This design comes from an exercise in tuning for small area, a short achievable clock period and few clock cycles per item on the open sky130 flow, not from production work.
Where RTL was checked, it was by simulation tests only, not by an equivalence proof against the original.
Not every run is shown, and edits may drop behaviour that the tests do not exercise.
Only the layout flow was run in runs 2 to 5, 7 and 8; the RTL was not checked for function there.
Power and IR drop assume default switching activity.

**design/flow/config.mk**
```make
export PLATFORM = sky130hd
export DESIGN_NAME = muldiv
export DESIGN_NICKNAME = muldiv
export VERILOG_FILES = /design/flow/design.v
export SDC_FILE = /design/flow/constraint.sdc
export NUM_CORES = 4
export LEC_CHECK = 0
export CAP_MARGIN = 20
export CORE_MARGIN = 2
export CORE_UTILIZATION = 40
export PLACE_DENSITY = 0.6
export SLEW_MARGIN = 20
```
**design/flow/constraint.sdc**
```tcl
create_clock -name core_clock -period 5.0 [get_ports {clk_i}]
set_input_delay 1.0000 -clock core_clock [delete_from_list [all_inputs] [get_ports {clk_i}]]
set_output_delay 1.0000 -clock core_clock [all_outputs]
set_load 0.01 [all_outputs]
```
**design/flow/design.v**
```verilog
`timescale 1ns / 1ps
module muldiv#(parameter DATA_WIDTH = 32)
(
    input                         clk_i,
    input                         rst_i,
    input                         stall_i,
    input  [DATA_WIDTH-1 : 0]     a_i,
    input  [DATA_WIDTH-1 : 0]     b_i,
    input                         req_i,
    input  [ 2 : 0]               operation_sel_i,
    output reg [DATA_WIDTH-1 : 0] muldiv_result_o,
    output reg                    ready_o
);
function [DATA_WIDTH-1 : 0] abs;
    input [DATA_WIDTH-1 : 0] num;
    abs = num[DATA_WIDTH-1] ? -num : num;
endfunction
wire operation_mul, operation_mulh, operation_mulhsu, operation_mulhu,
     operation_div, operation_divu, operation_rem, operation_remu;
assign operation_mul = (operation_sel_i == 3'b000);
assign operation_mulh = (operation_sel_i == 3'b001);
assign operation_mulhsu = (operation_sel_i == 3'b010);
assign operation_mulhu = (operation_sel_i == 3'b011);
assign operation_div = (operation_sel_i == 3'b100);
assign operation_divu = (operation_sel_i == 3'b101);
assign operation_rem = (operation_sel_i == 3'b110);
assign operation_remu = (operation_sel_i == 3'b111);
wire is_divider, is_a_zero, is_b_zero,
     is_a_neg, is_b_neg, signed_adjust, mul_overflow;
assign is_divider = operation_sel_i[2];
assign is_a_zero = (a_i == 32'b0);
assign is_b_zero = (b_i == 32'b0);
assign is_a_neg  = a_i[31] & (operation_mulh | operation_mulhsu | operation_div | operation_rem);
assign is_b_neg  = b_i[31] & (operation_mulh | operation_div | operation_rem);
assign signed_adjust = is_a_neg ^ is_b_neg;
assign mul_overflow   = (is_a_neg & (a_i[30: 0] == 31'b0));
wire [DATA_WIDTH-1 : 0] op_a, op_b;
assign op_a = ( | is_a_neg)? abs(a_i) : a_i;
assign op_b = ( | is_b_neg)? abs(b_i) : b_i;
wire                    is_calc_done;
reg  [DATA_WIDTH-1 : 0] reg32;
reg  [DATA_WIDTH*2 : 0] result;        
reg  [ 5 : 0]           cnt;
assign is_calc_done = ~|cnt;
wire [DATA_WIDTH-1 : 0] mull, mulh, quotient, remainder;
assign mull = result[31: 0];
assign mulh = result[63: 32];
assign quotient = result[31: 0];
assign remainder = result[64: 33];
localparam S_IDLE        = 3'b000,
           S_CALC        = 3'b001,
           S_SIGN_ADJUST = 3'b010,
           S_DONE        = 3'b011,
           S_STALL       = 3'b100;
reg [2 : 0] S, S_nxt;
always @(posedge clk_i)
begin
    if (rst_i)
        S <= S_IDLE;
    else
        S <= S_nxt;
end
always @(*)
begin
    case (S)
        S_IDLE:
            S_nxt = (| req_i)? (is_a_zero | is_b_zero)? S_DONE : S_CALC : S_IDLE;
        S_CALC:
            S_nxt = ( | is_calc_done)? S_SIGN_ADJUST : S_CALC;
        S_SIGN_ADJUST:
            S_nxt = S_DONE;
        S_DONE:
            S_nxt = (stall_i)? S_STALL : S_IDLE;
        S_STALL:
            S_nxt = (stall_i)? S_STALL : S_IDLE;
        default:
            S_nxt = S_IDLE;
    endcase
end
wire mul_add = ( | result[0]);
wire div_sub = (result[63: 32] >= reg32);
wire [32 : 0] adder_opa, adder_opb;
assign adder_opa = is_divider ? -reg32 : reg32;
assign adder_opb = result[63: 32];
wire [32 : 0] adder_tmp = adder_opa + adder_opb;
wire [64 : 0] result_tmp = {adder_tmp, result[31: 0]};
always @(posedge clk_i)
begin
    if ( (S == S_IDLE) & req_i)
    begin
        if ( | is_divider)
        begin                    
            if (is_b_zero)
            begin                    
                result[64: 33] <= a_i;
                result[32]  <= 1'b0;
                result[31: 0] <= {32{1'b1}};
            end
            else
            begin
                cnt <= 'd32;
                reg32 <= op_b;
                result <= {1'b0, 32'b0, op_a};   
            end
        end
        else
        begin                                
            if (is_a_zero | is_b_zero)
            begin
                result <= 65'b0;
            end
            else
            begin
                cnt <= 'd31;
                reg32 <= op_a;
                result <= {1'b0, 32'b0, op_b};   
            end
        end
    end
    else if (S == S_CALC)
    begin
        cnt <= cnt - 'd1;
        if ( | is_divider)
        begin
            result <= ( | div_sub)? {result_tmp[63 : 0], 1'b1} : {result[63 : 0], 1'b0};
        end
        else
        begin
            result <= ( | mul_add)? {1'b0, result_tmp[64 : 1]} : {1'b0, result[64 : 1]};
        end
    end
    else if (S == S_SIGN_ADJUST)
    begin
        if ( | is_divider)
        begin
            result[64: 33] <= ( | is_a_neg)? -remainder : remainder;
            result[31: 0] <= ( | signed_adjust)? -quotient : quotient;
        end
        else
        begin
            result <= (operation_mulh | operation_mulhu)? ( | signed_adjust)? -result : result
       : ( | operation_mulhsu)? ( | is_a_neg)? -result : result
       : result;
        end
    end
end
always @(posedge clk_i)
begin
    if (S == S_DONE || S == S_STALL)
        ready_o <= 1;
    else
        ready_o <= 0;
end
always @(posedge clk_i)
begin
    if (S == S_DONE)
        muldiv_result_o <= ( {32{operation_mul}} & mull)
                      | ( {32{operation_mulh | operation_mulhsu | operation_mulhu}} & mulh)
                      | ( {32{operation_div | operation_divu}} & quotient)
                      | ( {32{operation_rem | operation_remu}} & remainder)
                      ;
    else
        muldiv_result_o <= muldiv_result_o;
end
endmodule    
```
**design/flow/run.sh**
```bash
#!/bin/bash
# synth_recipe.tcl (not shown) runs the flow's synth.tcl, then flattens the netlist and writes it again
# the make line also repeats each setting of config.mk as NAME=value (left out here)
make -C /OpenROAD-flow-scripts/flow DESIGN_CONFIG=/design/flow/config.mk WORK_HOME=/design/flow/orfs CLKGATE_MAP_FILE= SYNTH_SCRIPT=/design/flow/synth_recipe.tcl finish
```
==> results.sh, run 1 <==
export IMPL_r2r_end="result[60]$_DFFE_PP_"
export IMPL_n_fill_cell=3416
export IMPL_place_port_buffers=103
export IMPL_cts_hold_buf=0
export IMPL_die_x_um=192
export IMPL_hp_class="reg -> reg"
export IMPL_synth_nets=1840
export IMPL_leakagePower_nw=6.02
export IMPL_comb_power_mw=2.52
export IMPL_status="timing/DRC/antenna clean"
export IMPL_detailed_place_hpwl_mm=41.5
export IMPL_max_stage_delay_ns=0.56
export IMPL_place_gp_congestion=0.969
export IMPL_area_share_clock_buf_inv_pct=3.48
export IMPL_top_usage_layer="met2"
export IMPL_p_int_mw=3.24
export IMPL_rrSetupSlack_ns=0.22
export IMPL_buf_share_pct=9.01
export IMPL_syn_area_per_cell_um2=8.37
export IMPL_vdd_drop_max_mv=0.281
export IMPL_end_kind="flop"
export IMPL_multi_input_area_mm2=0.00945
export IMPL_synthTopCellsByCount="a21oi_1, nor2_1, edfxtp_1"
export IMPL_clock_buffers=20
export IMPL_drtPass1Iterations=6
export IMPL_syn_area_mm2=0.0142
export IMPL_critical_path_endpoint="result[60]$_DFFE_PP_"
export IMPL_power_leader="combinational cells"
export IMPL_drt_iter0_drc=1995
export IMPL_async_flop_share_pct=0
export IMPL_final_max_slew_violation_count=0
export IMPL_crit_type="reg -> reg"
export IMPL_antenna_left=0
export IMPL_h_tree_depth=4
export IMPL_synth_top_family_by_area="compound AO/OA/AOI/OAI gates"
export IMPL_crit_path_top_delay_cell="or4_4"
export IMPL_regArea_mm2=0.00412
export IMPL_fp_dieH_um=192
export IMPL_clk_pin_slew_ns=0.07
export IMPL_use_met1_pct=41.5
export IMPL_synthMostInstantiatedCell="a21oi_1"
export IMPL_hold_start="cnt[0]$_DFFE_PP_"
export IMPL_synthAdderAreaFrac_pct=6.39
export IMPL_wl_met1_mm=23.6
export IMPL_largest_reg_flops=65
export IMPL_power_density_mw_per_mm2=344
export IMPL_postLayoutCoreUtil_pct=46.5
export IMPL_crit_required_ns=5.18
export IMPL_max_freq_mhz=209
export IMPL_yosys_top_cells_area="edfxtp_1, xnor2_1, a21oi_1, mux2i_1, ha_1"
export IMPL_synth_seq_area_share_pct=29.0
Testbench counts for the RTL of run 1, summed over its fixed seeds: cycles 70,150, ops 2,048.
Fig. 1: run 1, floorplan with the power grid
Scale: 2 px per µm. Pins as bars on the die edge. Tap cells in gray.
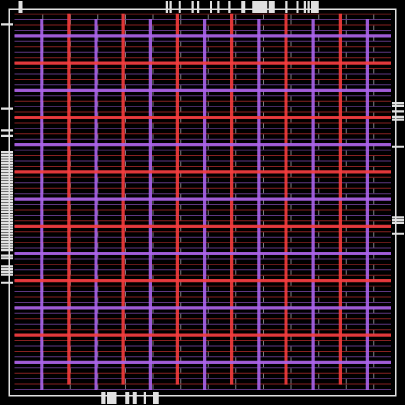
[VSS] purple
[VDD] red
met4 straps: 13
tap cells: 461
rows: 69

Fig. 2: run 1, cells colored by class
Scale: 2 px per µm.
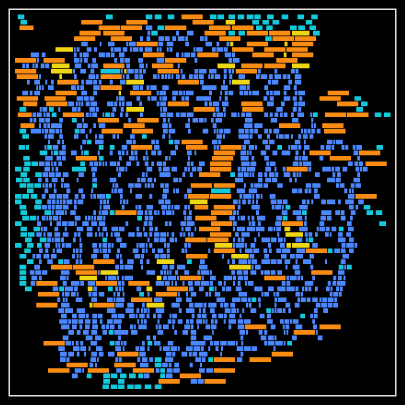
[clock drivers and dummy loads] yellow | cells: 32
[combinational and other logic] blue | cells: 1427
[remaining buffers and delay cells] cyan | cells: 156
[sequential cells] orange | cells: 139
FP Rows: 69
sequential cell area share: 25.1%
Core ar.: 0.0353 mm²

Fig. 3: run 1, clock network drawn from the DEF
Scale: 2 px per µm.
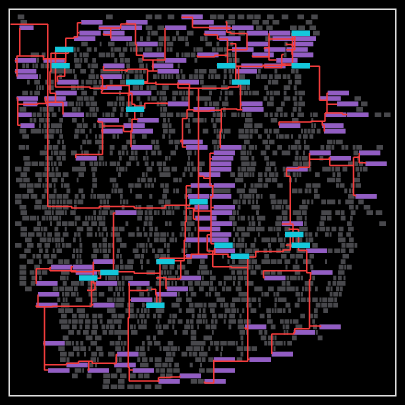
[flip-flops] purple | count: 139
[clock drivers] cyan | count: 17
[clock wires] red | length: 2400 µm
routed clock nets: 18
flops lie: spread over the die
Layout Skew: 0.0113 ns
P_clk: 1.28 mW
clk latency of the worst-skew pair: 0.44 ns
Clk pwr share: 22.8%

Fig. 4: run 1, clock wiring as the flow saved it
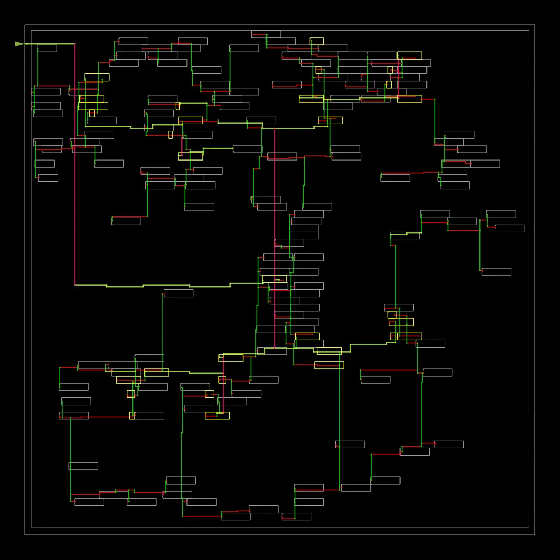

==> run 1 -> run 2 <==
==> design/flow/design.v (replaced) <==
`timescale 1ns / 1ps
module muldiv#(parameter DATA_WIDTH = 32)
(
    input                         clk_i,
    input                         rst_i,
    input                         stall_i,
    input  [DATA_WIDTH-1 : 0]     a_i,
    input  [DATA_WIDTH-1 : 0]     b_i,
    input                         req_i,
    input  [ 2 : 0]               operation_sel_i,
    output reg [DATA_WIDTH-1 : 0] muldiv_result_o,
    output reg                    ready_o
);
wire is_div   = operation_sel_i[2];
wire is_rem   = operation_sel_i[2] & operation_sel_i[1];
wire b_zero   = ~|b_i;
wire a_zero   = ~|a_i;
wire div_zero = is_div & b_zero;
wire a_signed = (~operation_sel_i[0] | (operation_sel_i == 3'b001)) & ~div_zero;
wire b_signed = (operation_sel_i == 3'b000) | (operation_sel_i == 3'b001)
              | (operation_sel_i == 3'b100) | (operation_sel_i == 3'b110);
wire sa = a_i[31] & a_signed;
wire sb = b_i[31] & b_signed;
reg  [31:0] ua;
reg         low_nz;
integer i;
always @(*) begin
    low_nz = 1'b0;
    for (i = 0; i < 32; i = i + 1) begin
        ua[i]  = a_i[i] ^ (sa & low_nz);
        low_nz = low_nz | a_i[i];
    end
end
reg  [4:0] lead;
always @(*) begin
    lead = 5'd0;
    for (i = 0; i < 32; i = i + 1)
        if (ua[i]) lead = i;
    if (div_zero) lead = 5'd31;
end
reg  [31:0] R, Q;
reg  [4:0]  cnt;
reg         busy, ps, nb;
reg         f_selq, f_neg, f_mh;
wire start = req_i & ~busy & ~ready_o;
wire bit_i = busy ? nb : (div_zero ? a_i[31] : 1'b1);
wire        inv  = sb ^ is_div;
wire [31:0] Rg   = R & {32{busy}};
wire [31:0] Qg   = Q & {32{busy}};
wire [33:0] opa  = {1'b0, Rg, is_div & bit_i};
wire [33:0] opb  = {is_div, is_div, b_i ^ {32{inv}}};
wire [33:0] sum  = opa + opb + {33'd0, inv};
wire        ge   = ~sum[33];
wire [31:0] R_div = ge ? sum[31:0] : {Rg[30:0], bit_i};
wire [31:0] R_mul = bit_i ? sum[31:0] : {Rg[30:0], 1'b0};
wire        q_in  = is_div ? ge : (bit_i ? sum[32] : Rg[31]);
wire [31:0] qsh   = {Qg[30:0], q_in};
wire [31:0] Q_mul = {Qg[30:0] + {30'd0, bit_i & sum[33]}, q_in};
wire step   = (start & (~a_zero | div_zero)) | busy;
wire [4:0] idx = busy ? cnt : lead;
wire last   = (idx == 5'd0);
wire [32:0] ua_sh = {ua, 1'b0};
always @(posedge clk_i)
begin
    ps <= stall_i;
    if (rst_i) begin
        busy    <= 1'b0;
        ready_o <= 1'b0;
    end else begin
        busy    <= step & ~last;
        ready_o <= (start & ~step) | (step & last) | (ready_o & ps);
    end
    if (step) begin
        cnt <= idx - 5'd1;
        nb  <= ua_sh[idx];
        R   <= is_div ? R_div : R_mul;
        Q   <= is_div ? qsh : Q_mul;
    end else if (start) begin
        R   <= 32'd0;
        Q   <= 32'd0;
    end
    if (start) begin
        f_selq <= is_div ? ~is_rem : (operation_sel_i[1:0] != 2'b00);
        f_neg  <= is_rem ? sa : ((sa ^ sb) & ~div_zero);
        f_mh   <= ~is_div & (operation_sel_i[1:0] != 2'b00);
    end
end
wire [31:0] res_x = f_selq ? Q : R;
wire        r_nz  = f_mh & (|R);
reg  [31:0] res;
reg         x_nz;
always @(*) begin
    x_nz = r_nz;
    for (i = 0; i < 32; i = i + 1) begin
        res[i] = res_x[i] ^ (f_neg & x_nz);
        x_nz   = x_nz | res_x[i];
    end
    muldiv_result_o = res;
end
endmodule    
Fig. 5: run 2, clock wiring as the flow saved it
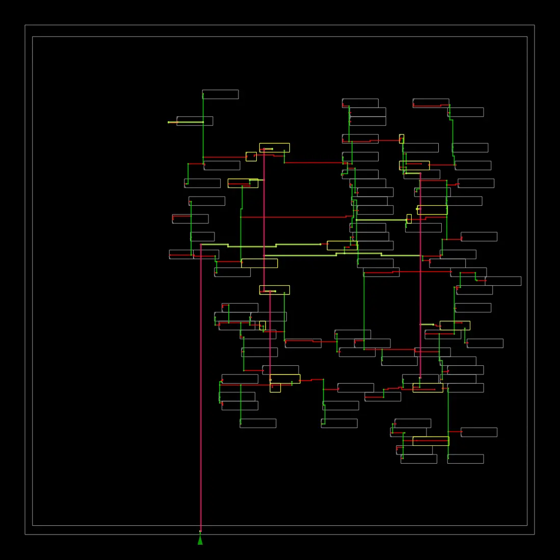
P_clk: 0.717 mW
Sink Count: 76
CTS buffer count: 9

Fig. 6: run 2, metal layers overlaid
Scale: 4 px per µm. Two of the layers only.
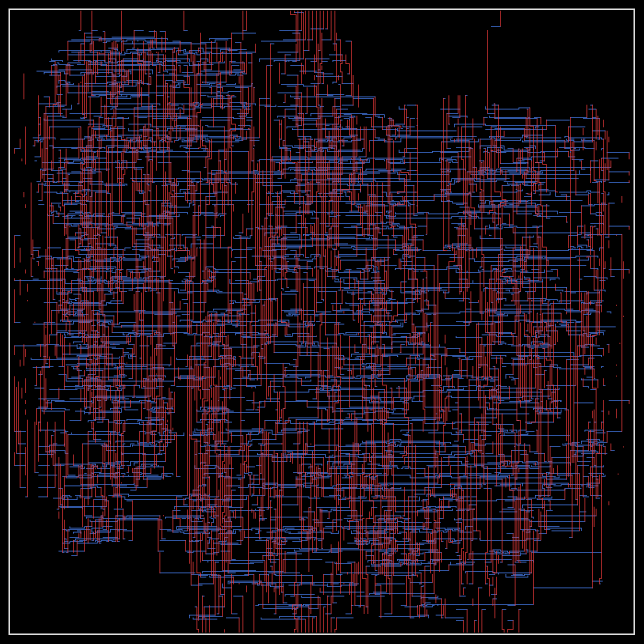
[metal 1] blue | wire length: 12900 µm
[metal 2] red | wire length: 15000 µm

==> run 2 against run 1 <==
Effect of this change: largest cell class unchanged; worst hold slack worse by 0.11 ns; via count down 28%; the layout now fails its checks (setup timing); highest routed layer unchanged; synthesized cell count fell by 29%.
==> results.sh, run 2 <==
export IMPL_area_share_clock_buf_inv_pct=2.30
export IMPL_hp_class="reg -> reg"
export IMPL_checkFailReasons="setup timing"
export IMPL_syn_area_mm2=0.00923
export IMPL_comb_power_mw=1.73
export IMPL_n_fill_cell=2058
export IMPL_fin_skew_ns=0.0102
export IMPL_vdd_drop_max_mv=0.184
export IMPL_cts_hold_buf=0
export IMPL_place_port_buffers=103
export IMPL_max_stage_delay_ns=0.39
export IMPL_h_tree_depth=3
export IMPL_use_met1_pct=30.4
export IMPL_critical_path_endpoint="Q[27]$_SDFFCE_PN0P_"
export IMPL_leakagePower_nw=6.12
export IMPL_power_density_mw_per_mm2=245
export IMPL_synthTopCellsByCount="nand2_1, nor2_1, xnor2_1"
export IMPL_place_gp_congestion=0.929
export IMPL_antenna_left=0
export IMPL_fp_dieH_um=156
export IMPL_final_max_slew_violation_count=0
export IMPL_postLayoutCoreUtil_pct=60.6
export IMPL_power_share_clock_pct=21.4
export IMPL_syn_area_per_cell_um2=7.65
export IMPL_status="finished with violations"
export IMPL_crit_path_top_delay_cell="or3_4"
export IMPL_detailed_place_hpwl_mm=23.7
export IMPL_crit_type="in -> reg"
export IMPL_std_cell_rows=55
export IMPL_synth_top_family_by_area="simple AND/OR/NAND/NOR gates"
export IMPL_top_usage_layer="met2"
export IMPL_setup_violations=13
export IMPL_max_freq_mhz=192
export IMPL_regArea_mm2=0.00225
export IMPL_synth_seq_area_share_pct=24.4
export IMPL_hold_start="ps$_DFF_P_"
export IMPL_end_kind="flop"
export IMPL_p_int_mw=2.15
export IMPL_die_x_um=156
export IMPL_crit_required_ns=5.09
export IMPL_seq_share_pct=16.4
export IMPL_setup_slack_ns=-0.215
export IMPL_worstSkewPairLatency_ns=0.35
export IMPL_wl_met1_mm=12.9
export IMPL_coreArea_mm2=0.0226
export IMPL_rrSetupSlack_ns=0.33
export IMPL_synth_nets=1314
export IMPL_synthMostInstantiatedCell="nand2_1"
export IMPL_drt_iter0_drc=614
export IMPL_buf_share_pct=27.2
Fig. 7: run 2, floorplan with the power grid
Scale: 3 px per µm. Pins as bars on the die edge. Tap cells in gray.
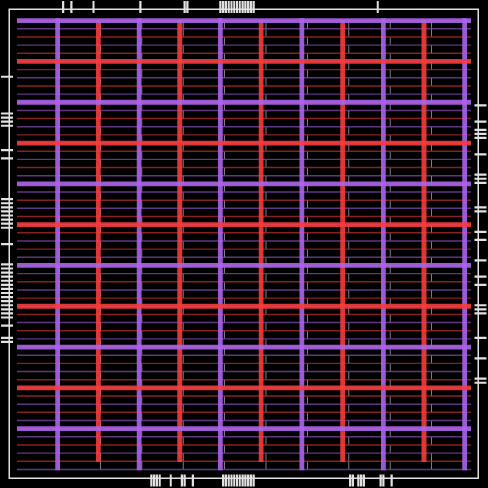

==> run 2 -> run 3 <==
--- a/design/flow/design.v
+++ b/design/flow/design.v
@@ -38,28 +38,28 @@
         if (ua[i]) lead = i;
     if (div_zero) lead = 5'd31;
 end
-reg  [31:0] R, Q;
+reg  [31:0] R, Q, B;
 reg  [4:0]  cnt;
 reg         busy, ps, nb;
+reg         f_div, f_inv;
 reg         f_selq, f_neg, f_mh;
 wire start = req_i & ~busy & ~ready_o;
-wire bit_i = busy ? nb : (div_zero ? a_i[31] : 1'b1);
 wire        inv  = sb ^ is_div;
-wire [31:0] Rg   = R & {32{busy}};
-wire [31:0] Qg   = Q & {32{busy}};
-wire [33:0] opa  = {1'b0, Rg, is_div & bit_i};
-wire [33:0] opb  = {is_div, is_div, b_i ^ {32{inv}}};
-wire [33:0] sum  = opa + opb + {33'd0, inv};
-wire        ge   = ~sum[33];
-wire [31:0] R_div = ge ? sum[31:0] : {Rg[30:0], bit_i};
-wire [31:0] R_mul = bit_i ? sum[31:0] : {Rg[30:0], 1'b0};
-wire        q_in  = is_div ? ge : (bit_i ? sum[32] : Rg[31]);
-wire [31:0] qsh   = {Qg[30:0], q_in};
-wire [31:0] Q_mul = {Qg[30:0] + {30'd0, bit_i & sum[33]}, q_in};
-wire step   = (start & (~a_zero | div_zero)) | busy;
-wire [4:0] idx = busy ? cnt : lead;
-wire last   = (idx == 5'd0);
+wire [33:0] opa  = {1'b0, R, f_div & nb};
+wire [33:0] opb  = {f_div, f_div, B};
+wire [33:0] sum  = opa + opb + {33'd0, f_inv};
+wire        take  = f_div ? ~sum[33] : nb;
+wire [31:0] R_nxt = take ? sum[31:0] : {R[30:0], nb};
+wire        c_hi  = ~f_div & nb & sum[33];
+wire [30:0] q_inc = Q[30:0] + 31'd1;
+wire        q_in  = f_div ? ~sum[33] : (nb ? sum[32] : R[31]);
+wire [31:0] Q_nxt = {c_hi ? q_inc : Q[30:0], q_in};
+wire bit0   = div_zero ? a_i[31] : ~a_zero;
+wire b_one  = (b_i == 32'd1) | (sb & (&b_i));
+wire ge0    = b_zero | (b_one & bit0);
 wire [32:0] ua_sh = {ua, 1'b0};
+wire        last  = (cnt == 5'd0);
+wire        nz    = ~a_zero | div_zero;
 always @(posedge clk_i)
 begin
     ps <= stall_i;
@@ -67,22 +67,32 @@
         busy    <= 1'b0;
         ready_o <= 1'b0;
     end else begin
-        busy    <= step & ~last;
-        ready_o <= (start & ~step) | (step & last) | (ready_o & ps);
-    end
-    if (step) begin
-        cnt <= idx - 5'd1;
-        nb  <= ua_sh[idx];
-        R   <= is_div ? R_div : R_mul;
-        Q   <= is_div ? qsh : Q_mul;
-    end else if (start) begin
-        R   <= 32'd0;
-        Q   <= 32'd0;
+        busy    <= (start & nz & ~(is_div & lead == 5'd0)) | (busy & ~last);
+        ready_o <= (start & (~nz | (is_div & lead == 5'd0))) | (busy & last) | (ready_o & ps);
     end
     if (start) begin
+        B      <= b_i ^ {32{inv}};
+        f_div  <= is_div;
+        f_inv  <= inv;
         f_selq <= is_div ? ~is_rem : (operation_sel_i[1:0] != 2'b00);
         f_neg  <= is_rem ? sa : ((sa ^ sb) & ~div_zero);
         f_mh   <= ~is_div & (operation_sel_i[1:0] != 2'b00);
+        if (is_div) begin
+            R   <= {31'd0, bit0 & ~b_one};
+            Q   <= {31'd0, ge0};
+            cnt <= lead - 5'd1;
+            nb  <= ua_sh[lead];
+        end else begin
+            R   <= 32'd0;
+            Q   <= 32'd0;
+            cnt <= lead;
+            nb  <= 1'b1;
+        end
+    end else if (busy) begin
+        R   <= R_nxt;
+        Q   <= Q_nxt;
+        cnt <= cnt - 5'd1;
+        nb  <= ua_sh[cnt];
     end
 end
 wire [31:0] res_x = f_selq ? Q : R;
Fig. 8: run 3, floorplan with the power grid
Scale: 3 px per µm. Pins as bars on the die edge. Tap cells in gray.
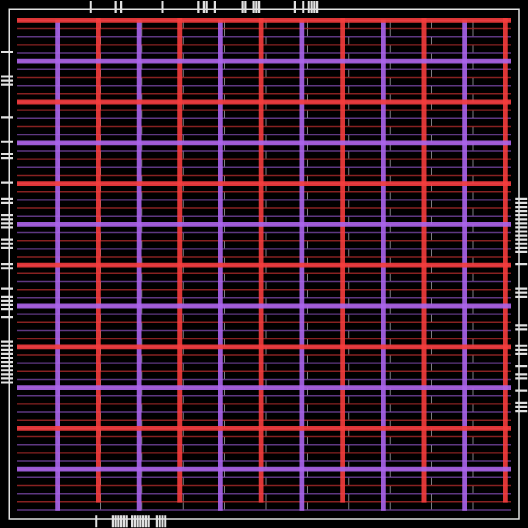
[VSS] purple
[VDD] red
signal pins: 104
met5 straps: 12
Core ar.: 0.0269 mm²
die width: 169 µm
worst vdd ir: 0.220 mV

==> run 3 against run 2 <==
Effect of this change: the run now finishes clean; register-to-register slack improved by 0.22 ns; critical path depth decreased by 10; sequential share of layout area increased by 6.4 points; worst hold slack got worse by 0.028 ns; die area increased by 18%; final cell count increased by 3.0%; core utilization decreased by 7.1 points; first-iteration DRC count increased by 79%; flip-flop and latch count increased by 34.
==> results.sh, run 3 <==
export IMPL_place_gp_congestion=0.920
export IMPL_synthAdderAreaFrac_pct=4.48
export IMPL_use_met1_pct=35.9
export IMPL_slew_headroom_pct=37.4
export IMPL_synthMostInstantiatedCell="nand2_1"
export IMPL_seq_share_pct=22.8
export IMPL_critical_path_endpoint="nb$_DFFE_PP_"
export IMPL_detailed_place_hpwl_mm=27.5
export IMPL_async_flop_share_pct=0
export IMPL_leakagePower_nw=5.61
export IMPL_yosys_top_cells_area="edfxtp_1, xnor2_1, nand2_1, a21oi_1, ha_1"
export IMPL_syn_area_mm2=0.0109
export IMPL_grt_max_degree=71
export IMPL_p_int_mw=2.94
export IMPL_hold_start="ps$_DFF_P_"
export IMPL_crit_chain="clkdlybuf4s50_1, nor4_2, buf_4, nand4_1, o31a_2, buf_4, o32ai_1, a21oi_1, buf_4, o31ai_4, nor2_4, buf_4, buf_4, nand2_1, o221ai_1, a2111oi_1, a21oi_1"
export IMPL_synth_top_family_by_area="simple AND/OR/NAND/NOR gates"
export IMPL_end_kind="flop"
export IMPL_crit_path_top_delay_cell="o31a_2"
export IMPL_cts_hold_buf=0
export IMPL_worstSkewPairLatency_ns=0.36
export IMPL_syn_area_per_cell_um2=8.44
export IMPL_power_leader="combinational cells"
export IMPL_max_stage_delay_ns=0.54
export IMPL_ys_seq_elements=110
export IMPL_rrSetupSlack_ns=0.55
export IMPL_regArea_mm2=0.00327
export IMPL_fin_skew_ns=0.0122
export IMPL_hp_class="reg -> reg"
export IMPL_ys_flop_type="edfxtp_1"
export IMPL_cts_num_sinks=110
export IMPL_io_pins=104
export IMPL_top_usage_layer="met2"
export IMPL_synth_seq_area_share_pct=29.9
export IMPL_crit_type="in -> reg"
export IMPL_crit_required_ns=5.10
export IMPL_clk_pin_slew_ns=0.07
export IMPL_synthTopCellsByCount="nand2_1, edfxtp_1, a21oi_1"
export IMPL_antenna_left=0
export IMPL_comb_power_mw=2.86
export IMPL_place_port_buffers=103
export IMPL_max_freq_mhz=206
export IMPL_setup_slack_ns=0.149
export IMPL_power_share_clock_pct=14.1
export IMPL_initial_utilization_pct=40.7
export IMPL_wl_met1_mm=16.8
export IMPL_instances_no_fill=1933
export IMPL_setup_violations=0
export IMPL_multi_input_area_mm2=0.00731
export IMPL_power_density_mw_per_mm2=349
export IMPL_status="timing/DRC/antenna clean"
export IMPL_n_fill_cell=2542
export IMPL_std_cell_rows=60
export IMPL_final_max_slew_violation_count=0
export IMPL_postLayoutCoreUtil_pct=53.5
export IMPL_area_share_clock_buf_inv_pct=1.99
Fig. 9: run 3, clock wiring as the flow saved it
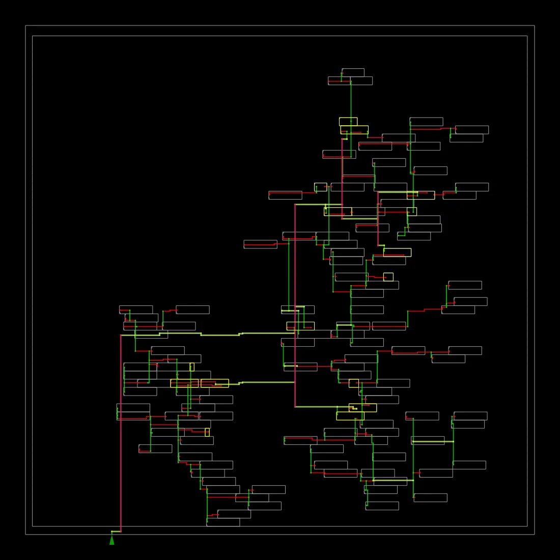
P_clk: 0.706 mW
seq_cells: 110

Fig. 10: run 3, clock network drawn from the DEF
Scale: 3 px per µm.
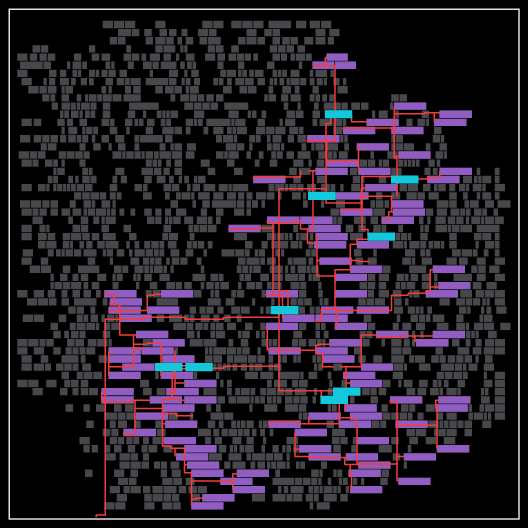

==> run 3 -> run 4 <==
--- a/design/flow/design.v
+++ b/design/flow/design.v
@@ -16,7 +16,7 @@
 wire b_zero   = ~|b_i;
 wire a_zero   = ~|a_i;
 wire div_zero = is_div & b_zero;
-wire a_signed = (~operation_sel_i[0] | (operation_sel_i == 3'b001)) & ~div_zero;
+wire a_signed = ~operation_sel_i[0] | (operation_sel_i == 3'b001);
 wire b_signed = (operation_sel_i == 3'b000) | (operation_sel_i == 3'b001)
               | (operation_sel_i == 3'b100) | (operation_sel_i == 3'b110);
 wire sa = a_i[31] & a_signed;
@@ -54,9 +54,6 @@
 wire [30:0] q_inc = Q[30:0] + 31'd1;
 wire        q_in  = f_div ? ~sum[33] : (nb ? sum[32] : R[31]);
 wire [31:0] Q_nxt = {c_hi ? q_inc : Q[30:0], q_in};
-wire bit0   = div_zero ? a_i[31] : ~a_zero;
-wire b_one  = (b_i == 32'd1) | (sb & (&b_i));
-wire ge0    = b_zero | (b_one & bit0);
 wire [32:0] ua_sh = {ua, 1'b0};
 wire        last  = (cnt == 5'd0);
 wire        nz    = ~a_zero | div_zero;
@@ -67,8 +64,8 @@
         busy    <= 1'b0;
         ready_o <= 1'b0;
     end else begin
-        busy    <= (start & nz & ~(is_div & lead == 5'd0)) | (busy & ~last);
-        ready_o <= (start & (~nz | (is_div & lead == 5'd0))) | (busy & last) | (ready_o & ps);
+        busy    <= (start & nz) | (busy & ~last);
+        ready_o <= (start & ~nz) | (busy & last) | (ready_o & ps);
     end
     if (start) begin
         B      <= b_i ^ {32{inv}};
@@ -77,17 +74,10 @@
         f_selq <= is_div ? ~is_rem : (operation_sel_i[1:0] != 2'b00);
         f_neg  <= is_rem ? sa : ((sa ^ sb) & ~div_zero);
         f_mh   <= ~is_div & (operation_sel_i[1:0] != 2'b00);
-        if (is_div) begin
-            R   <= {31'd0, bit0 & ~b_one};
-            Q   <= {31'd0, ge0};
-            cnt <= lead - 5'd1;
-            nb  <= ua_sh[lead];
-        end else begin
-            R   <= 32'd0;
-            Q   <= 32'd0;
-            cnt <= lead;
-            nb  <= 1'b1;
-        end
+        R      <= 32'd0;
+        Q      <= 32'd0;
+        cnt    <= lead;
+        nb     <= ~div_zero | ua[31];
     end else if (busy) begin
         R   <= R_nxt;
         Q   <= Q_nxt;
--- a/design/flow/config.mk
+++ b/design/flow/config.mk
@@ -9,4 +9,5 @@
 export CORE_MARGIN = 2
 export CORE_UTILIZATION = 40
 export PLACE_DENSITY = 0.6
+export SETUP_SLACK_MARGIN = 1.5
 export SLEW_MARGIN = 20
Fig. 11: run 4, clock network drawn from the DEF
Scale: 3 px per µm.
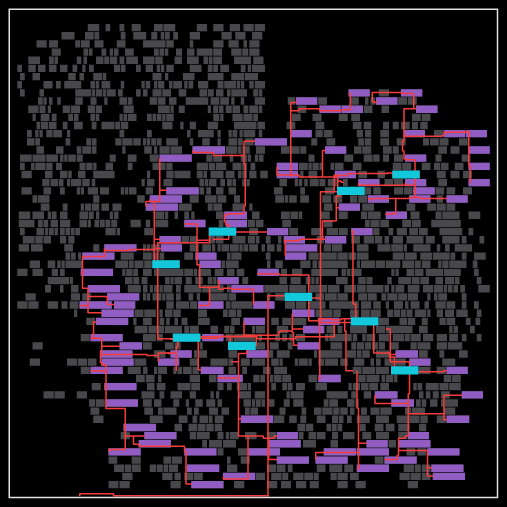
[flip-flops] purple | count: 110
[clock wires] red | length: 1600 µm
[clock drivers] cyan | count: 9
routed clock nets: 10

Fig. 12: run 4, floorplan with the power grid
Scale: 3 px per µm. Pins as bars on the die edge. Tap cells in gray.
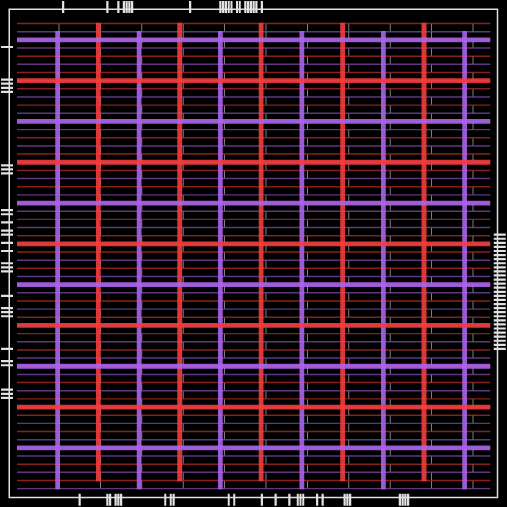
[VSS] purple
[VDD] red
tap cells: 324
met4 straps: 11

==> run 4 against run 3 <==
Effect of this change: still clean on timing, DRC and antenna; worst hold slack improved by 0.014 ns; setup slack improved by 0.53 ns; count of clock-buffer cells in the layout rose by 1; first-iteration DRC count fell by 20%; maximum frequency rose by 12%; sequential power fell by 16%; core utilization fell by 2.0 points; cell area fell by 12%; synthesized cell count fell by 6.5%; clock skew fell by 0.0043 ns; combinational power fell by 23%; power fell by 17%.
==> results.sh, run 4 <==
export IMPL_n_fill_cell=2270
export IMPL_yosys_top_cells_area="dfxtp_1, edfxtp_1, xnor2_1, a22o_1, ha_1"
export IMPL_grt_max_degree=76
export IMPL_synth_nets=1321
export IMPL_setup_slack_ns=0.683
export IMPL_ys_seq_elements=110
export IMPL_initial_utilization_pct=41.0
export IMPL_power_leader="combinational cells"
export IMPL_std_cell_rows=57
export IMPL_h_tree_depth=3
export IMPL_synth_seq_area_share_pct=26.3
export IMPL_status="timing/DRC/antenna clean"
export IMPL_power_density_mw_per_mm2=329
export IMPL_synthAdderAreaFrac_pct=4.77
export IMPL_async_flop_share_pct=0
export IMPL_slew_headroom_pct=31.8
export IMPL_place_gp_congestion=0.915
export IMPL_crit_chain="or4_4, o41ai_4, and4_1, nand4_1, buf_4, or2_4, nor2_4, a31o_2, xor2_2, dlygate4sd2_1"
export IMPL_leakagePower_nw=4.85
export IMPL_setup_violations=0
export IMPL_fp_dieH_um=162
export IMPL_crit_required_ns=4.00
export IMPL_ys_flop_type="dfxtp_1"
export IMPL_multi_input_area_mm2=0.00758
export IMPL_p_int_mw=2.42
export IMPL_final_max_slew_violation_count=0
export IMPL_buf_share_pct=12.1
export IMPL_hold_start="Q[31]$_SDFFE_PP0P_"
export IMPL_synth_top_family_by_area="compound AO/OA/AOI/OAI gates"
export IMPL_area_share_clock_buf_inv_pct=2.26
export IMPL_drtPass1Iterations=5
export IMPL_clock_buffers=11
Fig. 13: run 4, metal layers overlaid
Scale: 4 px per µm. Two of the layers only.
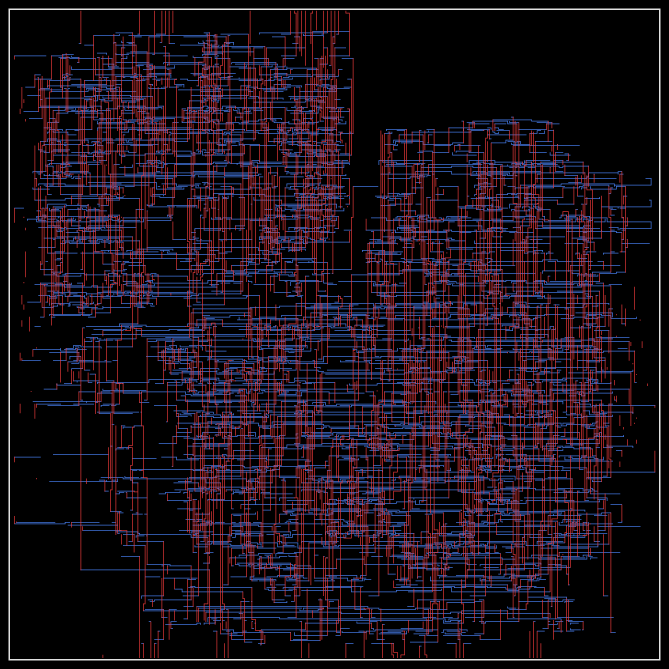

==> run 4 -> run 5 <==
--- a/design/flow/config.mk
+++ b/design/flow/config.mk
@@ -9,5 +9,4 @@
 export CORE_MARGIN = 2
 export CORE_UTILIZATION = 40
 export PLACE_DENSITY = 0.6
-export SETUP_SLACK_MARGIN = 1.5
 export SLEW_MARGIN = 20
Fig. 14: run 5, metal layers overlaid
Scale: 4 px per µm. Two of the layers only.
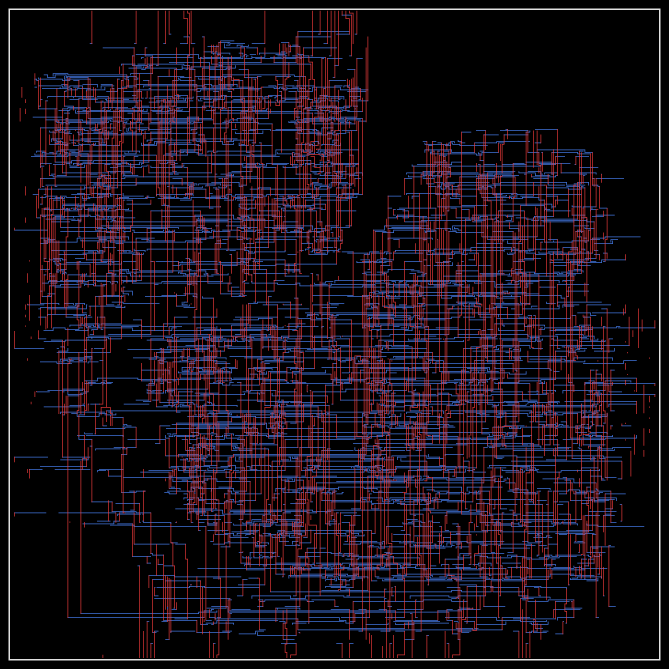
[metal 1] blue | wire length: 14500 µm
[metal 2] red | wire length: 13400 µm
drt total wl: 30.2 mm
Global Route Usage Sum: 22.9%
total number of vias: 9625

Fig. 15: run 5, floorplan with the power grid
Scale: 3 px per µm. Pins as bars on the die edge. Tap cells in gray.
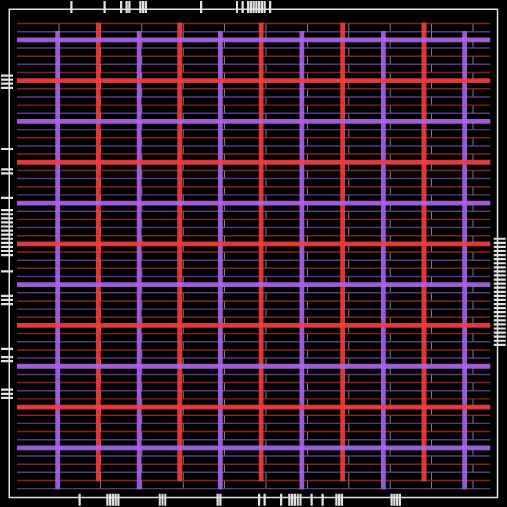
[VSS] purple
[VDD] red
signal pins: 104
tap cells: 324

==> run 5 against run 4 <==
Effect of this change: still clean on timing, DRC and antenna; combinational power shrank about 10%; worst hold slack gained 0.0060 ns; global-route usage shrank 0.43 points; critical endpoint is now muldiv_result_o[30]; largest cell class unchanged.
==> results.sh, run 5 <==
export IMPL_hp_class="reg -> reg"
export IMPL_top_usage_layer="met2"
export IMPL_use_met1_pct=32.9
export IMPL_power_share_clock_pct=19.2
export IMPL_status="timing/DRC/antenna clean"
export IMPL_n_fill_cell=2370
export IMPL_std_cell_rows=57
export IMPL_cts_hold_buf=0
export IMPL_place_gp_congestion=0.898
export IMPL_synthAdderAreaFrac_pct=4.77
export IMPL_final_max_slew_violation_count=0
export IMPL_cts_buffers=9
export IMPL_antenna_left=0
export IMPL_syn_area_mm2=0.0100
export IMPL_clock_buffers=11
export IMPL_async_flop_share_pct=0
export IMPL_ys_seq_elements=110
export IMPL_syn_area_per_cell_um2=8.26
export IMPL_leakagePower_nw=4.46
export IMPL_end_kind="output port"
export IMPL_area_share_clock_buf_inv_pct=2.52
export IMPL_slew_headroom_pct=27.2
export IMPL_seq_share_pct=22.3
export IMPL_drt_iter0_drc=715
export IMPL_synth_seq_area_share_pct=26.3
export IMPL_synthMostInstantiatedCell="xnor2_1"
export IMPL_hold_start="Q[31]$_SDFFE_PP0P_"
export IMPL_vdd_drop_max_mv=0.185
export IMPL_synthTopCellsByCount="xnor2_1, nand2_1, o21ai_0"
export IMPL_io_pins=104
export IMPL_synth_nets=1321
export IMPL_place_port_buffers=103
export IMPL_drtPass1Iterations=5
export IMPL_design_seq_count=110
export IMPL_grt_max_degree=75
export IMPL_fp_dieH_um=162
export IMPL_multi_input_area_mm2=0.00694
export IMPL_power_density_mw_per_mm2=334
export IMPL_coreArea_mm2=0.0245
export IMPL_setup_slack_ns=0.110
export IMPL_detailed_place_hpwl_mm=22.5
export IMPL_max_freq_mhz=204
export IMPL_fin_skew_ns=0.00936
export IMPL_crit_required_ns=4.00
export IMPL_rrSetupSlack_ns=0.55
export IMPL_wl_met1_mm=14.5
export IMPL_yosys_top_cells_area="dfxtp_1, edfxtp_1, xnor2_1, a22o_1, ha_1"
export IMPL_r2r_end="R[16]$_SDFFE_PP0P_"
export IMPL_regArea_mm2=0.00263
export IMPL_setup_violations=0
export IMPL_p_int_mw=2.38
export IMPL_p_clk_mw=0.755
export IMPL_clk_pin_slew_ns=0.08
export IMPL_die_x_um=162
export IMPL_crit_chain="or4_4, o41ai_4, and4_1, nand4_1, or4_1, nand2b_2, o31ai_2, xnor2_1, clkdlybuf4s50_1"
Fig. 16: run 5, cells colored by class
Scale: 3 px per µm.
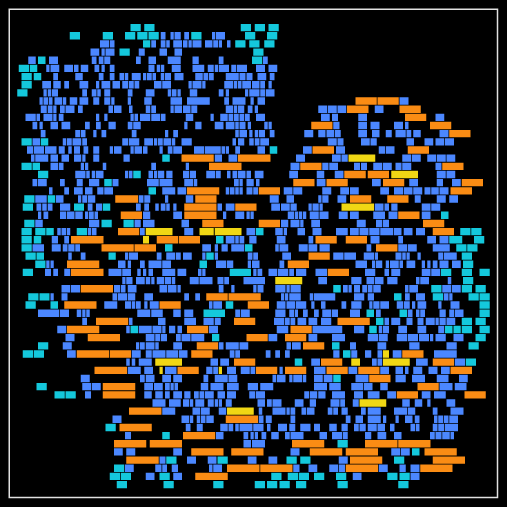

==> run 5 -> run 6 <==
==> design/flow/design.v (replaced) <==
`timescale 1ns / 1ps
module muldiv#(parameter DATA_WIDTH = 32)
(
    input                         clk_i,
    input                         rst_i,
    input                         stall_i,
    input  [DATA_WIDTH-1 : 0]     a_i,
    input  [DATA_WIDTH-1 : 0]     b_i,
    input                         req_i,
    input  [ 2 : 0]               operation_sel_i,
    output reg [DATA_WIDTH-1 : 0] muldiv_result_o,
    output reg                    ready_o
);
wire is_div   = operation_sel_i[2];
wire is_rem   = operation_sel_i[2] & operation_sel_i[1];
wire a_signed = ~operation_sel_i[0] | (operation_sel_i == 3'b001);
wire b_signed = (operation_sel_i == 3'b000) | (operation_sel_i == 3'b001)
              | (operation_sel_i == 3'b100) | (operation_sel_i == 3'b110);
wire sa = a_i[31] & a_signed;
wire sb = b_i[31] & b_signed;
wire [31:0] ua = sa ? -a_i : a_i;
wire [31:0] ub = sb ? -b_i : b_i;
wire b_zero = ~|b_i;
reg  [4:0] lead;
integer i;
always @(*) begin
    lead = 5'd0;
    for (i = 0; i < 32; i = i + 1)
        if (ua[i]) lead = i;
end
wire a_zero    = ~|a_i;
wire div_zero  = is_div & b_zero;
wire [4:0] top = div_zero ? 5'd31 : lead;
reg  [31:0] R, Q;
reg  [4:0]  cnt;
reg         busy, ps;
reg         f_selq, f_neg, f_mh;
wire start = req_i & ~busy & ~ready_o;
wire bit_i = busy ? ua[cnt] : (div_zero ? ua[31] : 1'b1);
wire [32:0] rs   = {R, bit_i};
wire [33:0] dsub = {1'b0, rs} - {2'b0, ub};
wire        ge   = ~dsub[33];
wire [32:0] msum = {1'b0, R[30:0], 1'b0} + {1'b0, ub};
wire [31:0] qsh  = {Q[30:0], is_div ? ge : R[31]};
wire [31:0] qinc = qsh + 32'd1;
wire [31:0] R_step = is_div ? (ge ? dsub[31:0] : rs[31:0])
                            : (bit_i ? msum[31:0] : {R[30:0], 1'b0});
wire [31:0] Q_step = (~is_div & bit_i & msum[32]) ? qinc : qsh;
wire nz     = ~a_zero | div_zero;
wire step   = (start & nz) | busy;
wire finish = (start & (~nz | top == 5'd0)) | (busy & cnt == 5'd0);
always @(posedge clk_i)
begin
    ps <= stall_i;
    if (rst_i) begin
        busy    <= 1'b0;
        ready_o <= 1'b0;
    end else begin
        busy    <= (start & nz & top != 5'd0) | (busy & cnt != 5'd0);
        ready_o <= finish | (ready_o & ps);
    end
    if (start)
        cnt <= top - 5'd1;
    else if (busy)
        cnt <= cnt - 5'd1;
    if (step) begin
        R <= R_step;
        Q <= Q_step;
    end else if (~(ready_o & ps)) begin
        R <= 32'd0;
        Q <= 32'd0;
    end
    if (start) begin
        f_selq <= is_div ? ~is_rem : (operation_sel_i[1:0] != 2'b00);
        f_neg  <= is_rem ? sa : ((sa ^ sb) & ~div_zero);
        f_mh   <= ~is_div & (operation_sel_i[1:0] != 2'b00);
    end
end
wire [31:0] res_x = f_selq ? Q : R;
wire        res_c = f_mh ? (R == 32'd0) : 1'b1;
always @(*)
    muldiv_result_o = f_neg ? (~res_x + {31'd0, res_c}) : res_x;
endmodule    
Fig. 17: run 6, cells colored by class
Scale: 3 px per µm.
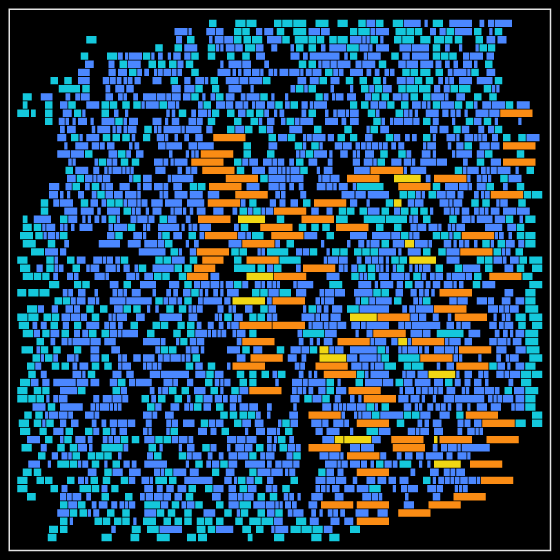
[sequential cells] orange | cells: 75
[combinational and other logic] blue | cells: 1495
[clock drivers and dummy loads] yellow | cells: 16
[remaining buffers and delay cells] cyan | cells: 655
Core ar.: 0.0305 mm²
sequential cell area share: 11.6%
design area: 0.0191 mm²

Fig. 18: run 6, clock wiring as the flow saved it
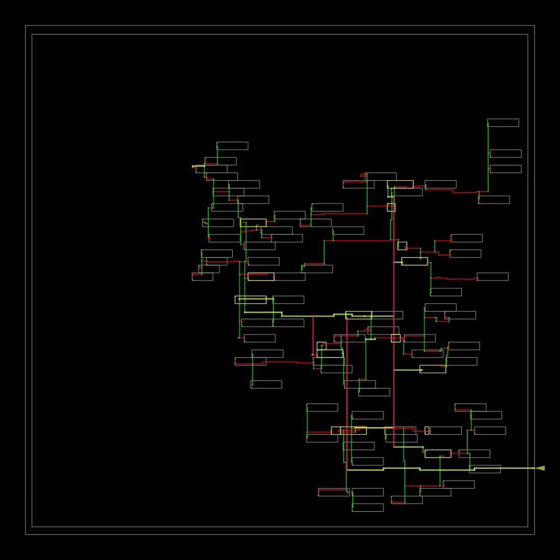
clkbuf count: 10
Sink Count: 75
P_clk: 0.693 mW
seq_cells: 75

==> run 6 against run 5 <==
Effect of this change: the layout now fails its checks (setup timing); flip-flop and latch count decreased by 35; area after synthesis is 24% higher; clock skew increased by 0.0029 ns; critical path type is now in -> reg.
==> results.sh, run 6 <==
export IMPL_postLayoutCoreUtil_pct=62.7
export IMPL_yosys_top_cells_area="edfxtp_1, ha_1, xnor2_1, nor2_1, a21oi_1"
export IMPL_instances_no_fill=2638
export IMPL_ys_seq_elements=75
export IMPL_cts_hold_buf=0
export IMPL_status="finished with violations"
export IMPL_leakagePower_nw=8.34
export IMPL_routed_wl_mm=52.5
export IMPL_place_gp_congestion=0.957
export IMPL_checkFailReasons="setup timing"
export IMPL_p_int_mw=4.35
export IMPL_power_density_mw_per_mm2=430
export IMPL_setup_violations=64
export IMPL_detailed_place_hpwl_mm=40.6
export IMPL_async_flop_share_pct=0
export IMPL_synth_seq_area_share_pct=18.0
export IMPL_synthMostInstantiatedCell="nor2_1"
export IMPL_slew_headroom_pct=30.7
export IMPL_clk_pin_slew_ns=0.07
export IMPL_buf_share_pct=28.3
export IMPL_rrSetupSlack_ns=-0.79
export IMPL_comb_power_mw=6.54
export IMPL_crit_type="in -> reg"
export IMPL_hold_start="ps$_DFF_P_"
export IMPL_max_freq_mhz=146
export IMPL_synth_top_family_by_area="simple AND/OR/NAND/NOR gates"
export IMPL_top_usage_layer="met2"
export IMPL_setup_slack_ns=-1.85
export IMPL_ys_flop_type="edfxtp_1"
export IMPL_r2r_end="Q[10]$_SDFFCE_PN0P_"
export IMPL_syn_area_per_cell_um2=7.37
export IMPL_regArea_mm2=0.00222
export IMPL_use_met1_pct=41.3
export IMPL_worstSkewPairLatency_ns=0.36
export IMPL_h_tree_depth=3
Testbench counts for the RTL of run 6, summed over its fixed seeds: cycles 33,944, ops 2,048.
Fig. 19: run 6, clock network drawn from the DEF
Scale: 3 px per µm.
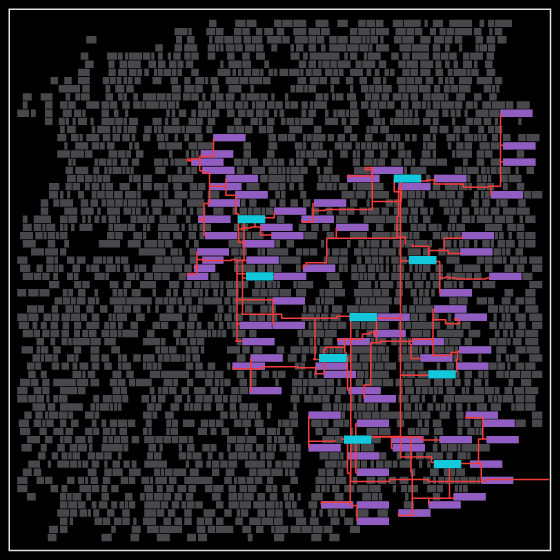

## Run 7: files that changed since run 6, shown whole
==> design/flow/design.v <==
`timescale 1ns / 1ps
module muldiv#(parameter DATA_WIDTH = 32)
(
    input                         clk_i,
    input                         rst_i,
    input                         stall_i,
    input  [DATA_WIDTH-1 : 0]     a_i,
    input  [DATA_WIDTH-1 : 0]     b_i,
    input                         req_i,
    input  [ 2 : 0]               operation_sel_i,
    output reg [DATA_WIDTH-1 : 0] muldiv_result_o,
    output reg                    ready_o
);
function [31:0] prefix_or;
    input [31:0] x;
    integer l, k;
    begin
        prefix_or = x;
        for (l = 0; l < 5; l = l + 1)
            for (k = 0; k < 32; k = k + 1)
                if (k[l])
                    prefix_or[k] = prefix_or[k] | prefix_or[((k >> l) << l) - 1];
    end
endfunction
function [33:0] add34;
    input [33:0] x, y;
    input        ci;
    reg   [33:0] p, g, gg, pp;
    integer l, k;
    begin
        p = x ^ y;
        g = x & y;
        g[0] = g[0] | (p[0] & ci);
        gg = g;
        pp = p;
        for (l = 0; l < 6; l = l + 1)
            for (k = 0; k < 34; k = k + 1)
                if (k[l]) begin
                    gg[k] = gg[k] | (pp[k] & gg[((k >> l) << l) - 1]);
                    pp[k] = pp[k] & pp[((k >> l) << l) - 1];
                end
        add34 = p ^ {gg[32:0], ci};
    end
endfunction
wire is_div   = operation_sel_i[2];
wire is_rem   = operation_sel_i[2] & operation_sel_i[1];
wire b_zero   = ~|b_i;
wire a_zero   = ~|a_i;
wire div_zero = is_div & b_zero;
wire a_signed = ~operation_sel_i[0] | (operation_sel_i == 3'b001);
wire b_signed = (operation_sel_i == 3'b000) | (operation_sel_i == 3'b001)
              | (operation_sel_i == 3'b100) | (operation_sel_i == 3'b110);
wire sa = a_i[31] & a_signed;
wire sb = b_i[31] & b_signed;
wire [31:0] a_pre = prefix_or(a_i);
wire [31:0] ua    = a_i ^ ({32{sa}} & {a_pre[30:0], 1'b0});
reg  [15:0] v1; reg [15:0] e1;
reg  [7:0]  v2; reg [15:0] e2;
reg  [3:0]  v3; reg [11:0] e3;
reg  [1:0]  v4; reg [7:0]  e4;
reg  [4:0]  lead;
integer j;
always @(*) begin
    for (j = 0; j < 16; j = j + 1) begin
        v1[j] = ua[2*j+1] | ua[2*j];
        e1[j] = ua[2*j+1];
    end
    for (j = 0; j < 8; j = j + 1) begin
        v2[j]         = v1[2*j+1] | v1[2*j];
        e2[2*j+:2]    = v1[2*j+1] ? {1'b1, e1[2*j+1]} : {1'b0, e1[2*j]};
    end
    for (j = 0; j < 4; j = j + 1) begin
        v3[j]         = v2[2*j+1] | v2[2*j];
        e3[3*j+:3]    = v2[2*j+1] ? {1'b1, e2[4*j+2+:2]} : {1'b0, e2[4*j+:2]};
    end
    for (j = 0; j < 2; j = j + 1) begin
        v4[j]         = v3[2*j+1] | v3[2*j];
        e4[4*j+:4]    = v3[2*j+1] ? {1'b1, e3[6*j+3+:3]} : {1'b0, e3[6*j+:3]};
    end
    lead = v4[1] ? {1'b1, e4[7:4]} : {1'b0, e4[3:0]};
    if (div_zero) lead = 5'd31;
end
reg  [31:0] R, Q, B;
reg  [4:0]  cnt;
reg         busy, ps, nb;
reg         f_div, f_inv;
reg         f_selq, f_neg, f_mh;
wire start = req_i & ~busy & ~ready_o;
wire        inv  = sb ^ is_div;
wire [33:0] sum  = add34({1'b0, R, f_div & nb}, {f_div, f_div, B}, f_inv);
wire        take  = f_div ? ~sum[33] : nb;
wire [31:0] R_nxt = take ? sum[31:0] : {R[30:0], nb};
wire        c_hi  = ~f_div & nb & sum[33];
wire [30:0] q_inc = Q[30:0] + 31'd1;
wire        q_in  = f_div ? ~sum[33] : (nb ? sum[32] : R[31]);
wire [31:0] Q_nxt = {c_hi ? q_inc : Q[30:0], q_in};
wire [32:0] ua_sh = {ua, 1'b0};
wire        last  = (cnt == 5'd0);
wire        nz    = ~a_zero | div_zero;
always @(posedge clk_i)
begin
    ps <= stall_i;
    if (rst_i) begin
        busy    <= 1'b0;
        ready_o <= 1'b0;
    end else begin
        busy    <= (start & nz) | (busy & ~last);
        ready_o <= (start & ~nz) | (busy & last) | (ready_o & ps);
    end
    if (start) begin
        B      <= b_i ^ {32{inv}};
        f_div  <= is_div;
        f_inv  <= inv;
        f_selq <= is_div ? ~is_rem : (operation_sel_i[1:0] != 2'b00);
        f_neg  <= is_rem ? sa : ((sa ^ sb) & ~div_zero);
        f_mh   <= ~is_div & (operation_sel_i[1:0] != 2'b00);
        R      <= 32'd0;
        Q      <= 32'd0;
        cnt    <= lead;
        nb     <= ~div_zero | ua[31];
    end else if (busy) begin
        R   <= R_nxt;
        Q   <= Q_nxt;
        cnt <= cnt - 5'd1;
        nb  <= ua_sh[cnt];
    end
end
wire [31:0] res_x = f_selq ? Q : R;
wire        r_nz  = f_mh & (|R);
wire [31:0] x_pre = prefix_or(res_x);
always @(*)
    muldiv_result_o = res_x ^ ({32{f_neg}} & ({x_pre[30:0], 1'b0} | {32{r_nz}}));
endmodule    
==> design/flow/config.mk <==
export PLATFORM = sky130hd
export DESIGN_NAME = muldiv
export DESIGN_NICKNAME = muldiv
export VERILOG_FILES = /design/flow/design.v
export SDC_FILE = /design/flow/constraint.sdc
export NUM_CORES = 4
export LEC_CHECK = 0
export CAP_MARGIN = 20
export CORE_MARGIN = 2
export CORE_UTILIZATION = 40
export PLACE_DENSITY = 0.6
export SETUP_SLACK_MARGIN = 1.0
export SLEW_MARGIN = 20
Fig. 20: run 7, clock network drawn from the DEF
Scale: 3 px per µm.
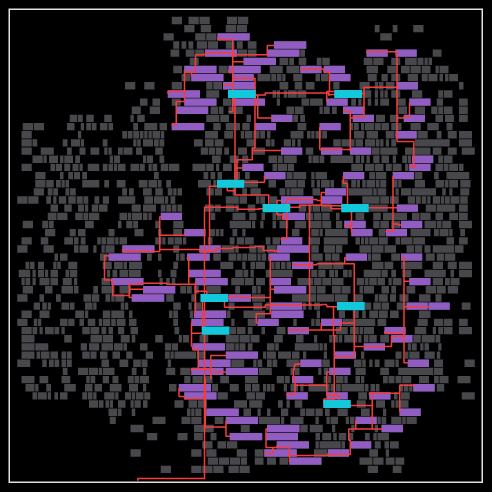
[clock wires] red | length: 1510 µm
[flip-flops] purple | count: 110
[clock drivers] cyan | count: 9
routed clock nets: 10

Fig. 21: run 7, metal layers overlaid
Scale: 4 px per µm. Two of the layers only.
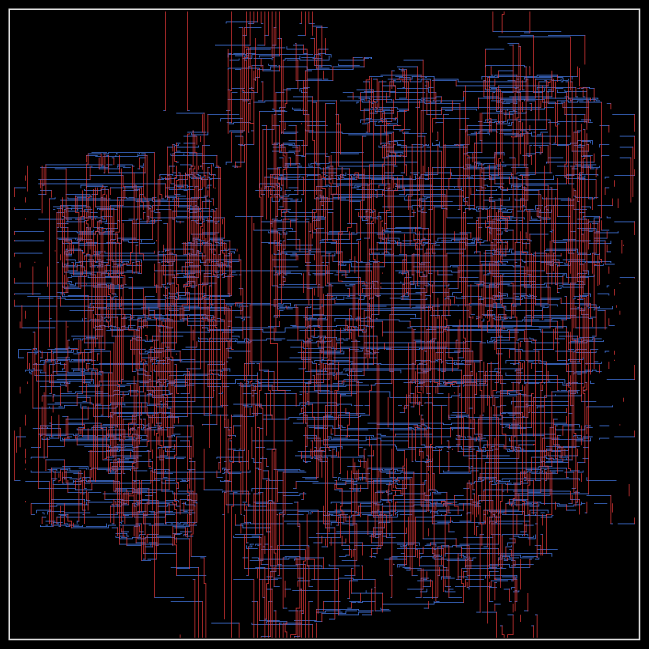
[metal 2] red | wire length: 14500 µm
[metal 1] blue | wire length: 12000 µm

==> run 7 against run 6 <==
Effect of this change: now clean on timing, DRC and antenna; register-to-register slack improved by 1.6 ns; sequential share of layout area increased by 10 points; clock power is 11% higher; setup slack improved by 2.7 ns; maximum frequency rose by 64%; power shrank 55%; final cell count shrank 39%; die area is 24% lower; area after synthesis fell by 24%; via count down 42%; flip-flop and latch count is 35 higher; largest power group unchanged.
==> results.sh, run 7 <==
export IMPL_status="timing/DRC/antenna clean"
export IMPL_clock_buffers=12
export IMPL_leakagePower_nw=4.69
export IMPL_crit_type="reg -> reg"
export IMPL_p_clk_mw=0.769
export IMPL_slew_headroom_pct=36.0
export IMPL_seq_share_pct=22.1
export IMPL_fp_dieH_um=157
export IMPL_synthAdderAreaFrac_pct=5.89
export IMPL_place_port_buffers=103
export IMPL_rrSetupSlack_ns=0.84
export IMPL_syn_area_mm2=0.00939
export IMPL_antenna_left=0
export IMPL_cts_hold_buf=0
export IMPL_synth_seq_area_share_pct=28.0
export IMPL_coreArea_mm2=0.0233
export IMPL_die_x_um=157
export IMPL_h_tree_depth=3
export IMPL_fin_skew_ns=0.0126
export IMPL_final_max_slew_violation_count=0
export IMPL_cts_num_sinks=110
export IMPL_r2r_end="Q[24]$_SDFFE_PP0P_"
export IMPL_cts_buffers=9
export IMPL_power_share_clock_pct=20.9
export IMPL_p_int_mw=2.28
export IMPL_vias=9068
export IMPL_wl_met1_mm=12.0
export IMPL_power_density_mw_per_mm2=309
export IMPL_ys_flop_type="dfxtp_1"
export IMPL_routed_wl_mm=28.0
export IMPL_grt_max_degree=97
export IMPL_drtPass1Iterations=8
export IMPL_vdd_drop_max_mv=0.186
export IMPL_drt_iter0_drc=656
export IMPL_std_cell_rows=56
export IMPL_hp_class="reg -> reg"
export IMPL_final_area_mm2=0.0119
export IMPL_setup_slack_ns=0.839
export IMPL_crit_chain="nand2_2, fa_2, inv_2, fa_2, a211oi_2, o211ai_1, a31o_2, nand3_2, a21oi_2, o31ai_2, a21boi_2, or2_4, fa_2, nand4b_1, nor3_4, and3_4, and3_4, and3_4, xor2_1, nand2_1, o21ai_1"
export IMPL_postLayoutCoreUtil_pct=51.2
export IMPL_max_stage_delay_ns=0.41
export IMPL_synth_top_family_by_area="compound AO/OA/AOI/OAI gates"
export IMPL_async_flop_share_pct=0
export IMPL_use_met1_pct=28.8
export IMPL_worstSkewPairLatency_ns=0.36
export IMPL_critical_path_endpoint="Q[24]$_SDFFE_PP0P_"
export IMPL_io_pins=104
export IMPL_comb_power_mw=1.66
export IMPL_buf_share_pct=14.7
export IMPL_yosys_top_cells_area="dfxtp_1, edfxtp_1, xnor2_1, nand2_1, o21ai_0"
export IMPL_initial_utilization_pct=40.4
export IMPL_regArea_mm2=0.00264
export IMPL_end_kind="flop"
export IMPL_max_freq_mhz=240
export IMPL_detailed_place_hpwl_mm=20.2
Fig. 22: run 7, clock wiring as the flow saved it
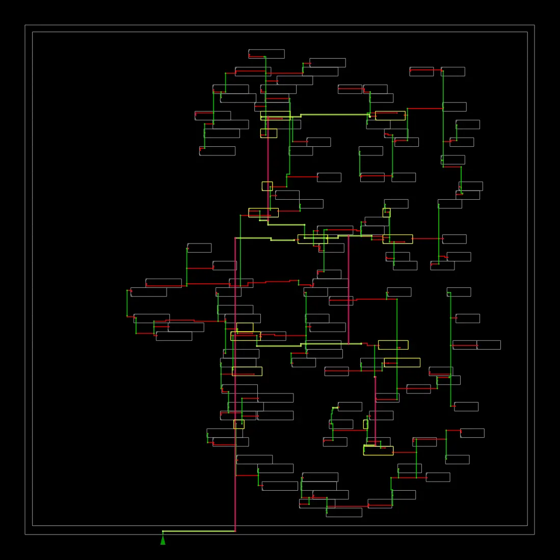

==> run 7 -> run 8 <==
--- a/design/flow/config.mk
+++ b/design/flow/config.mk
@@ -9,5 +9,5 @@
 export CORE_MARGIN = 2
 export CORE_UTILIZATION = 40
 export PLACE_DENSITY = 0.6
-export SETUP_SLACK_MARGIN = 1.0
+export SETUP_SLACK_MARGIN = 2.0
 export SLEW_MARGIN = 20
Fig. 23: run 8, clock wiring as the flow saved it
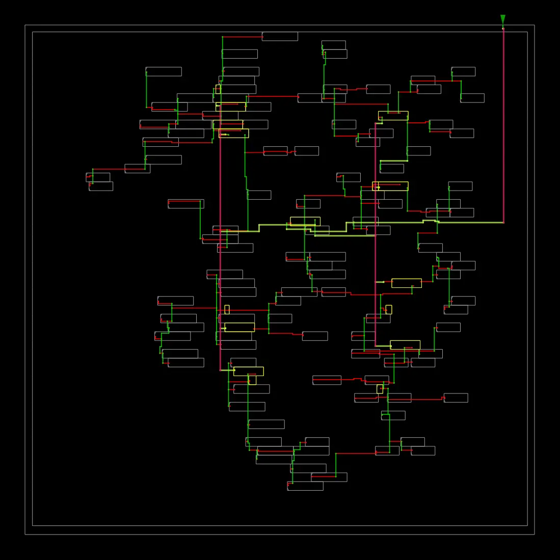
seq_cells: 110
clk latency of the worst-skew pair: 0.36 ns
Layout Skew: 0.0131 ns
clkbuf count: 12

==> run 8 against run 7 <==
Effect of this change: clock skew hardly changed; setup slack worse by 0.034 ns; global-route usage is 0.92 points higher; area after synthesis stayed put; routed wire length is 5.0% higher; synthesized cell count stayed put; critical endpoint is now Q[26]$_SDFFE_PP0P_; critical path type unchanged; core utilization is 4.2 points higher; sequential power hardly changed; largest cell class unchanged; via count is 4.9% higher.
==> results.sh, run 8 <==
export IMPL_multi_input_area_mm2=0.00722
export IMPL_syn_area_mm2=0.00939
export IMPL_setup_slack_ns=0.804
export IMPL_initial_utilization_pct=40.4
export IMPL_power_density_mw_per_mm2=301
export IMPL_final_area_mm2=0.0129
export IMPL_synth_seq_area_share_pct=28.0
export IMPL_vdd_drop_max_mv=0.180
export IMPL_slew_headroom_pct=33.1
export IMPL_cts_hold_buf=0
export IMPL_seq_share_pct=20.6
export IMPL_place_gp_congestion=0.870
export IMPL_synth_nets=1283
export IMPL_antenna_left=0
export IMPL_buf_share_pct=17.2
export IMPL_p_clk_mw=0.706
export IMPL_max_stage_delay_ns=0.45
export IMPL_ys_flop_type="dfxtp_1"
export IMPL_vias=9511
export IMPL_h_tree_depth=3
export IMPL_n_fill_cell=2136
export IMPL_status="timing/DRC/antenna clean"
export IMPL_end_kind="flop"
export IMPL_cts_num_sinks=110
export IMPL_grt_max_degree=97
export IMPL_drt_iter0_drc=635
export IMPL_cts_buffers=9
export IMPL_hold_start="Q[29]$_SDFFE_PP0P_"
export IMPL_p_int_mw=2.37
export IMPL_die_x_um=157
export IMPL_leakagePower_nw=5.07
export IMPL_crit_type="reg -> reg"
export IMPL_hp_class="reg -> reg"
export IMPL_max_freq_mhz=238
export IMPL_async_flop_share_pct=0
export IMPL_coreArea_mm2=0.0233
export IMPL_drtPass1Iterations=5
export IMPL_power_share_clock_pct=18.2
export IMPL_yosys_top_cells_area="dfxtp_1, edfxtp_1, xnor2_1, nand2_1, o21ai_0"
export IMPL_instances_no_fill=1676
export IMPL_wl_met1_mm=13.1
export IMPL_crit_required_ns=5.26
export IMPL_critical_path_endpoint="Q[26]$_SDFFE_PP0P_"
export IMPL_use_met1_pct=31.5
export IMPL_io_pins=104
export IMPL_setup_violations=0
Fig. 24: run 8, metal layers overlaid
Scale: 4 px per µm. Two of the layers only.
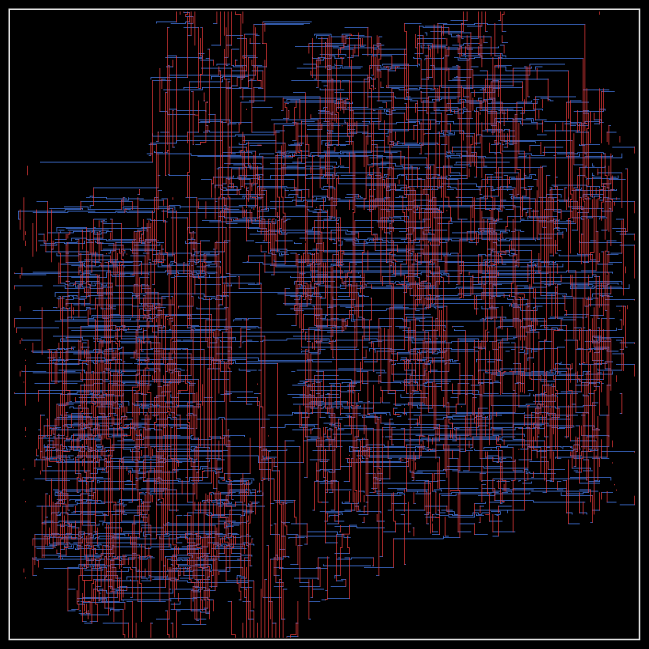
[metal 2] red | wire length: 14500 µm
[metal 1] blue | wire length: 13100 µm

Fig. 25: run 8, cells colored by class
Scale: 3 px per µm.
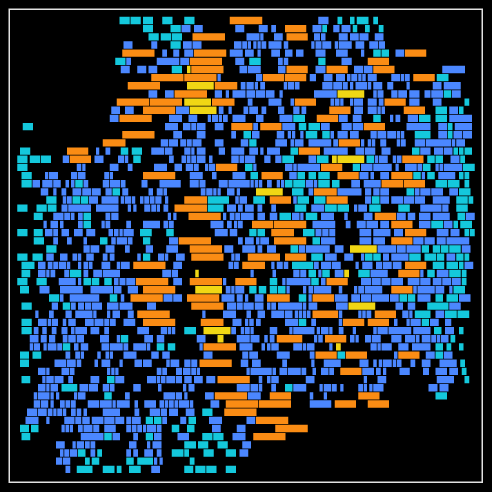

==> run 8 -> run 9 <==
--- a/design/flow/design.v
+++ b/design/flow/design.v
@@ -22,24 +22,28 @@
                     prefix_or[k] = prefix_or[k] | prefix_or[((k >> l) << l) - 1];
     end
 endfunction
-function [33:0] add34;
-    input [33:0] x, y;
+function [33:0] add33;
+    input [32:0] x, y;
     input        ci;
-    reg   [33:0] p, g, gg, pp;
+    reg   [32:0] p, g, gg, pp, c;
+    reg          g0;
     integer l, k;
     begin
-        p = x ^ y;
-        g = x & y;
-        g[0] = g[0] | (p[0] & ci);
+        p  = x ^ y;
+        g  = x & y;
+        g0 = g[0] | (p[0] & ci);
         gg = g;
         pp = p;
-        for (l = 0; l < 6; l = l + 1)
-            for (k = 0; k < 34; k = k + 1)
-                if (k[l]) begin
-                    gg[k] = gg[k] | (pp[k] & gg[((k >> l) << l) - 1]);
-                    pp[k] = pp[k] & pp[((k >> l) << l) - 1];
+        for (l = 0; l < 5; l = l + 1)
+            for (k = 1; k < 33; k = k + 1)
+                if ((k - 1) & (1 << l)) begin
+                    gg[k] = gg[k] | (pp[k] & gg[(((k - 1) >> l) << l)]);
+                    pp[k] = pp[k] & pp[(((k - 1) >> l) << l)];
                 end
-        add34 = p ^ {gg[32:0], ci};
+        c[0] = g0;
+        for (k = 1; k < 33; k = k + 1)
+            c[k] = gg[k] | (pp[k] & g0);
+        add33 = {c[32], p ^ {c[31:0], ci}};
     end
 endfunction
 wire is_div   = operation_sel_i[2];
@@ -87,12 +91,12 @@
 reg         f_selq, f_neg, f_mh;
 wire start = req_i & ~busy & ~ready_o;
 wire        inv  = sb ^ is_div;
-wire [33:0] sum  = add34({1'b0, R, f_div & nb}, {f_div, f_div, B}, f_inv);
-wire        take  = f_div ? ~sum[33] : nb;
+wire [33:0] sum  = add33({R, f_div & nb}, {f_div, B}, f_inv);
+wire        take  = f_div ? sum[33] : nb;
 wire [31:0] R_nxt = take ? sum[31:0] : {R[30:0], nb};
 wire        c_hi  = ~f_div & nb & sum[33];
 wire [30:0] q_inc = Q[30:0] + 31'd1;
-wire        q_in  = f_div ? ~sum[33] : (nb ? sum[32] : R[31]);
+wire        q_in  = f_div ? sum[33] : (nb ? sum[32] : R[31]);
 wire [31:0] Q_nxt = {c_hi ? q_inc : Q[30:0], q_in};
 wire [32:0] ua_sh = {ua, 1'b0};
 wire        last  = (cnt == 5'd0);
--- a/design/flow/config.mk
+++ b/design/flow/config.mk
@@ -9,5 +9,4 @@
 export CORE_MARGIN = 2
 export CORE_UTILIZATION = 40
 export PLACE_DENSITY = 0.6
-export SETUP_SLACK_MARGIN = 2.0
 export SLEW_MARGIN = 20
Fig. 26: run 9, cells colored by class
Scale: 3 px per µm.
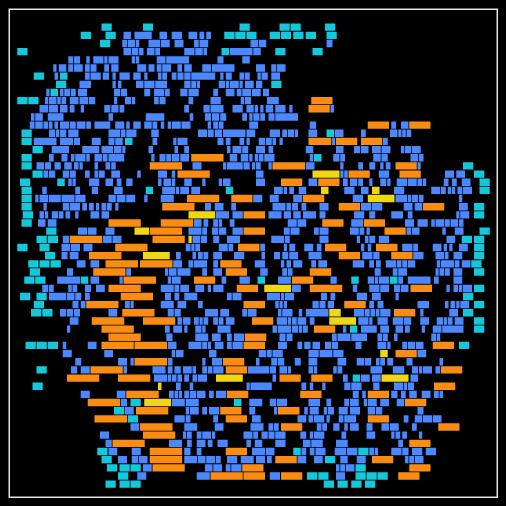
[combinational and other logic] blue | cells: 977
[remaining buffers and delay cells] cyan | cells: 120
[clock drivers and dummy loads] yellow | cells: 16
[sequential cells] orange | cells: 110

Fig. 27: run 9, metal layers overlaid
Scale: 4 px per µm. Two of the layers only.
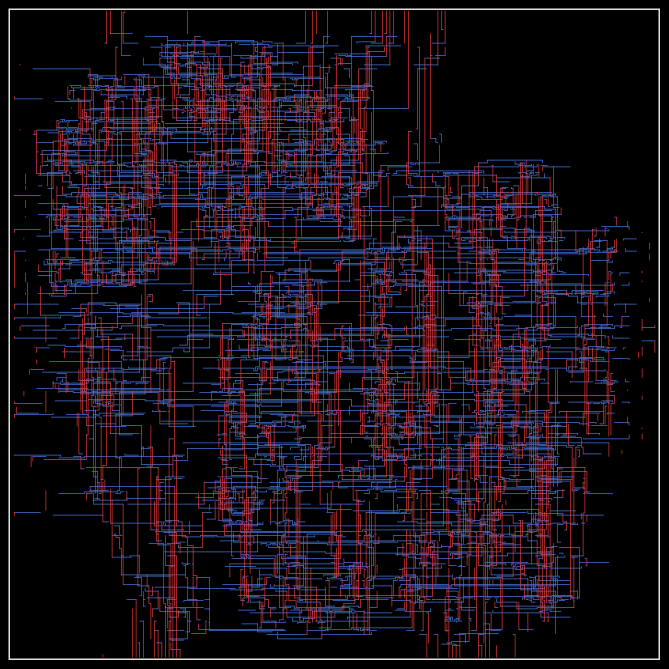
[metal 2] red | wire length: 12300 µm
[metal 1] blue | wire length: 14100 µm

==> run 9 against run 8 <==
Effect of this change: global-route usage is 2.1 points lower; core utilization is 8.9 points lower; non-clock buffer count fell by 132; clock skew fell by 0.0062 ns; synthesized cell count rose by 0.17%; first-iteration DRC count rose by 8.0%; count of clock-buffer cells in the layout did not move; critical path type is now reg -> out; area after synthesis up 6.6%; routed wire length down 4.6%; cell area decreased by 12%; sequential share of layout area rose by 2.6 points.
==> results.sh, run 9 <==
export IMPL_status="timing/DRC/antenna clean"
export IMPL_place_gp_congestion=0.862
export IMPL_end_kind="output port"
export IMPL_power_leader="combinational cells"
export IMPL_syn_area_mm2=0.0100
export IMPL_comb_power_mw=1.82
export IMPL_io_pins=104
export IMPL_critical_path_endpoint="muldiv_result_o[29]"
export IMPL_crit_type="reg -> out"
export IMPL_r2r_end="Q[26]$_SDFFE_PP0P_"
export IMPL_crit_chain="buf_4, mux2i_1, nand3_1, nor2_1, nand3_1, nor4_4, nand3_1, o31ai_1, xor2_1, clkdlybuf4s50_1"
export IMPL_hold_start="ps$_DFF_P_"
export IMPL_multi_input_area_mm2=0.00677
export IMPL_setup_violations=0
export IMPL_synthTopCellsByCount="nand2_1, xnor2_1, o21ai_0"
export IMPL_seq_share_pct=23.2
export IMPL_vdd_drop_max_mv=0.195
export IMPL_instances_no_fill=1547
export IMPL_final_max_slew_violation_count=0
export IMPL_h_tree_depth=3
export IMPL_power_density_mw_per_mm2=338
export IMPL_place_port_buffers=103
export IMPL_max_stage_delay_ns=0.75
export IMPL_synthAdderAreaFrac_pct=4.78
export IMPL_top_usage_layer="met2"
export IMPL_detailed_place_hpwl_mm=20.9
export IMPL_slew_headroom_pct=23.4
export IMPL_hp_class="reg -> reg"
export IMPL_postLayoutCoreUtil_pct=46.5
export IMPL_yosys_top_cells_area="dfxtp_1, edfxtp_1, xnor2_1, ha_1, mux2i_1"
export IMPL_clock_buffers=12
export IMPL_crit_required_ns=4.00
export IMPL_synth_nets=1282
export IMPL_initial_utilization_pct=40.9
export IMPL_p_int_mw=2.27
export IMPL_wl_met1_mm=14.1
export IMPL_synth_top_family_by_area="compound AO/OA/AOI/OAI gates"
export IMPL_syn_area_per_cell_um2=8.52
export IMPL_coreArea_mm2=0.0245
export IMPL_routed_wl_mm=28.1
export IMPL_buf_share_pct=10.2
export IMPL_vias=9277
export IMPL_drt_iter0_drc=686
export IMPL_p_clk_mw=0.707
export IMPL_crit_path_top_delay_cell="edfxtp_1"
export IMPL_synth_seq_area_share_pct=26.3
export IMPL_power_share_clock_pct=18.4
export IMPL_antenna_left=0
export IMPL_ys_flop_type="dfxtp_1"
export IMPL_cts_buffers=9
export IMPL_die_x_um=162
export IMPL_ys_seq_elements=110
export IMPL_clk_pin_slew_ns=0.07
export IMPL_area_share_clock_buf_inv_pct=2.46
export IMPL_worstSkewPairLatency_ns=0.36
export IMPL_final_area_mm2=0.0114
Testbench counts for the RTL of run 9, summed over its fixed seeds: cycles 35,912, ops 2,048.
Fig. 28: run 9, clock network drawn from the DEF
Scale: 3 px per µm.
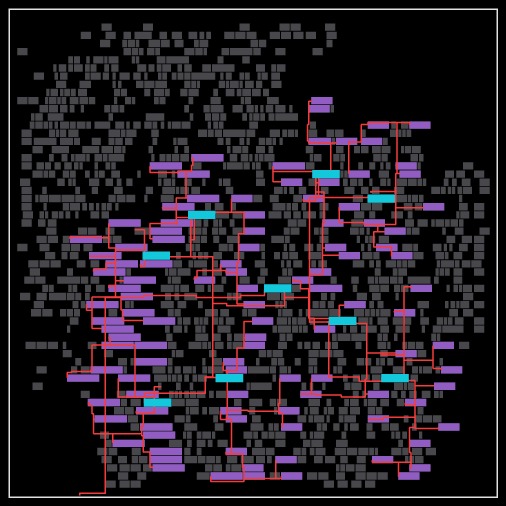

==> run 9 -> run 10 <==
--- a/design/flow/config.mk
+++ b/design/flow/config.mk
@@ -9,4 +9,5 @@
 export CORE_MARGIN = 2
 export CORE_UTILIZATION = 40
 export PLACE_DENSITY = 0.6
+export SETUP_SLACK_MARGIN = 1.5
 export SLEW_MARGIN = 20
Fig. 29: run 10, clock network drawn from the DEF
Scale: 3 px per µm.
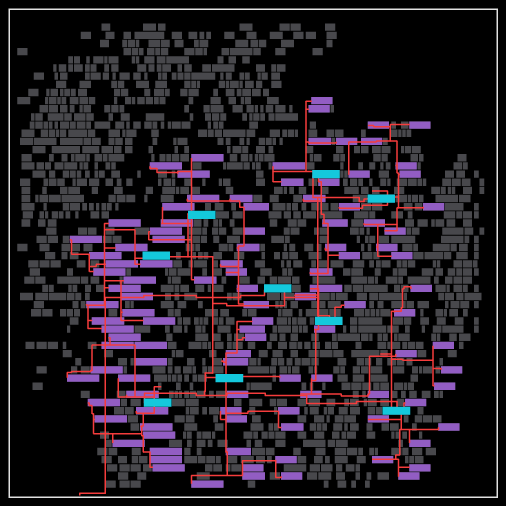
[clock drivers] cyan | count: 9
[flip-flops] purple | count: 110
[clock wires] red | length: 1580 µm
routed clock nets: 10
clk latency of the worst-skew pair: 0.37 ns
P_clk: 0.711 mW

==> run 10 against run 9 <==
Effect of this change: still clean on timing, DRC and antenna; sequential share of layout area down 1.3 points; combinational power up 14%; sequential power about the same; die area unchanged; worst hold slack better by 0.00085 ns; synthesized cell count unchanged; non-clock buffer count up 54; power up 7.2%; cell area up 7.6%.
==> results.sh, run 10 <==
export IMPL_status="timing/DRC/antenna clean"
export IMPL_detailed_place_hpwl_mm=20.9
export IMPL_leakagePower_nw=4.49
export IMPL_fp_dieH_um=162
export IMPL_initial_utilization_pct=40.9
export IMPL_routed_wl_mm=29.8
export IMPL_syn_area_per_cell_um2=8.52
export IMPL_max_stage_delay_ns=0.36
export IMPL_synth_seq_area_share_pct=26.3
export IMPL_buf_share_pct=12.2
export IMPL_wl_met1_mm=14.4
export IMPL_fin_skew_ns=0.00857
export IMPL_area_share_clock_buf_inv_pct=2.29
export IMPL_crit_required_ns=4.00
export IMPL_power_share_clock_pct=17.3
export IMPL_io_pins=104
export IMPL_place_gp_congestion=0.862
export IMPL_synthAdderAreaFrac_pct=4.78
export IMPL_std_cell_rows=57
export IMPL_drtPass1Iterations=5
export IMPL_r2r_end="Q[22]$_SDFFE_PP0P_"
export IMPL_drt_iter0_drc=794
export IMPL_cts_hold_buf=0
export IMPL_synth_top_family_by_area="compound AO/OA/AOI/OAI gates"
export IMPL_final_area_mm2=0.0122
export IMPL_slew_headroom_pct=26.9
export IMPL_crit_chain="nor4_4, nand4_1, o31ai_4, buf_4, buf_6, nand2_2, or2_4, o31ai_2, xor2_1, clkdlybuf4s15_2"
export IMPL_p_int_mw=2.39
export IMPL_crit_type="reg -> out"
export IMPL_power_leader="combinational cells"
export IMPL_crit_path_top_delay_cell="dfxtp_4"
export IMPL_synthTopCellsByCount="nand2_1, xnor2_1, o21ai_0"
export IMPL_postLayoutCoreUtil_pct=50.0
export IMPL_design_seq_count=110
export IMPL_ys_seq_elements=110
export IMPL_async_flop_share_pct=0
export IMPL_use_met1_pct=32.6
export IMPL_h_tree_depth=3
export IMPL_n_fill_cell=2308
export IMPL_grt_max_degree=64
export IMPL_top_usage_layer="met2"
export IMPL_clock_buffers=12
export IMPL_place_port_buffers=103
export IMPL_critical_path_endpoint="muldiv_result_o[5]"
export IMPL_die_x_um=162
export IMPL_rrSetupSlack_ns=1.68
export IMPL_setup_violations=0
export IMPL_cts_buffers=9
export IMPL_vdd_drop_max_mv=0.193
export IMPL_synthMostInstantiatedCell="nand2_1"
export IMPL_regArea_mm2=0.00267
export IMPL_instances_no_fill=1602
Fig. 30: run 10, metal layers overlaid
Scale: 4 px per µm. Two of the layers only.
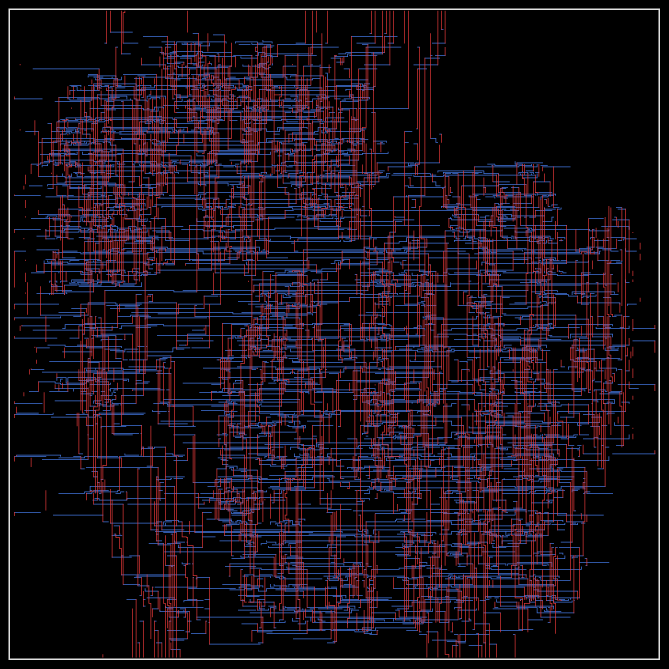
[metal 1] blue | wire length: 14400 µm
[metal 2] red | wire length: 13300 µm

Fig. 31: run 10, cells colored by class
Scale: 3 px per µm.
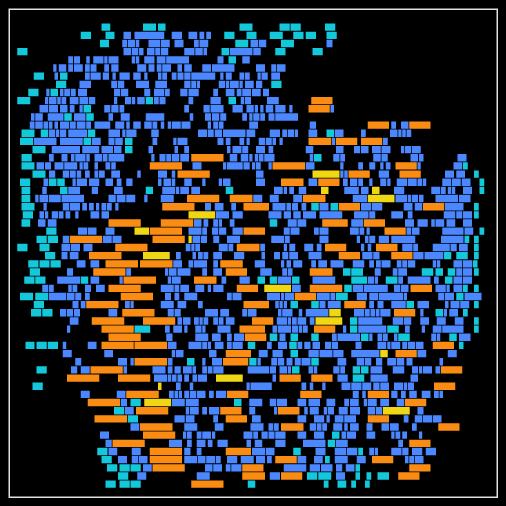

==> run 10 -> run 11 <==
--- a/design/flow/design.v
+++ b/design/flow/design.v
@@ -84,14 +84,14 @@
     lead = v4[1] ? {1'b1, e4[7:4]} : {1'b0, e4[3:0]};
     if (div_zero) lead = 5'd31;
 end
-reg  [31:0] R, Q, B;
+reg  [31:0] R, Q;
 reg  [4:0]  cnt;
 reg         busy, ps, nb;
 reg         f_div, f_inv;
 reg         f_selq, f_neg, f_mh;
 wire start = req_i & ~busy & ~ready_o;
 wire        inv  = sb ^ is_div;
-wire [33:0] sum  = add33({R, f_div & nb}, {f_div, B}, f_inv);
+wire [33:0] sum  = add33({R, f_div & nb}, {f_div, b_i ^ {32{f_inv}}}, f_inv);
 wire        take  = f_div ? sum[33] : nb;
 wire [31:0] R_nxt = take ? sum[31:0] : {R[30:0], nb};
 wire        c_hi  = ~f_div & nb & sum[33];
@@ -112,7 +112,6 @@
         ready_o <= (start & ~nz) | (busy & last) | (ready_o & ps);
     end
     if (start) begin
-        B      <= b_i ^ {32{inv}};
         f_div  <= is_div;
         f_inv  <= inv;
         f_selq <= is_div ? ~is_rem : (operation_sel_i[1:0] != 2'b00);
Fig. 32: run 11, cells colored by class
Scale: 3 px per µm.
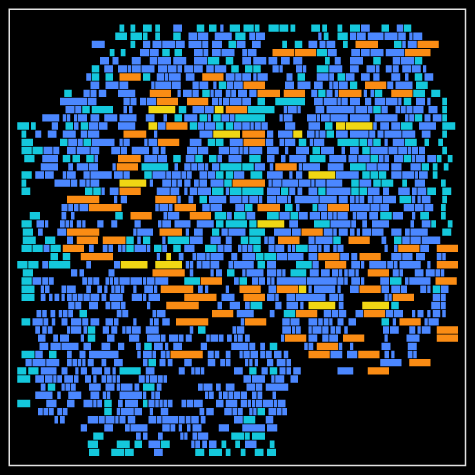
[clock drivers and dummy loads] yellow | cells: 16
[remaining buffers and delay cells] cyan | cells: 268
[combinational and other logic] blue | cells: 1029
[sequential cells] orange | cells: 78

==> run 11 against run 10 <==
Effect of this change: die area decreased by 13%; clock power shrank 4.2%; critical path depth increased by 2; sequential power shrank 28%; setup slack got worse by 0.41 ns; critical path type unchanged.
==> results.sh, run 11 <==
export IMPL_status="timing/DRC/antenna clean"
export IMPL_std_cell_rows=53
export IMPL_io_pins=104
export IMPL_grt_max_degree=65
export IMPL_n_fill_cell=1883
export IMPL_max_freq_mhz=235
export IMPL_setup_slack_ns=0.743
export IMPL_postLayoutCoreUtil_pct=58.7
export IMPL_hp_class="reg -> reg"
export IMPL_design_seq_count=78
export IMPL_area_share_clock_buf_inv_pct=2.39
export IMPL_synth_seq_area_share_pct=19.2
export IMPL_async_flop_share_pct=0
export IMPL_crit_type="reg -> out"
export IMPL_initial_utilization_pct=41.0
export IMPL_drt_iter0_drc=809
export IMPL_p_clk_mw=0.681
export IMPL_ys_seq_elements=78
export IMPL_final_area_mm2=0.0125
export IMPL_r2r_end="R[4]$_SDFFE_PP0P_"
export IMPL_grt_use_total_pct=27.0
export IMPL_synthMostInstantiatedCell="nand2_1"
export IMPL_place_gp_congestion=0.914
export IMPL_yosys_top_cells_area="dfxtp_1, xor2_1, nand2_1, ha_1, xnor2_1"
export IMPL_slew_headroom_pct=42.0
Testbench counts for the RTL of run 11, summed over its fixed seeds: cycles 35,912, ops 2,048.
Fig. 33: run 11, floorplan with the power grid
Scale: 3 px per µm. Pins as bars on the die edge. Tap cells in gray.
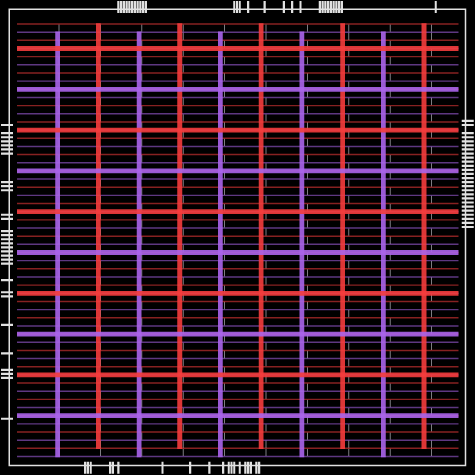
[VSS] purple
[VDD] red
tap cells: 275
met1 rails: 54
met4 straps: 10

Fig. 34: run 11, clock wiring as the flow saved it
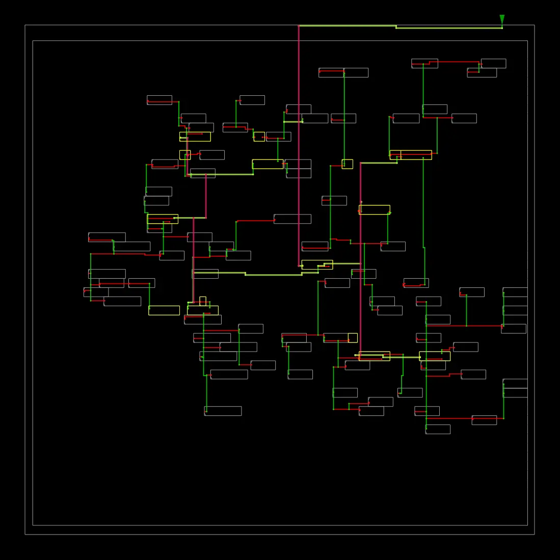

==> run 11 -> run 12 <==
--- a/design/flow/config.mk
+++ b/design/flow/config.mk
@@ -9,5 +9,5 @@
 export CORE_MARGIN = 2
 export CORE_UTILIZATION = 40
 export PLACE_DENSITY = 0.6
-export SETUP_SLACK_MARGIN = 1.5
+export SETUP_SLACK_MARGIN = 1.0
 export SLEW_MARGIN = 20
Fig. 35: run 12, clock wiring as the flow saved it
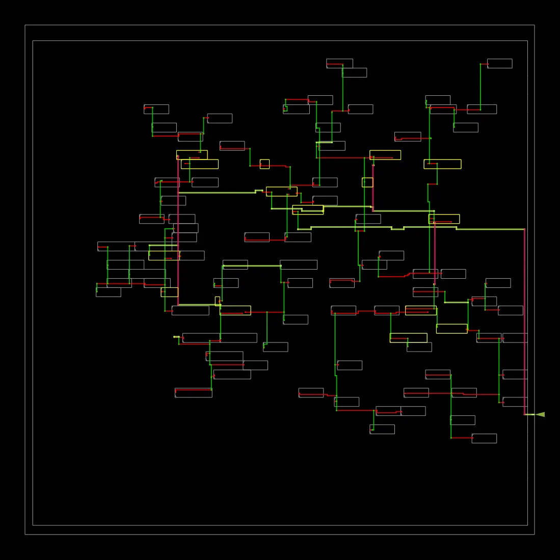
Layout Skew: 0.0112 ns
Sink Count: 78

==> run 12 against run 11 <==
Effect of this change: die area unchanged; critical endpoint is now muldiv_result_o[20]; area after synthesis unchanged; first-iteration DRC count down 2.1%; critical path depth shrank 2; largest power group unchanged; still clean on timing, DRC and antenna; final cell count shrank 5.4%.
==> results.sh, run 12 <==
export IMPL_use_met1_pct=36.6
export IMPL_synthAdderAreaFrac_pct=5.26
export IMPL_final_area_mm2=0.0111
export IMPL_hp_class="reg -> reg"
export IMPL_buf_share_pct=14.9
export IMPL_p_clk_mw=0.795
export IMPL_max_freq_mhz=244
export IMPL_place_gp_congestion=0.909
export IMPL_power_leader="combinational cells"
export IMPL_setup_slack_ns=0.900
export IMPL_status="timing/DRC/antenna clean"
export IMPL_slew_headroom_pct=48.2
export IMPL_syn_area_mm2=0.00871
export IMPL_yosys_top_cells_area="dfxtp_1, xor2_1, nand2_1, ha_1, xnor2_1"
export IMPL_synth_top_family_by_area="simple AND/OR/NAND/NOR gates"
export IMPL_max_stage_delay_ns=0.41
export IMPL_multi_input_area_mm2=0.00694
export IMPL_wl_met1_mm=14.2
export IMPL_final_max_slew_violation_count=0
export IMPL_vias=9544
export IMPL_io_pins=104
export IMPL_synth_nets=1304
export IMPL_detailed_place_hpwl_mm=21.4
export IMPL_n_fill_cell=2033
export IMPL_design_seq_count=78
export IMPL_crit_type="reg -> out"
export IMPL_synthTopCellsByCount="nand2_1, a21oi_1, o21ai_0"
export IMPL_crit_chain="nor4_4, nand4_1, o21a_1, nor4b_2, buf_4, nand3_2, or3_1, o21ai_2, xor2_1, clkdlybuf4s15_2"
export IMPL_ys_flop_type="dfxtp_1"
export IMPL_p_int_mw=2.13
export IMPL_place_port_buffers=103
export IMPL_grt_max_degree=58
export IMPL_grt_use_total_pct=25.3
export IMPL_top_usage_layer="met2"
export IMPL_std_cell_rows=53
Fig. 36: run 12, cells colored by class
Scale: 3 px per µm.
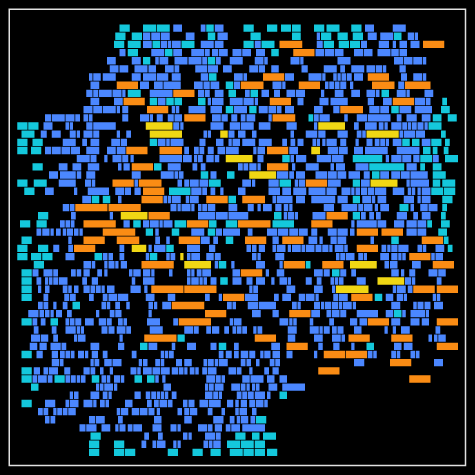
[combinational and other logic] blue | cells: 1029
[remaining buffers and delay cells] cyan | cells: 178
[sequential cells] orange | cells: 78
[clock drivers and dummy loads] yellow | cells: 16
Core ar.: 0.0212 mm²
sequential cell area share: 15.2%

Fig. 37: run 12, clock network drawn from the DEF
Scale: 3 px per µm.
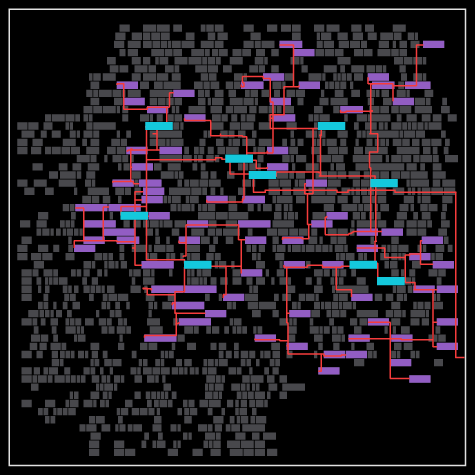

==> run 12 -> run 13 <==
==> design/flow/flow/run.sh (new file) <==
#!/bin/bash
# The standard layout, with the ports buffered by sky130_fd_sc_hd__buf_4
# instead of the flow's default pick (a slow delay buffer).
set -e
bash standard.sh synth > synth.log 2>&1
bash standard.sh "BUFFER_PORTS_ARGS=-buffer_cell sky130_fd_sc_hd__buf_4" finish > layout.log 2>&1
==> design/flow/standard.sh (new file) <==
#!/bin/bash
# synth_recipe.tcl (not shown) runs the flow's synth.tcl, then flattens the netlist and writes it again
# the make line also repeats each setting of config.mk as NAME=value (left out here)
make -C /OpenROAD-flow-scripts/flow DESIGN_CONFIG=/design/flow/config.mk WORK_HOME=/design/flow/orfs CLKGATE_MAP_FILE= SYNTH_SCRIPT=/design/flow/synth_recipe.tcl "${@:-finish}"
removed: design/flow/run.sh
Fig. 38: run 13, clock network drawn from the DEF
Scale: 3 px per µm.
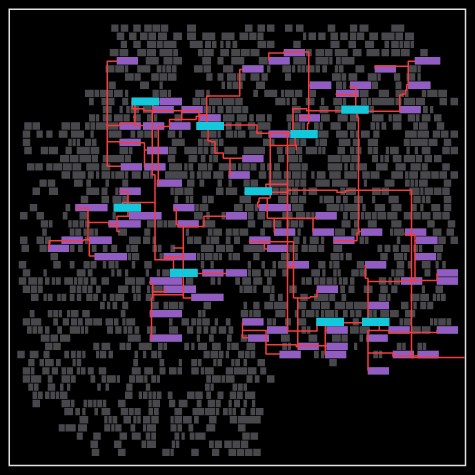
[clock wires] red | length: 1300 µm
[clock drivers] cyan | count: 9
[flip-flops] purple | count: 78
routed clock nets: 10

==> run 13 against run 12 <==
Effect of this change: still clean on timing, DRC and antenna; setup slack gained 0.0055 ns; first-iteration DRC count grew 8.6%; core utilization shrank 4.0 points; count of clock-buffer cells in the layout shrank 1; combinational power shrank 9.8%; global-route usage shrank 0.44 points; critical path depth is the same; synthesized cell count is the same; register-to-register slack lost 0.09 ns; largest power group unchanged.
==> results.sh, run 13 <==
export IMPL_status="timing/DRC/antenna clean"
export IMPL_n_fill_cell=2134
export IMPL_top_usage_layer="met2"
export IMPL_max_stage_delay_ns=0.36
export IMPL_setup_slack_ns=0.905
export IMPL_instances_no_fill=1543
export IMPL_seq_share_pct=16.4
export IMPL_synthTopCellsByCount="nand2_1, a21oi_1, o21ai_0"
export IMPL_final_max_slew_violation_count=0
export IMPL_regArea_mm2=0.00168
export IMPL_syn_area_per_cell_um2=7.28
export IMPL_fp_dieH_um=152
export IMPL_r2r_end="R[27]$_SDFFE_PP0P_"
export IMPL_synth_seq_area_share_pct=19.2
export IMPL_slew_headroom_pct=28.1
export IMPL_power_leader="combinational cells"
export IMPL_h_tree_depth=3
export IMPL_async_flop_share_pct=0
export IMPL_synth_top_family_by_area="simple AND/OR/NAND/NOR gates"
export IMPL_final_area_mm2=0.0102
export IMPL_design_seq_count=78
export IMPL_crit_path_top_delay_cell="dfxtp_4"
export IMPL_vias=9349
export IMPL_leakagePower_nw=3.90
export IMPL_multi_input_area_mm2=0.00668
export IMPL_area_share_clock_buf_inv_pct=2.77
export IMPL_p_int_mw=1.86
export IMPL_crit_chain="nor4_4, nand4_1, o21a_1, nor4b_4, nand4_1, nor3_4, nand3_2, o21a_1, xnor2_1, buf_4"
export IMPL_wl_met1_mm=13.4
export IMPL_cts_num_sinks=78
export IMPL_die_x_um=152
export IMPL_crit_type="reg -> out"
export IMPL_critical_path_endpoint="muldiv_result_o[31]"
export IMPL_std_cell_rows=53
export IMPL_comb_power_mw=1.75
export IMPL_grt_use_total_pct=24.8
export IMPL_drtPass1Iterations=6
export IMPL_io_pins=104
export IMPL_fin_skew_ns=0.00862
export IMPL_clk_pin_slew_ns=0.06
export IMPL_power_density_mw_per_mm2=326
export IMPL_use_met1_pct=35.7
export IMPL_grt_max_degree=63
export IMPL_synth_nets=1304
export IMPL_crit_required_ns=4.00
export IMPL_p_clk_mw=0.650
export IMPL_detailed_place_hpwl_mm=21.0
export IMPL_power_share_clock_pct=19.5
export IMPL_clock_buffers=10
export IMPL_hold_start="Q[31]$_SDFFE_PP0P_"
export IMPL_buf_share_pct=11.1
Fig. 39: run 13, cells colored by class
Scale: 3 px per µm.
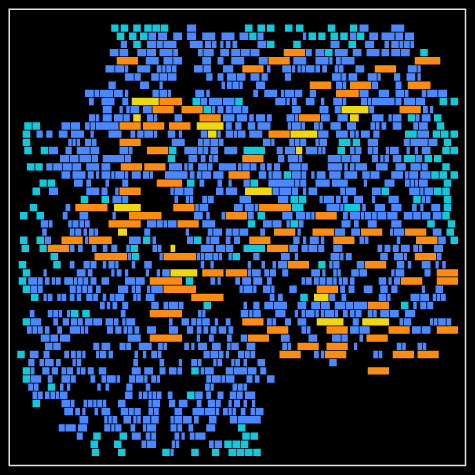
[remaining buffers and delay cells] cyan | cells: 145
[clock drivers and dummy loads] yellow | cells: 16
[sequential cells] orange | cells: 78
[combinational and other logic] blue | cells: 1029

Fig. 40: run 13, metal layers overlaid
Scale: 4 px per µm. Two of the layers only.
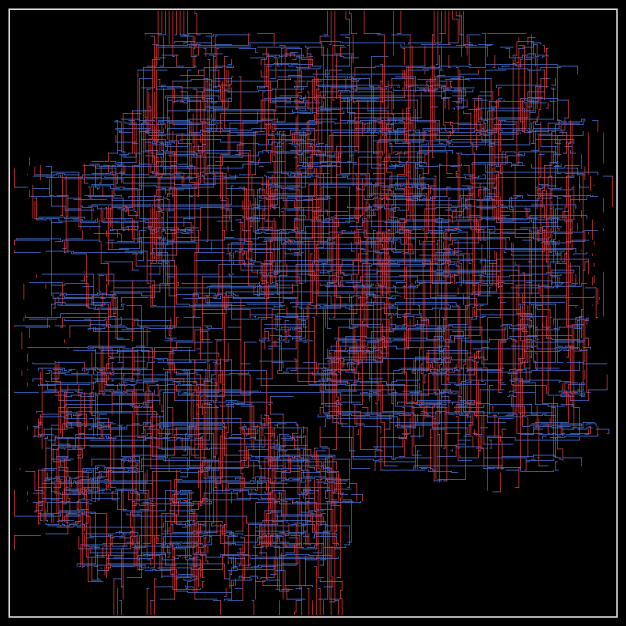

==> run 13 -> run 14 <==
==> design/flow/flow/run.sh (replaced) <==
#!/bin/bash
# The standard layout, with the ports buffered by sky130_fd_sc_hd__buf_2
# instead of the flow's default pick (a slow delay buffer).
set -e
bash standard.sh synth > synth.log 2>&1
bash standard.sh "BUFFER_PORTS_ARGS=-buffer_cell sky130_fd_sc_hd__buf_2" finish > layout.log 2>&1
--- a/design/flow/config.mk
+++ b/design/flow/config.mk
@@ -5,6 +5,7 @@
 export SDC_FILE = /design/flow/constraint.sdc
 export NUM_CORES = 4
 export LEC_CHECK = 0
+export ABC_AREA = 1
 export CAP_MARGIN = 20
 export CORE_MARGIN = 2
 export CORE_UTILIZATION = 40
Fig. 41: run 14, metal layers overlaid
Scale: 4 px per µm. Two of the layers only.
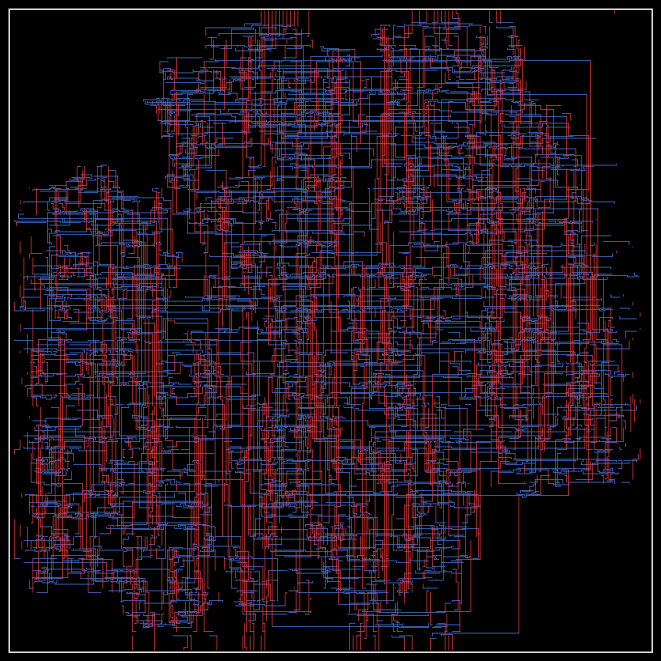
[metal 1] blue | wire length: 14000 µm
[metal 2] red | wire length: 14800 µm

Fig. 42: run 14, clock network drawn from the DEF
Scale: 3 px per µm.
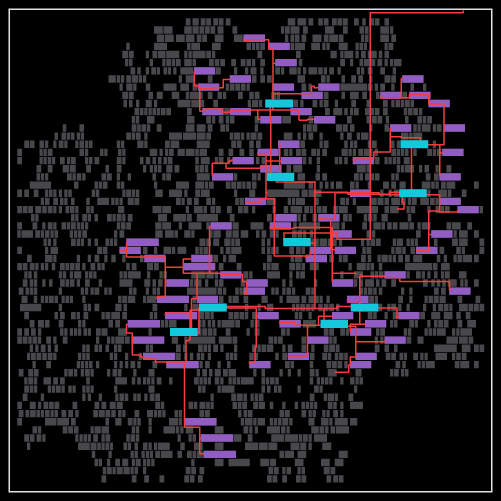
[flip-flops] purple | count: 78
[clock wires] red | length: 1290 µm
[clock drivers] cyan | count: 9
routed clock nets: 10
Layout Skew: 0.00929 ns
clk latency of the worst-skew pair: 0.35 ns
P_clk: 0.733 mW
Clk pwr share: 24.9%

==> run 14 against run 13 <==
Effect of this change: highest routed layer is now met5; cell area grew 7.7%; critical endpoint is now muldiv_result_o[26]; global-route usage decreased by 1.3 points; clock skew grew 0.00067 ns; critical path depth up 7; largest cell class unchanged.
==> results.sh, run 14 <==
export IMPL_clock_buffers=11
export IMPL_synth_top_family_by_area="simple AND/OR/NAND/NOR gates"
export IMPL_critical_path_endpoint="muldiv_result_o[26]"
export IMPL_drtPass1Iterations=5
export IMPL_design_seq_count=78
export IMPL_power_density_mw_per_mm2=267
export IMPL_instances_no_fill=2125
export IMPL_crit_path_top_delay_cell="edfxtp_1"
export IMPL_detailed_place_hpwl_mm=24.2
export IMPL_h_tree_depth=3
export IMPL_async_flop_share_pct=0
export IMPL_die_x_um=160
export IMPL_cts_hold_buf=0
export IMPL_status="timing/DRC/antenna clean"
export IMPL_ys_seq_elements=78
export IMPL_cts_num_sinks=78
export IMPL_use_met1_pct=30.2
export IMPL_area_share_clock_buf_inv_pct=2.97
export IMPL_drt_iter0_drc=729
export IMPL_wl_met1_mm=14.0
export IMPL_setup_violations=0
export IMPL_synthTopCellsByCount="nand2_1, nand3_1, inv_1"
export IMPL_leakagePower_nw=5.37
export IMPL_clk_pin_slew_ns=0.07
export IMPL_r2r_end="R[22]$_SDFFE_PP0P_"
export IMPL_crit_type="reg -> out"
export IMPL_end_kind="output port"
export IMPL_postLayoutCoreUtil_pct=45.6
export IMPL_place_port_buffers=103
export IMPL_p_int_mw=1.66
export IMPL_crit_required_ns=4.00
Fig. 43: run 14, clock wiring as the flow saved it
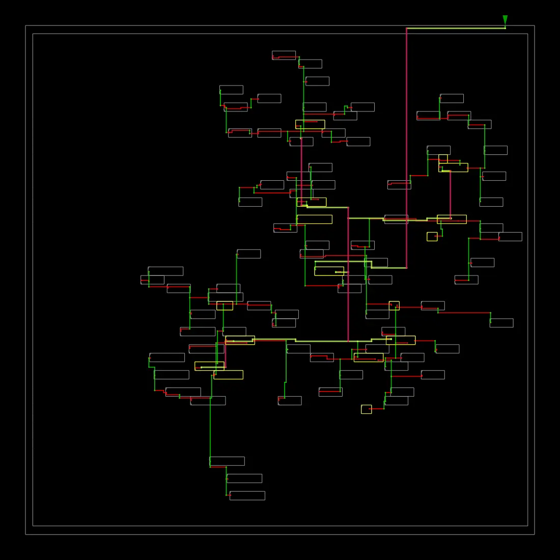

==> run 14 -> run 15 <==
--- a/design/flow/config.mk
+++ b/design/flow/config.mk
@@ -5,7 +5,6 @@
 export SDC_FILE = /design/flow/constraint.sdc
 export NUM_CORES = 4
 export LEC_CHECK = 0
-export ABC_AREA = 1
 export CAP_MARGIN = 20
 export CORE_MARGIN = 2
 export CORE_UTILIZATION = 40
Fig. 44: run 15, clock wiring as the flow saved it
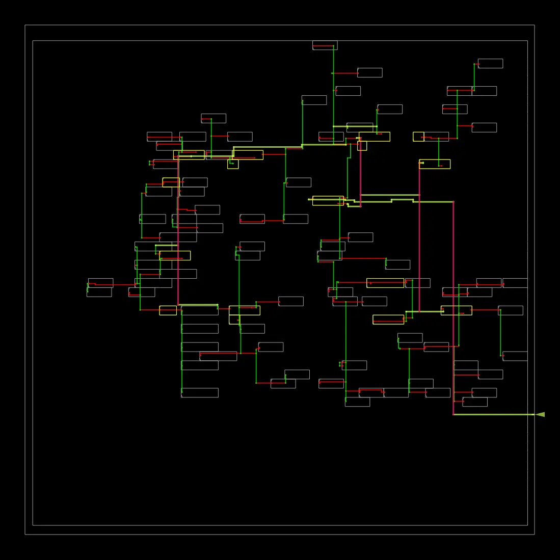
P_clk: 0.713 mW
clkbuf count: 11
seq_cells: 78
clk latency of the worst-skew pair: 0.36 ns

Fig. 45: run 15, cells colored by class
Scale: 3 px per µm.
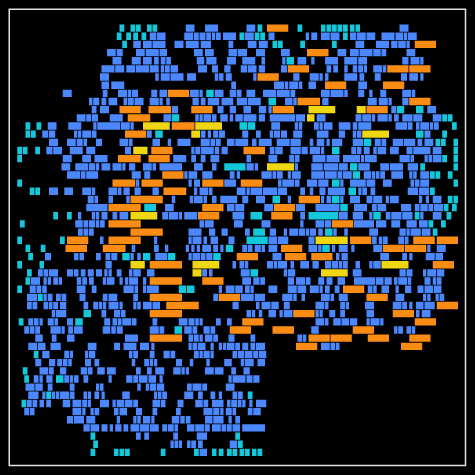
[clock drivers and dummy loads] yellow | cells: 16
[combinational and other logic] blue | cells: 1029
[remaining buffers and delay cells] cyan | cells: 143
[sequential cells] orange | cells: 78

==> run 15 against run 14 <==
Effect of this change: worst hold slack better by 0.056 ns; critical path type unchanged; die area down 11%; sequential share of layout area rose by 1.5 points; core utilization up 1.9 points; setup slack worse by 0.26 ns; flip-flop and latch count did not move; via count is 16% lower; count of clock-buffer cells in the layout stayed put; sequential power up 19%; critical endpoint is now muldiv_result_o[31].
==> results.sh, run 15 <==
export IMPL_ys_flop_type="dfxtp_1"
export IMPL_crit_required_ns=4.00
export IMPL_crit_chain="nor4_2, nand4_1, o21a_1, nor4b_4, nand4_1, nor3_4, nand3_2, o21a_1, xnor2_1, buf_2"
export IMPL_h_tree_depth=3
export IMPL_synth_seq_area_share_pct=19.2
export IMPL_clk_pin_slew_ns=0.07
export IMPL_io_pins=104
export IMPL_setup_violations=0
export IMPL_place_gp_congestion=0.920
export IMPL_die_x_um=152
export IMPL_initial_utilization_pct=41.0
export IMPL_regArea_mm2=0.00168
export IMPL_wl_met1_mm=13.4
export IMPL_p_int_mw=1.89
export IMPL_power_leader="combinational cells"
export IMPL_syn_area_per_cell_um2=7.28
export IMPL_end_kind="output port"
export IMPL_final_max_slew_violation_count=0
export IMPL_area_share_clock_buf_inv_pct=3.14
export IMPL_status="timing/DRC/antenna clean"
export IMPL_max_freq_mhz=244
export IMPL_fin_skew_ns=0.0151
export IMPL_multi_input_area_mm2=0.00675
export IMPL_crit_type="reg -> out"
export IMPL_hp_class="reg -> reg"
export IMPL_rrSetupSlack_ns=1.21
export IMPL_use_met1_pct=35.3
export IMPL_buf_share_pct=8.65
export IMPL_top_usage_layer="met2"
export IMPL_cts_num_sinks=78
export IMPL_drtPass1Iterations=7
export IMPL_synth_nets=1304
export IMPL_vias=9376
export IMPL_vdd_drop_max_mv=0.184
Fig. 46: run 15, floorplan with the power grid
Scale: 3 px per µm. Pins as bars on the die edge. Tap cells in gray.
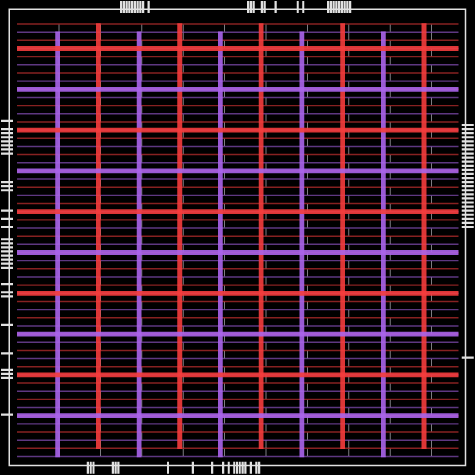

==> run 15 -> run 16 <==
--- a/design/flow/config.mk
+++ b/design/flow/config.mk
@@ -7,7 +7,7 @@
 export LEC_CHECK = 0
 export CAP_MARGIN = 20
 export CORE_MARGIN = 2
-export CORE_UTILIZATION = 40
-export PLACE_DENSITY = 0.6
+export CORE_UTILIZATION = 60
+export PLACE_DENSITY = 0.75
 export SETUP_SLACK_MARGIN = 1.0
 export SLEW_MARGIN = 20
Fig. 47: run 16, floorplan with the power grid
Scale: 4 px per µm. Pins as bars on the die edge. Tap cells in gray.
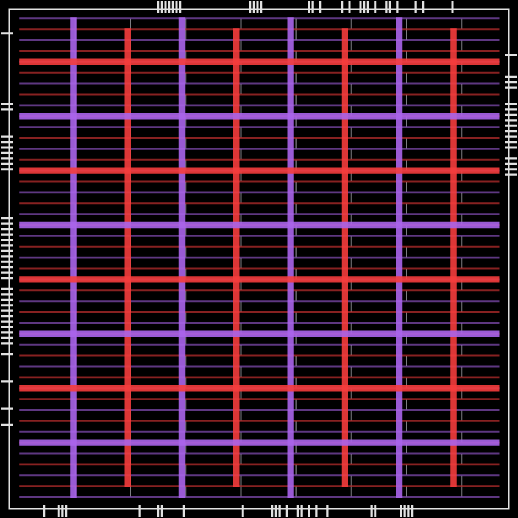
[VSS] purple
[VDD] red
signal pins: 104
met4 straps: 8
tap cells: 184
met1 rails: 45
met5 straps: 8

==> run 16 against run 15 <==
Effect of this change: first-iteration DRC count up 18%; worst hold slack worse by 0.017 ns; critical path type unchanged; critical path depth up 1; flip-flop and latch count unchanged; die area shrank 33%; largest cell class unchanged.
==> results.sh, run 16 <==
export IMPL_setup_violations=0
export IMPL_crit_type="reg -> out"
export IMPL_die_x_um=124
export IMPL_crit_chain="buf_12, nor3b_1, o21ai_1, or3_4, nor3_4, nand4_1, nor3_2, nand3_2, o21a_1, xnor2_1, buf_2"
export IMPL_crit_path_top_delay_cell="edfxtp_1"
export IMPL_end_kind="output port"
export IMPL_cts_buffers=9
export IMPL_clk_pin_slew_ns=0.06
export IMPL_coreArea_mm2=0.0144
export IMPL_synth_seq_area_share_pct=19.2
export IMPL_final_max_slew_violation_count=0
export IMPL_regArea_mm2=0.00167
export IMPL_max_freq_mhz=236
export IMPL_p_int_mw=1.82
export IMPL_h_tree_depth=3
export IMPL_setup_slack_ns=0.762
export IMPL_cts_hold_buf=0
export IMPL_comb_power_mw=1.61
export IMPL_power_share_clock_pct=21.0
export IMPL_grt_max_degree=65
export IMPL_power_leader="combinational cells"
export IMPL_instances_no_fill=1450
export IMPL_hp_class="reg -> reg"
export IMPL_synthMostInstantiatedCell="nand2_1"
export IMPL_seq_share_pct=16.9
export IMPL_ys_seq_elements=78
export IMPL_multi_input_area_mm2=0.00668
export IMPL_max_stage_delay_ns=0.52
export IMPL_critical_path_endpoint="muldiv_result_o[31]"
export IMPL_antenna_left=0
export IMPL_fp_dieH_um=124
export IMPL_hold_start="Q[31]$_SDFFE_PP0P_"
export IMPL_wl_met1_mm=12.0
export IMPL_std_cell_rows=44
export IMPL_synth_nets=1304
export IMPL_status="timing/DRC/antenna clean"
export IMPL_syn_area_per_cell_um2=7.28
export IMPL_detailed_place_hpwl_mm=19.1
export IMPL_drtPass1Iterations=6
export IMPL_vias=9522
export IMPL_yosys_top_cells_area="dfxtp_1, xor2_1, nand2_1, ha_1, xnor2_1"
Fig. 48: run 16, clock wiring as the flow saved it
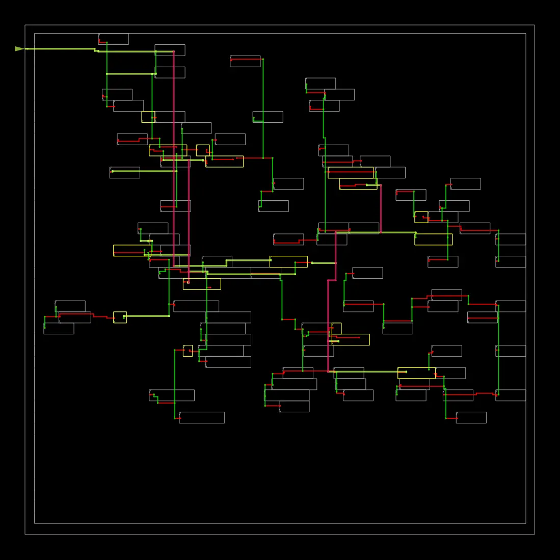
Layout Skew: 0.0121 ns
clkbuf count: 9
P_clk: 0.683 mW
clk latency of the worst-skew pair: 0.35 ns

Fig. 49: run 16, cells colored by class
Scale: 4 px per µm.
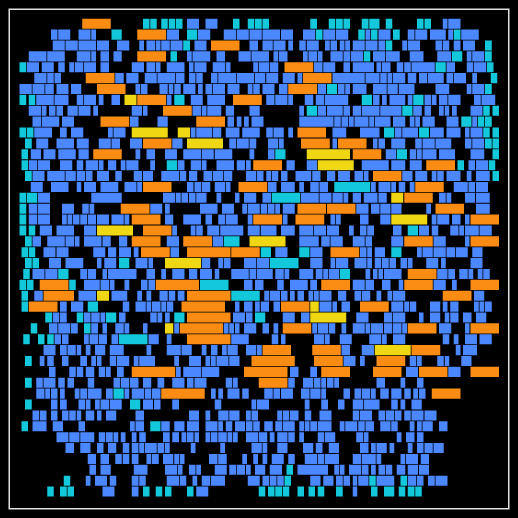

==> run 16 -> run 17 <==
==> design/flow/config.mk (replaced) <==
export PLATFORM = sky130hd
export DESIGN_NAME = muldiv
export DESIGN_NICKNAME = muldiv
export VERILOG_FILES = /design/flow/design.v
export SDC_FILE = /design/flow/constraint.sdc
export NUM_CORES = 4
export LEC_CHECK = 0
export ABC_AREA = 1
export CAP_MARGIN = 20
export CORE_MARGIN = 2
export CORE_UTILIZATION = 40
export PLACE_DENSITY = 0.6
export SETUP_SLACK_MARGIN = 0.5
export SLEW_MARGIN = 20
Fig. 50: run 17, cells colored by class
Scale: 3 px per µm.
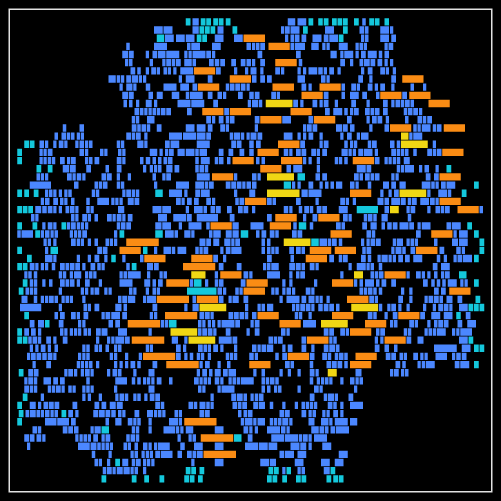
[remaining buffers and delay cells] cyan | cells: 119
[clock drivers and dummy loads] yellow | cells: 16
[combinational and other logic] blue | cells: 1574
[sequential cells] orange | cells: 78
Core ar.: 0.0242 mm²
post-layout util: 44.8%

==> run 17 against run 16 <==
Effect of this change: combinational power shrank 14%; cell area grew 9.5%; area after synthesis increased by 12%; clock skew down 0.0042 ns; power shrank 10%; largest power group unchanged; non-clock buffer count is 24 lower; final cell count rose by 46%; sequential share of layout area shrank 1.5 points; first-iteration DRC count down 28%; clock power rose by 7.0%; worst hold slack got worse by 0.039 ns; global-route usage fell by 9.5 points.
==> results.sh, run 17 <==
export IMPL_fp_dieH_um=160
export IMPL_vias=10985
export IMPL_seq_share_pct=15.4
export IMPL_synth_top_family_by_area="simple AND/OR/NAND/NOR gates"
export IMPL_setup_slack_ns=0.764
export IMPL_synth_nets=1823
export IMPL_r2r_end="R[10]$_SDFFE_PP0P_"
export IMPL_leakagePower_nw=5.26
export IMPL_routed_wl_mm=30.6
export IMPL_comb_power_mw=1.38
export IMPL_end_kind="output port"
export IMPL_max_freq_mhz=236
export IMPL_io_pins=104
export IMPL_final_max_slew_violation_count=0
export IMPL_synthAdderAreaFrac_pct=4.68
export IMPL_regArea_mm2=0.00167
export IMPL_n_fill_cell=2596
export IMPL_hold_start="ps$_DFF_P_"
export IMPL_h_tree_depth=3
export IMPL_fin_skew_ns=0.00790
export IMPL_ys_seq_elements=78
export IMPL_crit_required_ns=4.00
export IMPL_slew_headroom_pct=30.8
export IMPL_design_seq_count=78
export IMPL_rrSetupSlack_ns=1.11
export IMPL_std_cell_rows=57
export IMPL_detailed_place_hpwl_mm=24.2
export IMPL_crit_path_top_delay_cell="edfxtp_1"
export IMPL_worstSkewPairLatency_ns=0.35
export IMPL_drtPass1Iterations=5
export IMPL_clock_buffers=11
export IMPL_wl_met1_mm=14.0
export IMPL_yosys_top_cells_area="nand2_1, dfxtp_1, nand3_1, inv_1, xor2_1"
export IMPL_async_flop_share_pct=0
export IMPL_hp_class="reg -> reg"
export IMPL_ys_flop_type="dfxtp_1"
export IMPL_cts_hold_buf=0
export IMPL_final_area_mm2=0.0108
export IMPL_syn_area_per_cell_um2=5.70
export IMPL_power_share_clock_pct=25.1
export IMPL_cts_buffers=9
export IMPL_multi_input_area_mm2=0.00696
export IMPL_use_met1_pct=30.2
export IMPL_instances_no_fill=2112
export IMPL_power_density_mw_per_mm2=268
export IMPL_die_x_um=160
export IMPL_drt_iter0_drc=714
export IMPL_power_leader="combinational cells"
export IMPL_antenna_left=0
export IMPL_critical_path_endpoint="muldiv_result_o[28]"
export IMPL_place_gp_congestion=0.901
export IMPL_vdd_drop_max_mv=0.173
export IMPL_crit_chain="buf_4, nand2_1, o21ai_0, nor2_1, buf_4, nand2_1, nor3_2, and2_2, nand2_1, inv_2, nand2_2, nor2_4, nand2_1, nand2_1, xor2_1, buf_2"
export IMPL_area_share_clock_buf_inv_pct=3.02
export IMPL_status="timing/DRC/antenna clean"
export IMPL_synthMostInstantiatedCell="nand2_1"
Fig. 51: run 17, clock network drawn from the DEF
Scale: 3 px per µm.
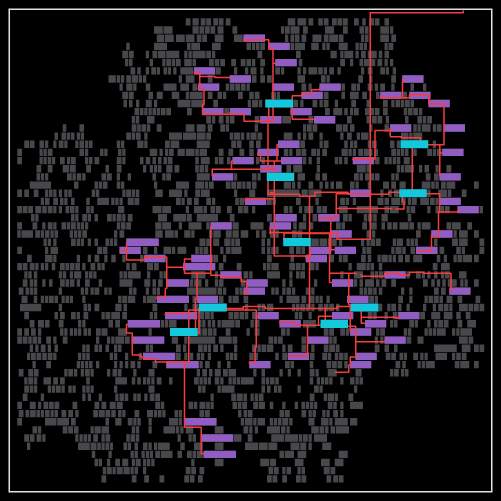
[flip-flops] purple | count: 78
[clock wires] red | length: 1280 µm
[clock drivers] cyan | count: 9
routed clock nets: 10

Fig. 52: run 17, clock wiring as the flow saved it
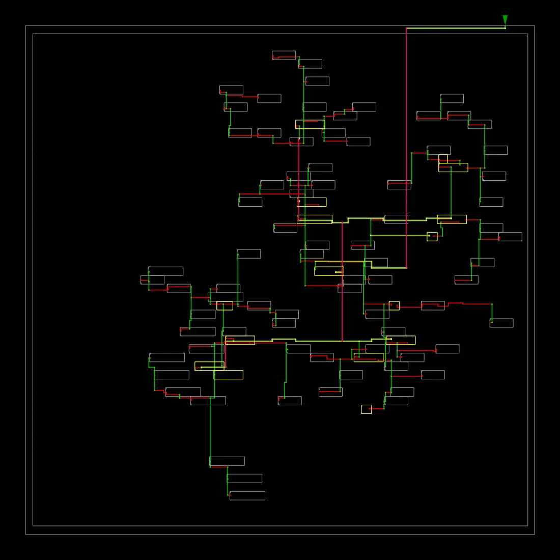

==> run 17 -> run 18 <==
==> design/flow/config.mk (replaced) <==
export PLATFORM = sky130hd
export DESIGN_NAME = muldiv
export DESIGN_NICKNAME = muldiv
export VERILOG_FILES = /design/flow/design.v
export SDC_FILE = /design/flow/constraint.sdc
export NUM_CORES = 4
export LEC_CHECK = 0
export CAP_MARGIN = 20
export CORE_MARGIN = 2
export CORE_UTILIZATION = 40
export CTS_BUF_LIST = sky130_fd_sc_hd__clkbuf_8
export PLACE_DENSITY = 0.6
export SETUP_SLACK_MARGIN = 1.0
export SLEW_MARGIN = 20
Fig. 53: run 18, clock wiring as the flow saved it
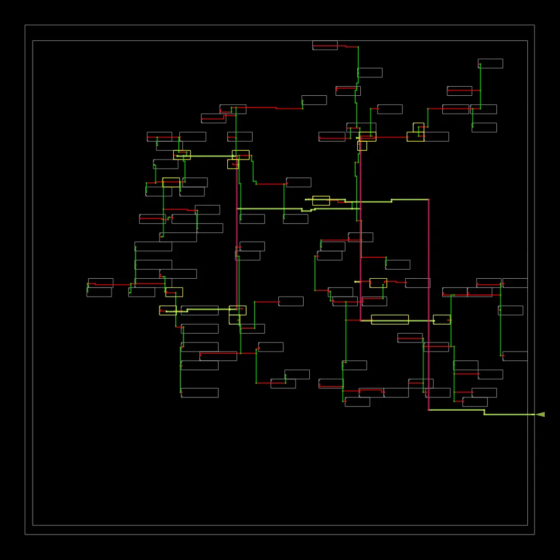
clkbuf count: 11
Layout Skew: 0.0204 ns
clk latency of the worst-skew pair: 0.39 ns

==> run 18 against run 17 <==
Effect of this change: still clean; register-to-register slack gained 0.13 ns; via count down 15%; combinational power is 26% higher.
==> results.sh, run 18 <==
export IMPL_status="timing/DRC/antenna clean"
export IMPL_top_usage_layer="met2"
export IMPL_vdd_drop_max_mv=0.158
export IMPL_fp_dieH_um=152
export IMPL_max_stage_delay_ns=0.46
export IMPL_power_density_mw_per_mm2=322
export IMPL_crit_type="reg -> out"
export IMPL_synthAdderAreaFrac_pct=5.26
export IMPL_p_int_mw=1.75
export IMPL_design_seq_count=78
export IMPL_regArea_mm2=0.00169
export IMPL_antenna_left=0
export IMPL_drt_iter0_drc=773
export IMPL_end_kind="output port"
export IMPL_clk_pin_slew_ns=0.09
export IMPL_initial_utilization_pct=41.0
export IMPL_power_leader="combinational cells"
export IMPL_crit_required_ns=4.00
export IMPL_place_port_buffers=103
export IMPL_vias=9350
export IMPL_power_share_clock_pct=16.5
export IMPL_setup_violations=0
export IMPL_die_x_um=152
export IMPL_synth_nets=1304
export IMPL_io_pins=104
export IMPL_postLayoutCoreUtil_pct=47.2
export IMPL_r2r_end="Q[28]$_SDFFE_PP0P_"
export IMPL_cts_buffers=9
export IMPL_grt_use_total_pct=24.4
export IMPL_ys_flop_type="dfxtp_1"
export IMPL_comb_power_mw=1.74
export IMPL_place_gp_congestion=0.920
export IMPL_cts_hold_buf=0
export IMPL_coreArea_mm2=0.0212
export IMPL_leakagePower_nw=3.79
export IMPL_p_clk_mw=0.531
export IMPL_use_met1_pct=35.6
export IMPL_hp_class="reg -> reg"
export IMPL_buf_share_pct=8.78
export IMPL_syn_area_mm2=0.00871
export IMPL_synth_seq_area_share_pct=19.2
export IMPL_synth_top_family_by_area="simple AND/OR/NAND/NOR gates"
export IMPL_ys_seq_elements=78
export IMPL_grt_max_degree=63
export IMPL_routed_wl_mm=28.6
export IMPL_cts_num_sinks=78
Fig. 54: run 18, cells colored by class
Scale: 3 px per µm.
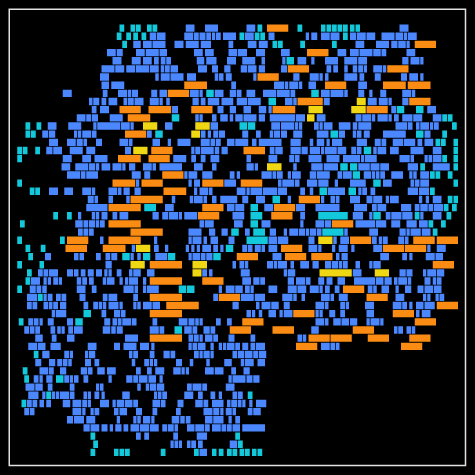
[sequential cells] orange | cells: 78
[clock drivers and dummy loads] yellow | cells: 16
[remaining buffers and delay cells] cyan | cells: 144
[combinational and other logic] blue | cells: 1029
sequential cell area share: 16.9%
design area: 0.0100 mm²

## what the ideal ports hide
In the flow no input, the clock included, has a driving cell. The finished layouts below were timed again as built, in two steps.
Step 1 sets driving cells, clkbuf_16 on the clock port and buf_2 on the other inputs (assumed; they add their load-dependent delay and slew).
Step 2 also shifts input and output timing later by t, the mid clock arrival at the registers, as if the neighbouring blocks saw the same clock.
Three values: ideal, step 1, step 2; two values: the first two.
run	t, ns	setup WS [ns]	slew at the worst register clock pin (ns)	worst slew at a driven data input, ns
run 1	0.496	0.223 / 0.223 / 0.121	0.07 / 0.07	0.04
run 2	0.392	-0.215 / -0.207 / -0.598	0.07 / 0.07	0.05
run 3	0.405	0.149 / 0.119 / -0.234	0.08 / 0.08	0.04
run 4	0.403	0.683 / 0.640 / 0.965	0.08 / 0.08	0.05
run 5	0.405	0.110 / 0.066 / 0.263	0.08 / 0.08	0.05
run 6	0.395	-1.845 / -1.834 / -2.229	0.07 / 0.07	0.09
run 7	0.401	0.839 / 0.839 / 0.718	0.08 / 0.08	0.07
run 8	0.399	0.804 / 0.804 / 0.804	0.08 / 0.08	0.05
run 9	0.403	0.384 / 0.338 / 0.585	0.08 / 0.08	0.05
run 10	0.411	1.155 / 1.110 / 1.223	0.08 / 0.08	0.05
run 11	0.395	0.743 / 0.699 / 0.846	0.07 / 0.07	0.04
run 12	0.389	0.900 / 0.854 / 0.677	0.07 / 0.07	0.04
run 13	0.398	0.905 / 0.861 / 0.813	0.07 / 0.07	0.04
run 14	0.395	1.160 / 1.112 / 0.920	0.07 / 0.07	0.06
run 15	0.399	0.900 / 0.852 / 0.741	0.07 / 0.07	0.04
run 16	0.388	0.762 / 0.719 / 0.787	0.07 / 0.07	0.04
run 17	0.393	0.764 / 0.716 / 0.799	0.07 / 0.07	0.06
run 18	0.419	0.968 / 0.925 / 0.769	0.10 / 0.10	0.04
Met with ideal ports but missed after step 2: setup timing in run 3. For run 6, which loses most, drivers alone change the setup slack by +0.011 ns; drivers and shift together by -0.384 ns.
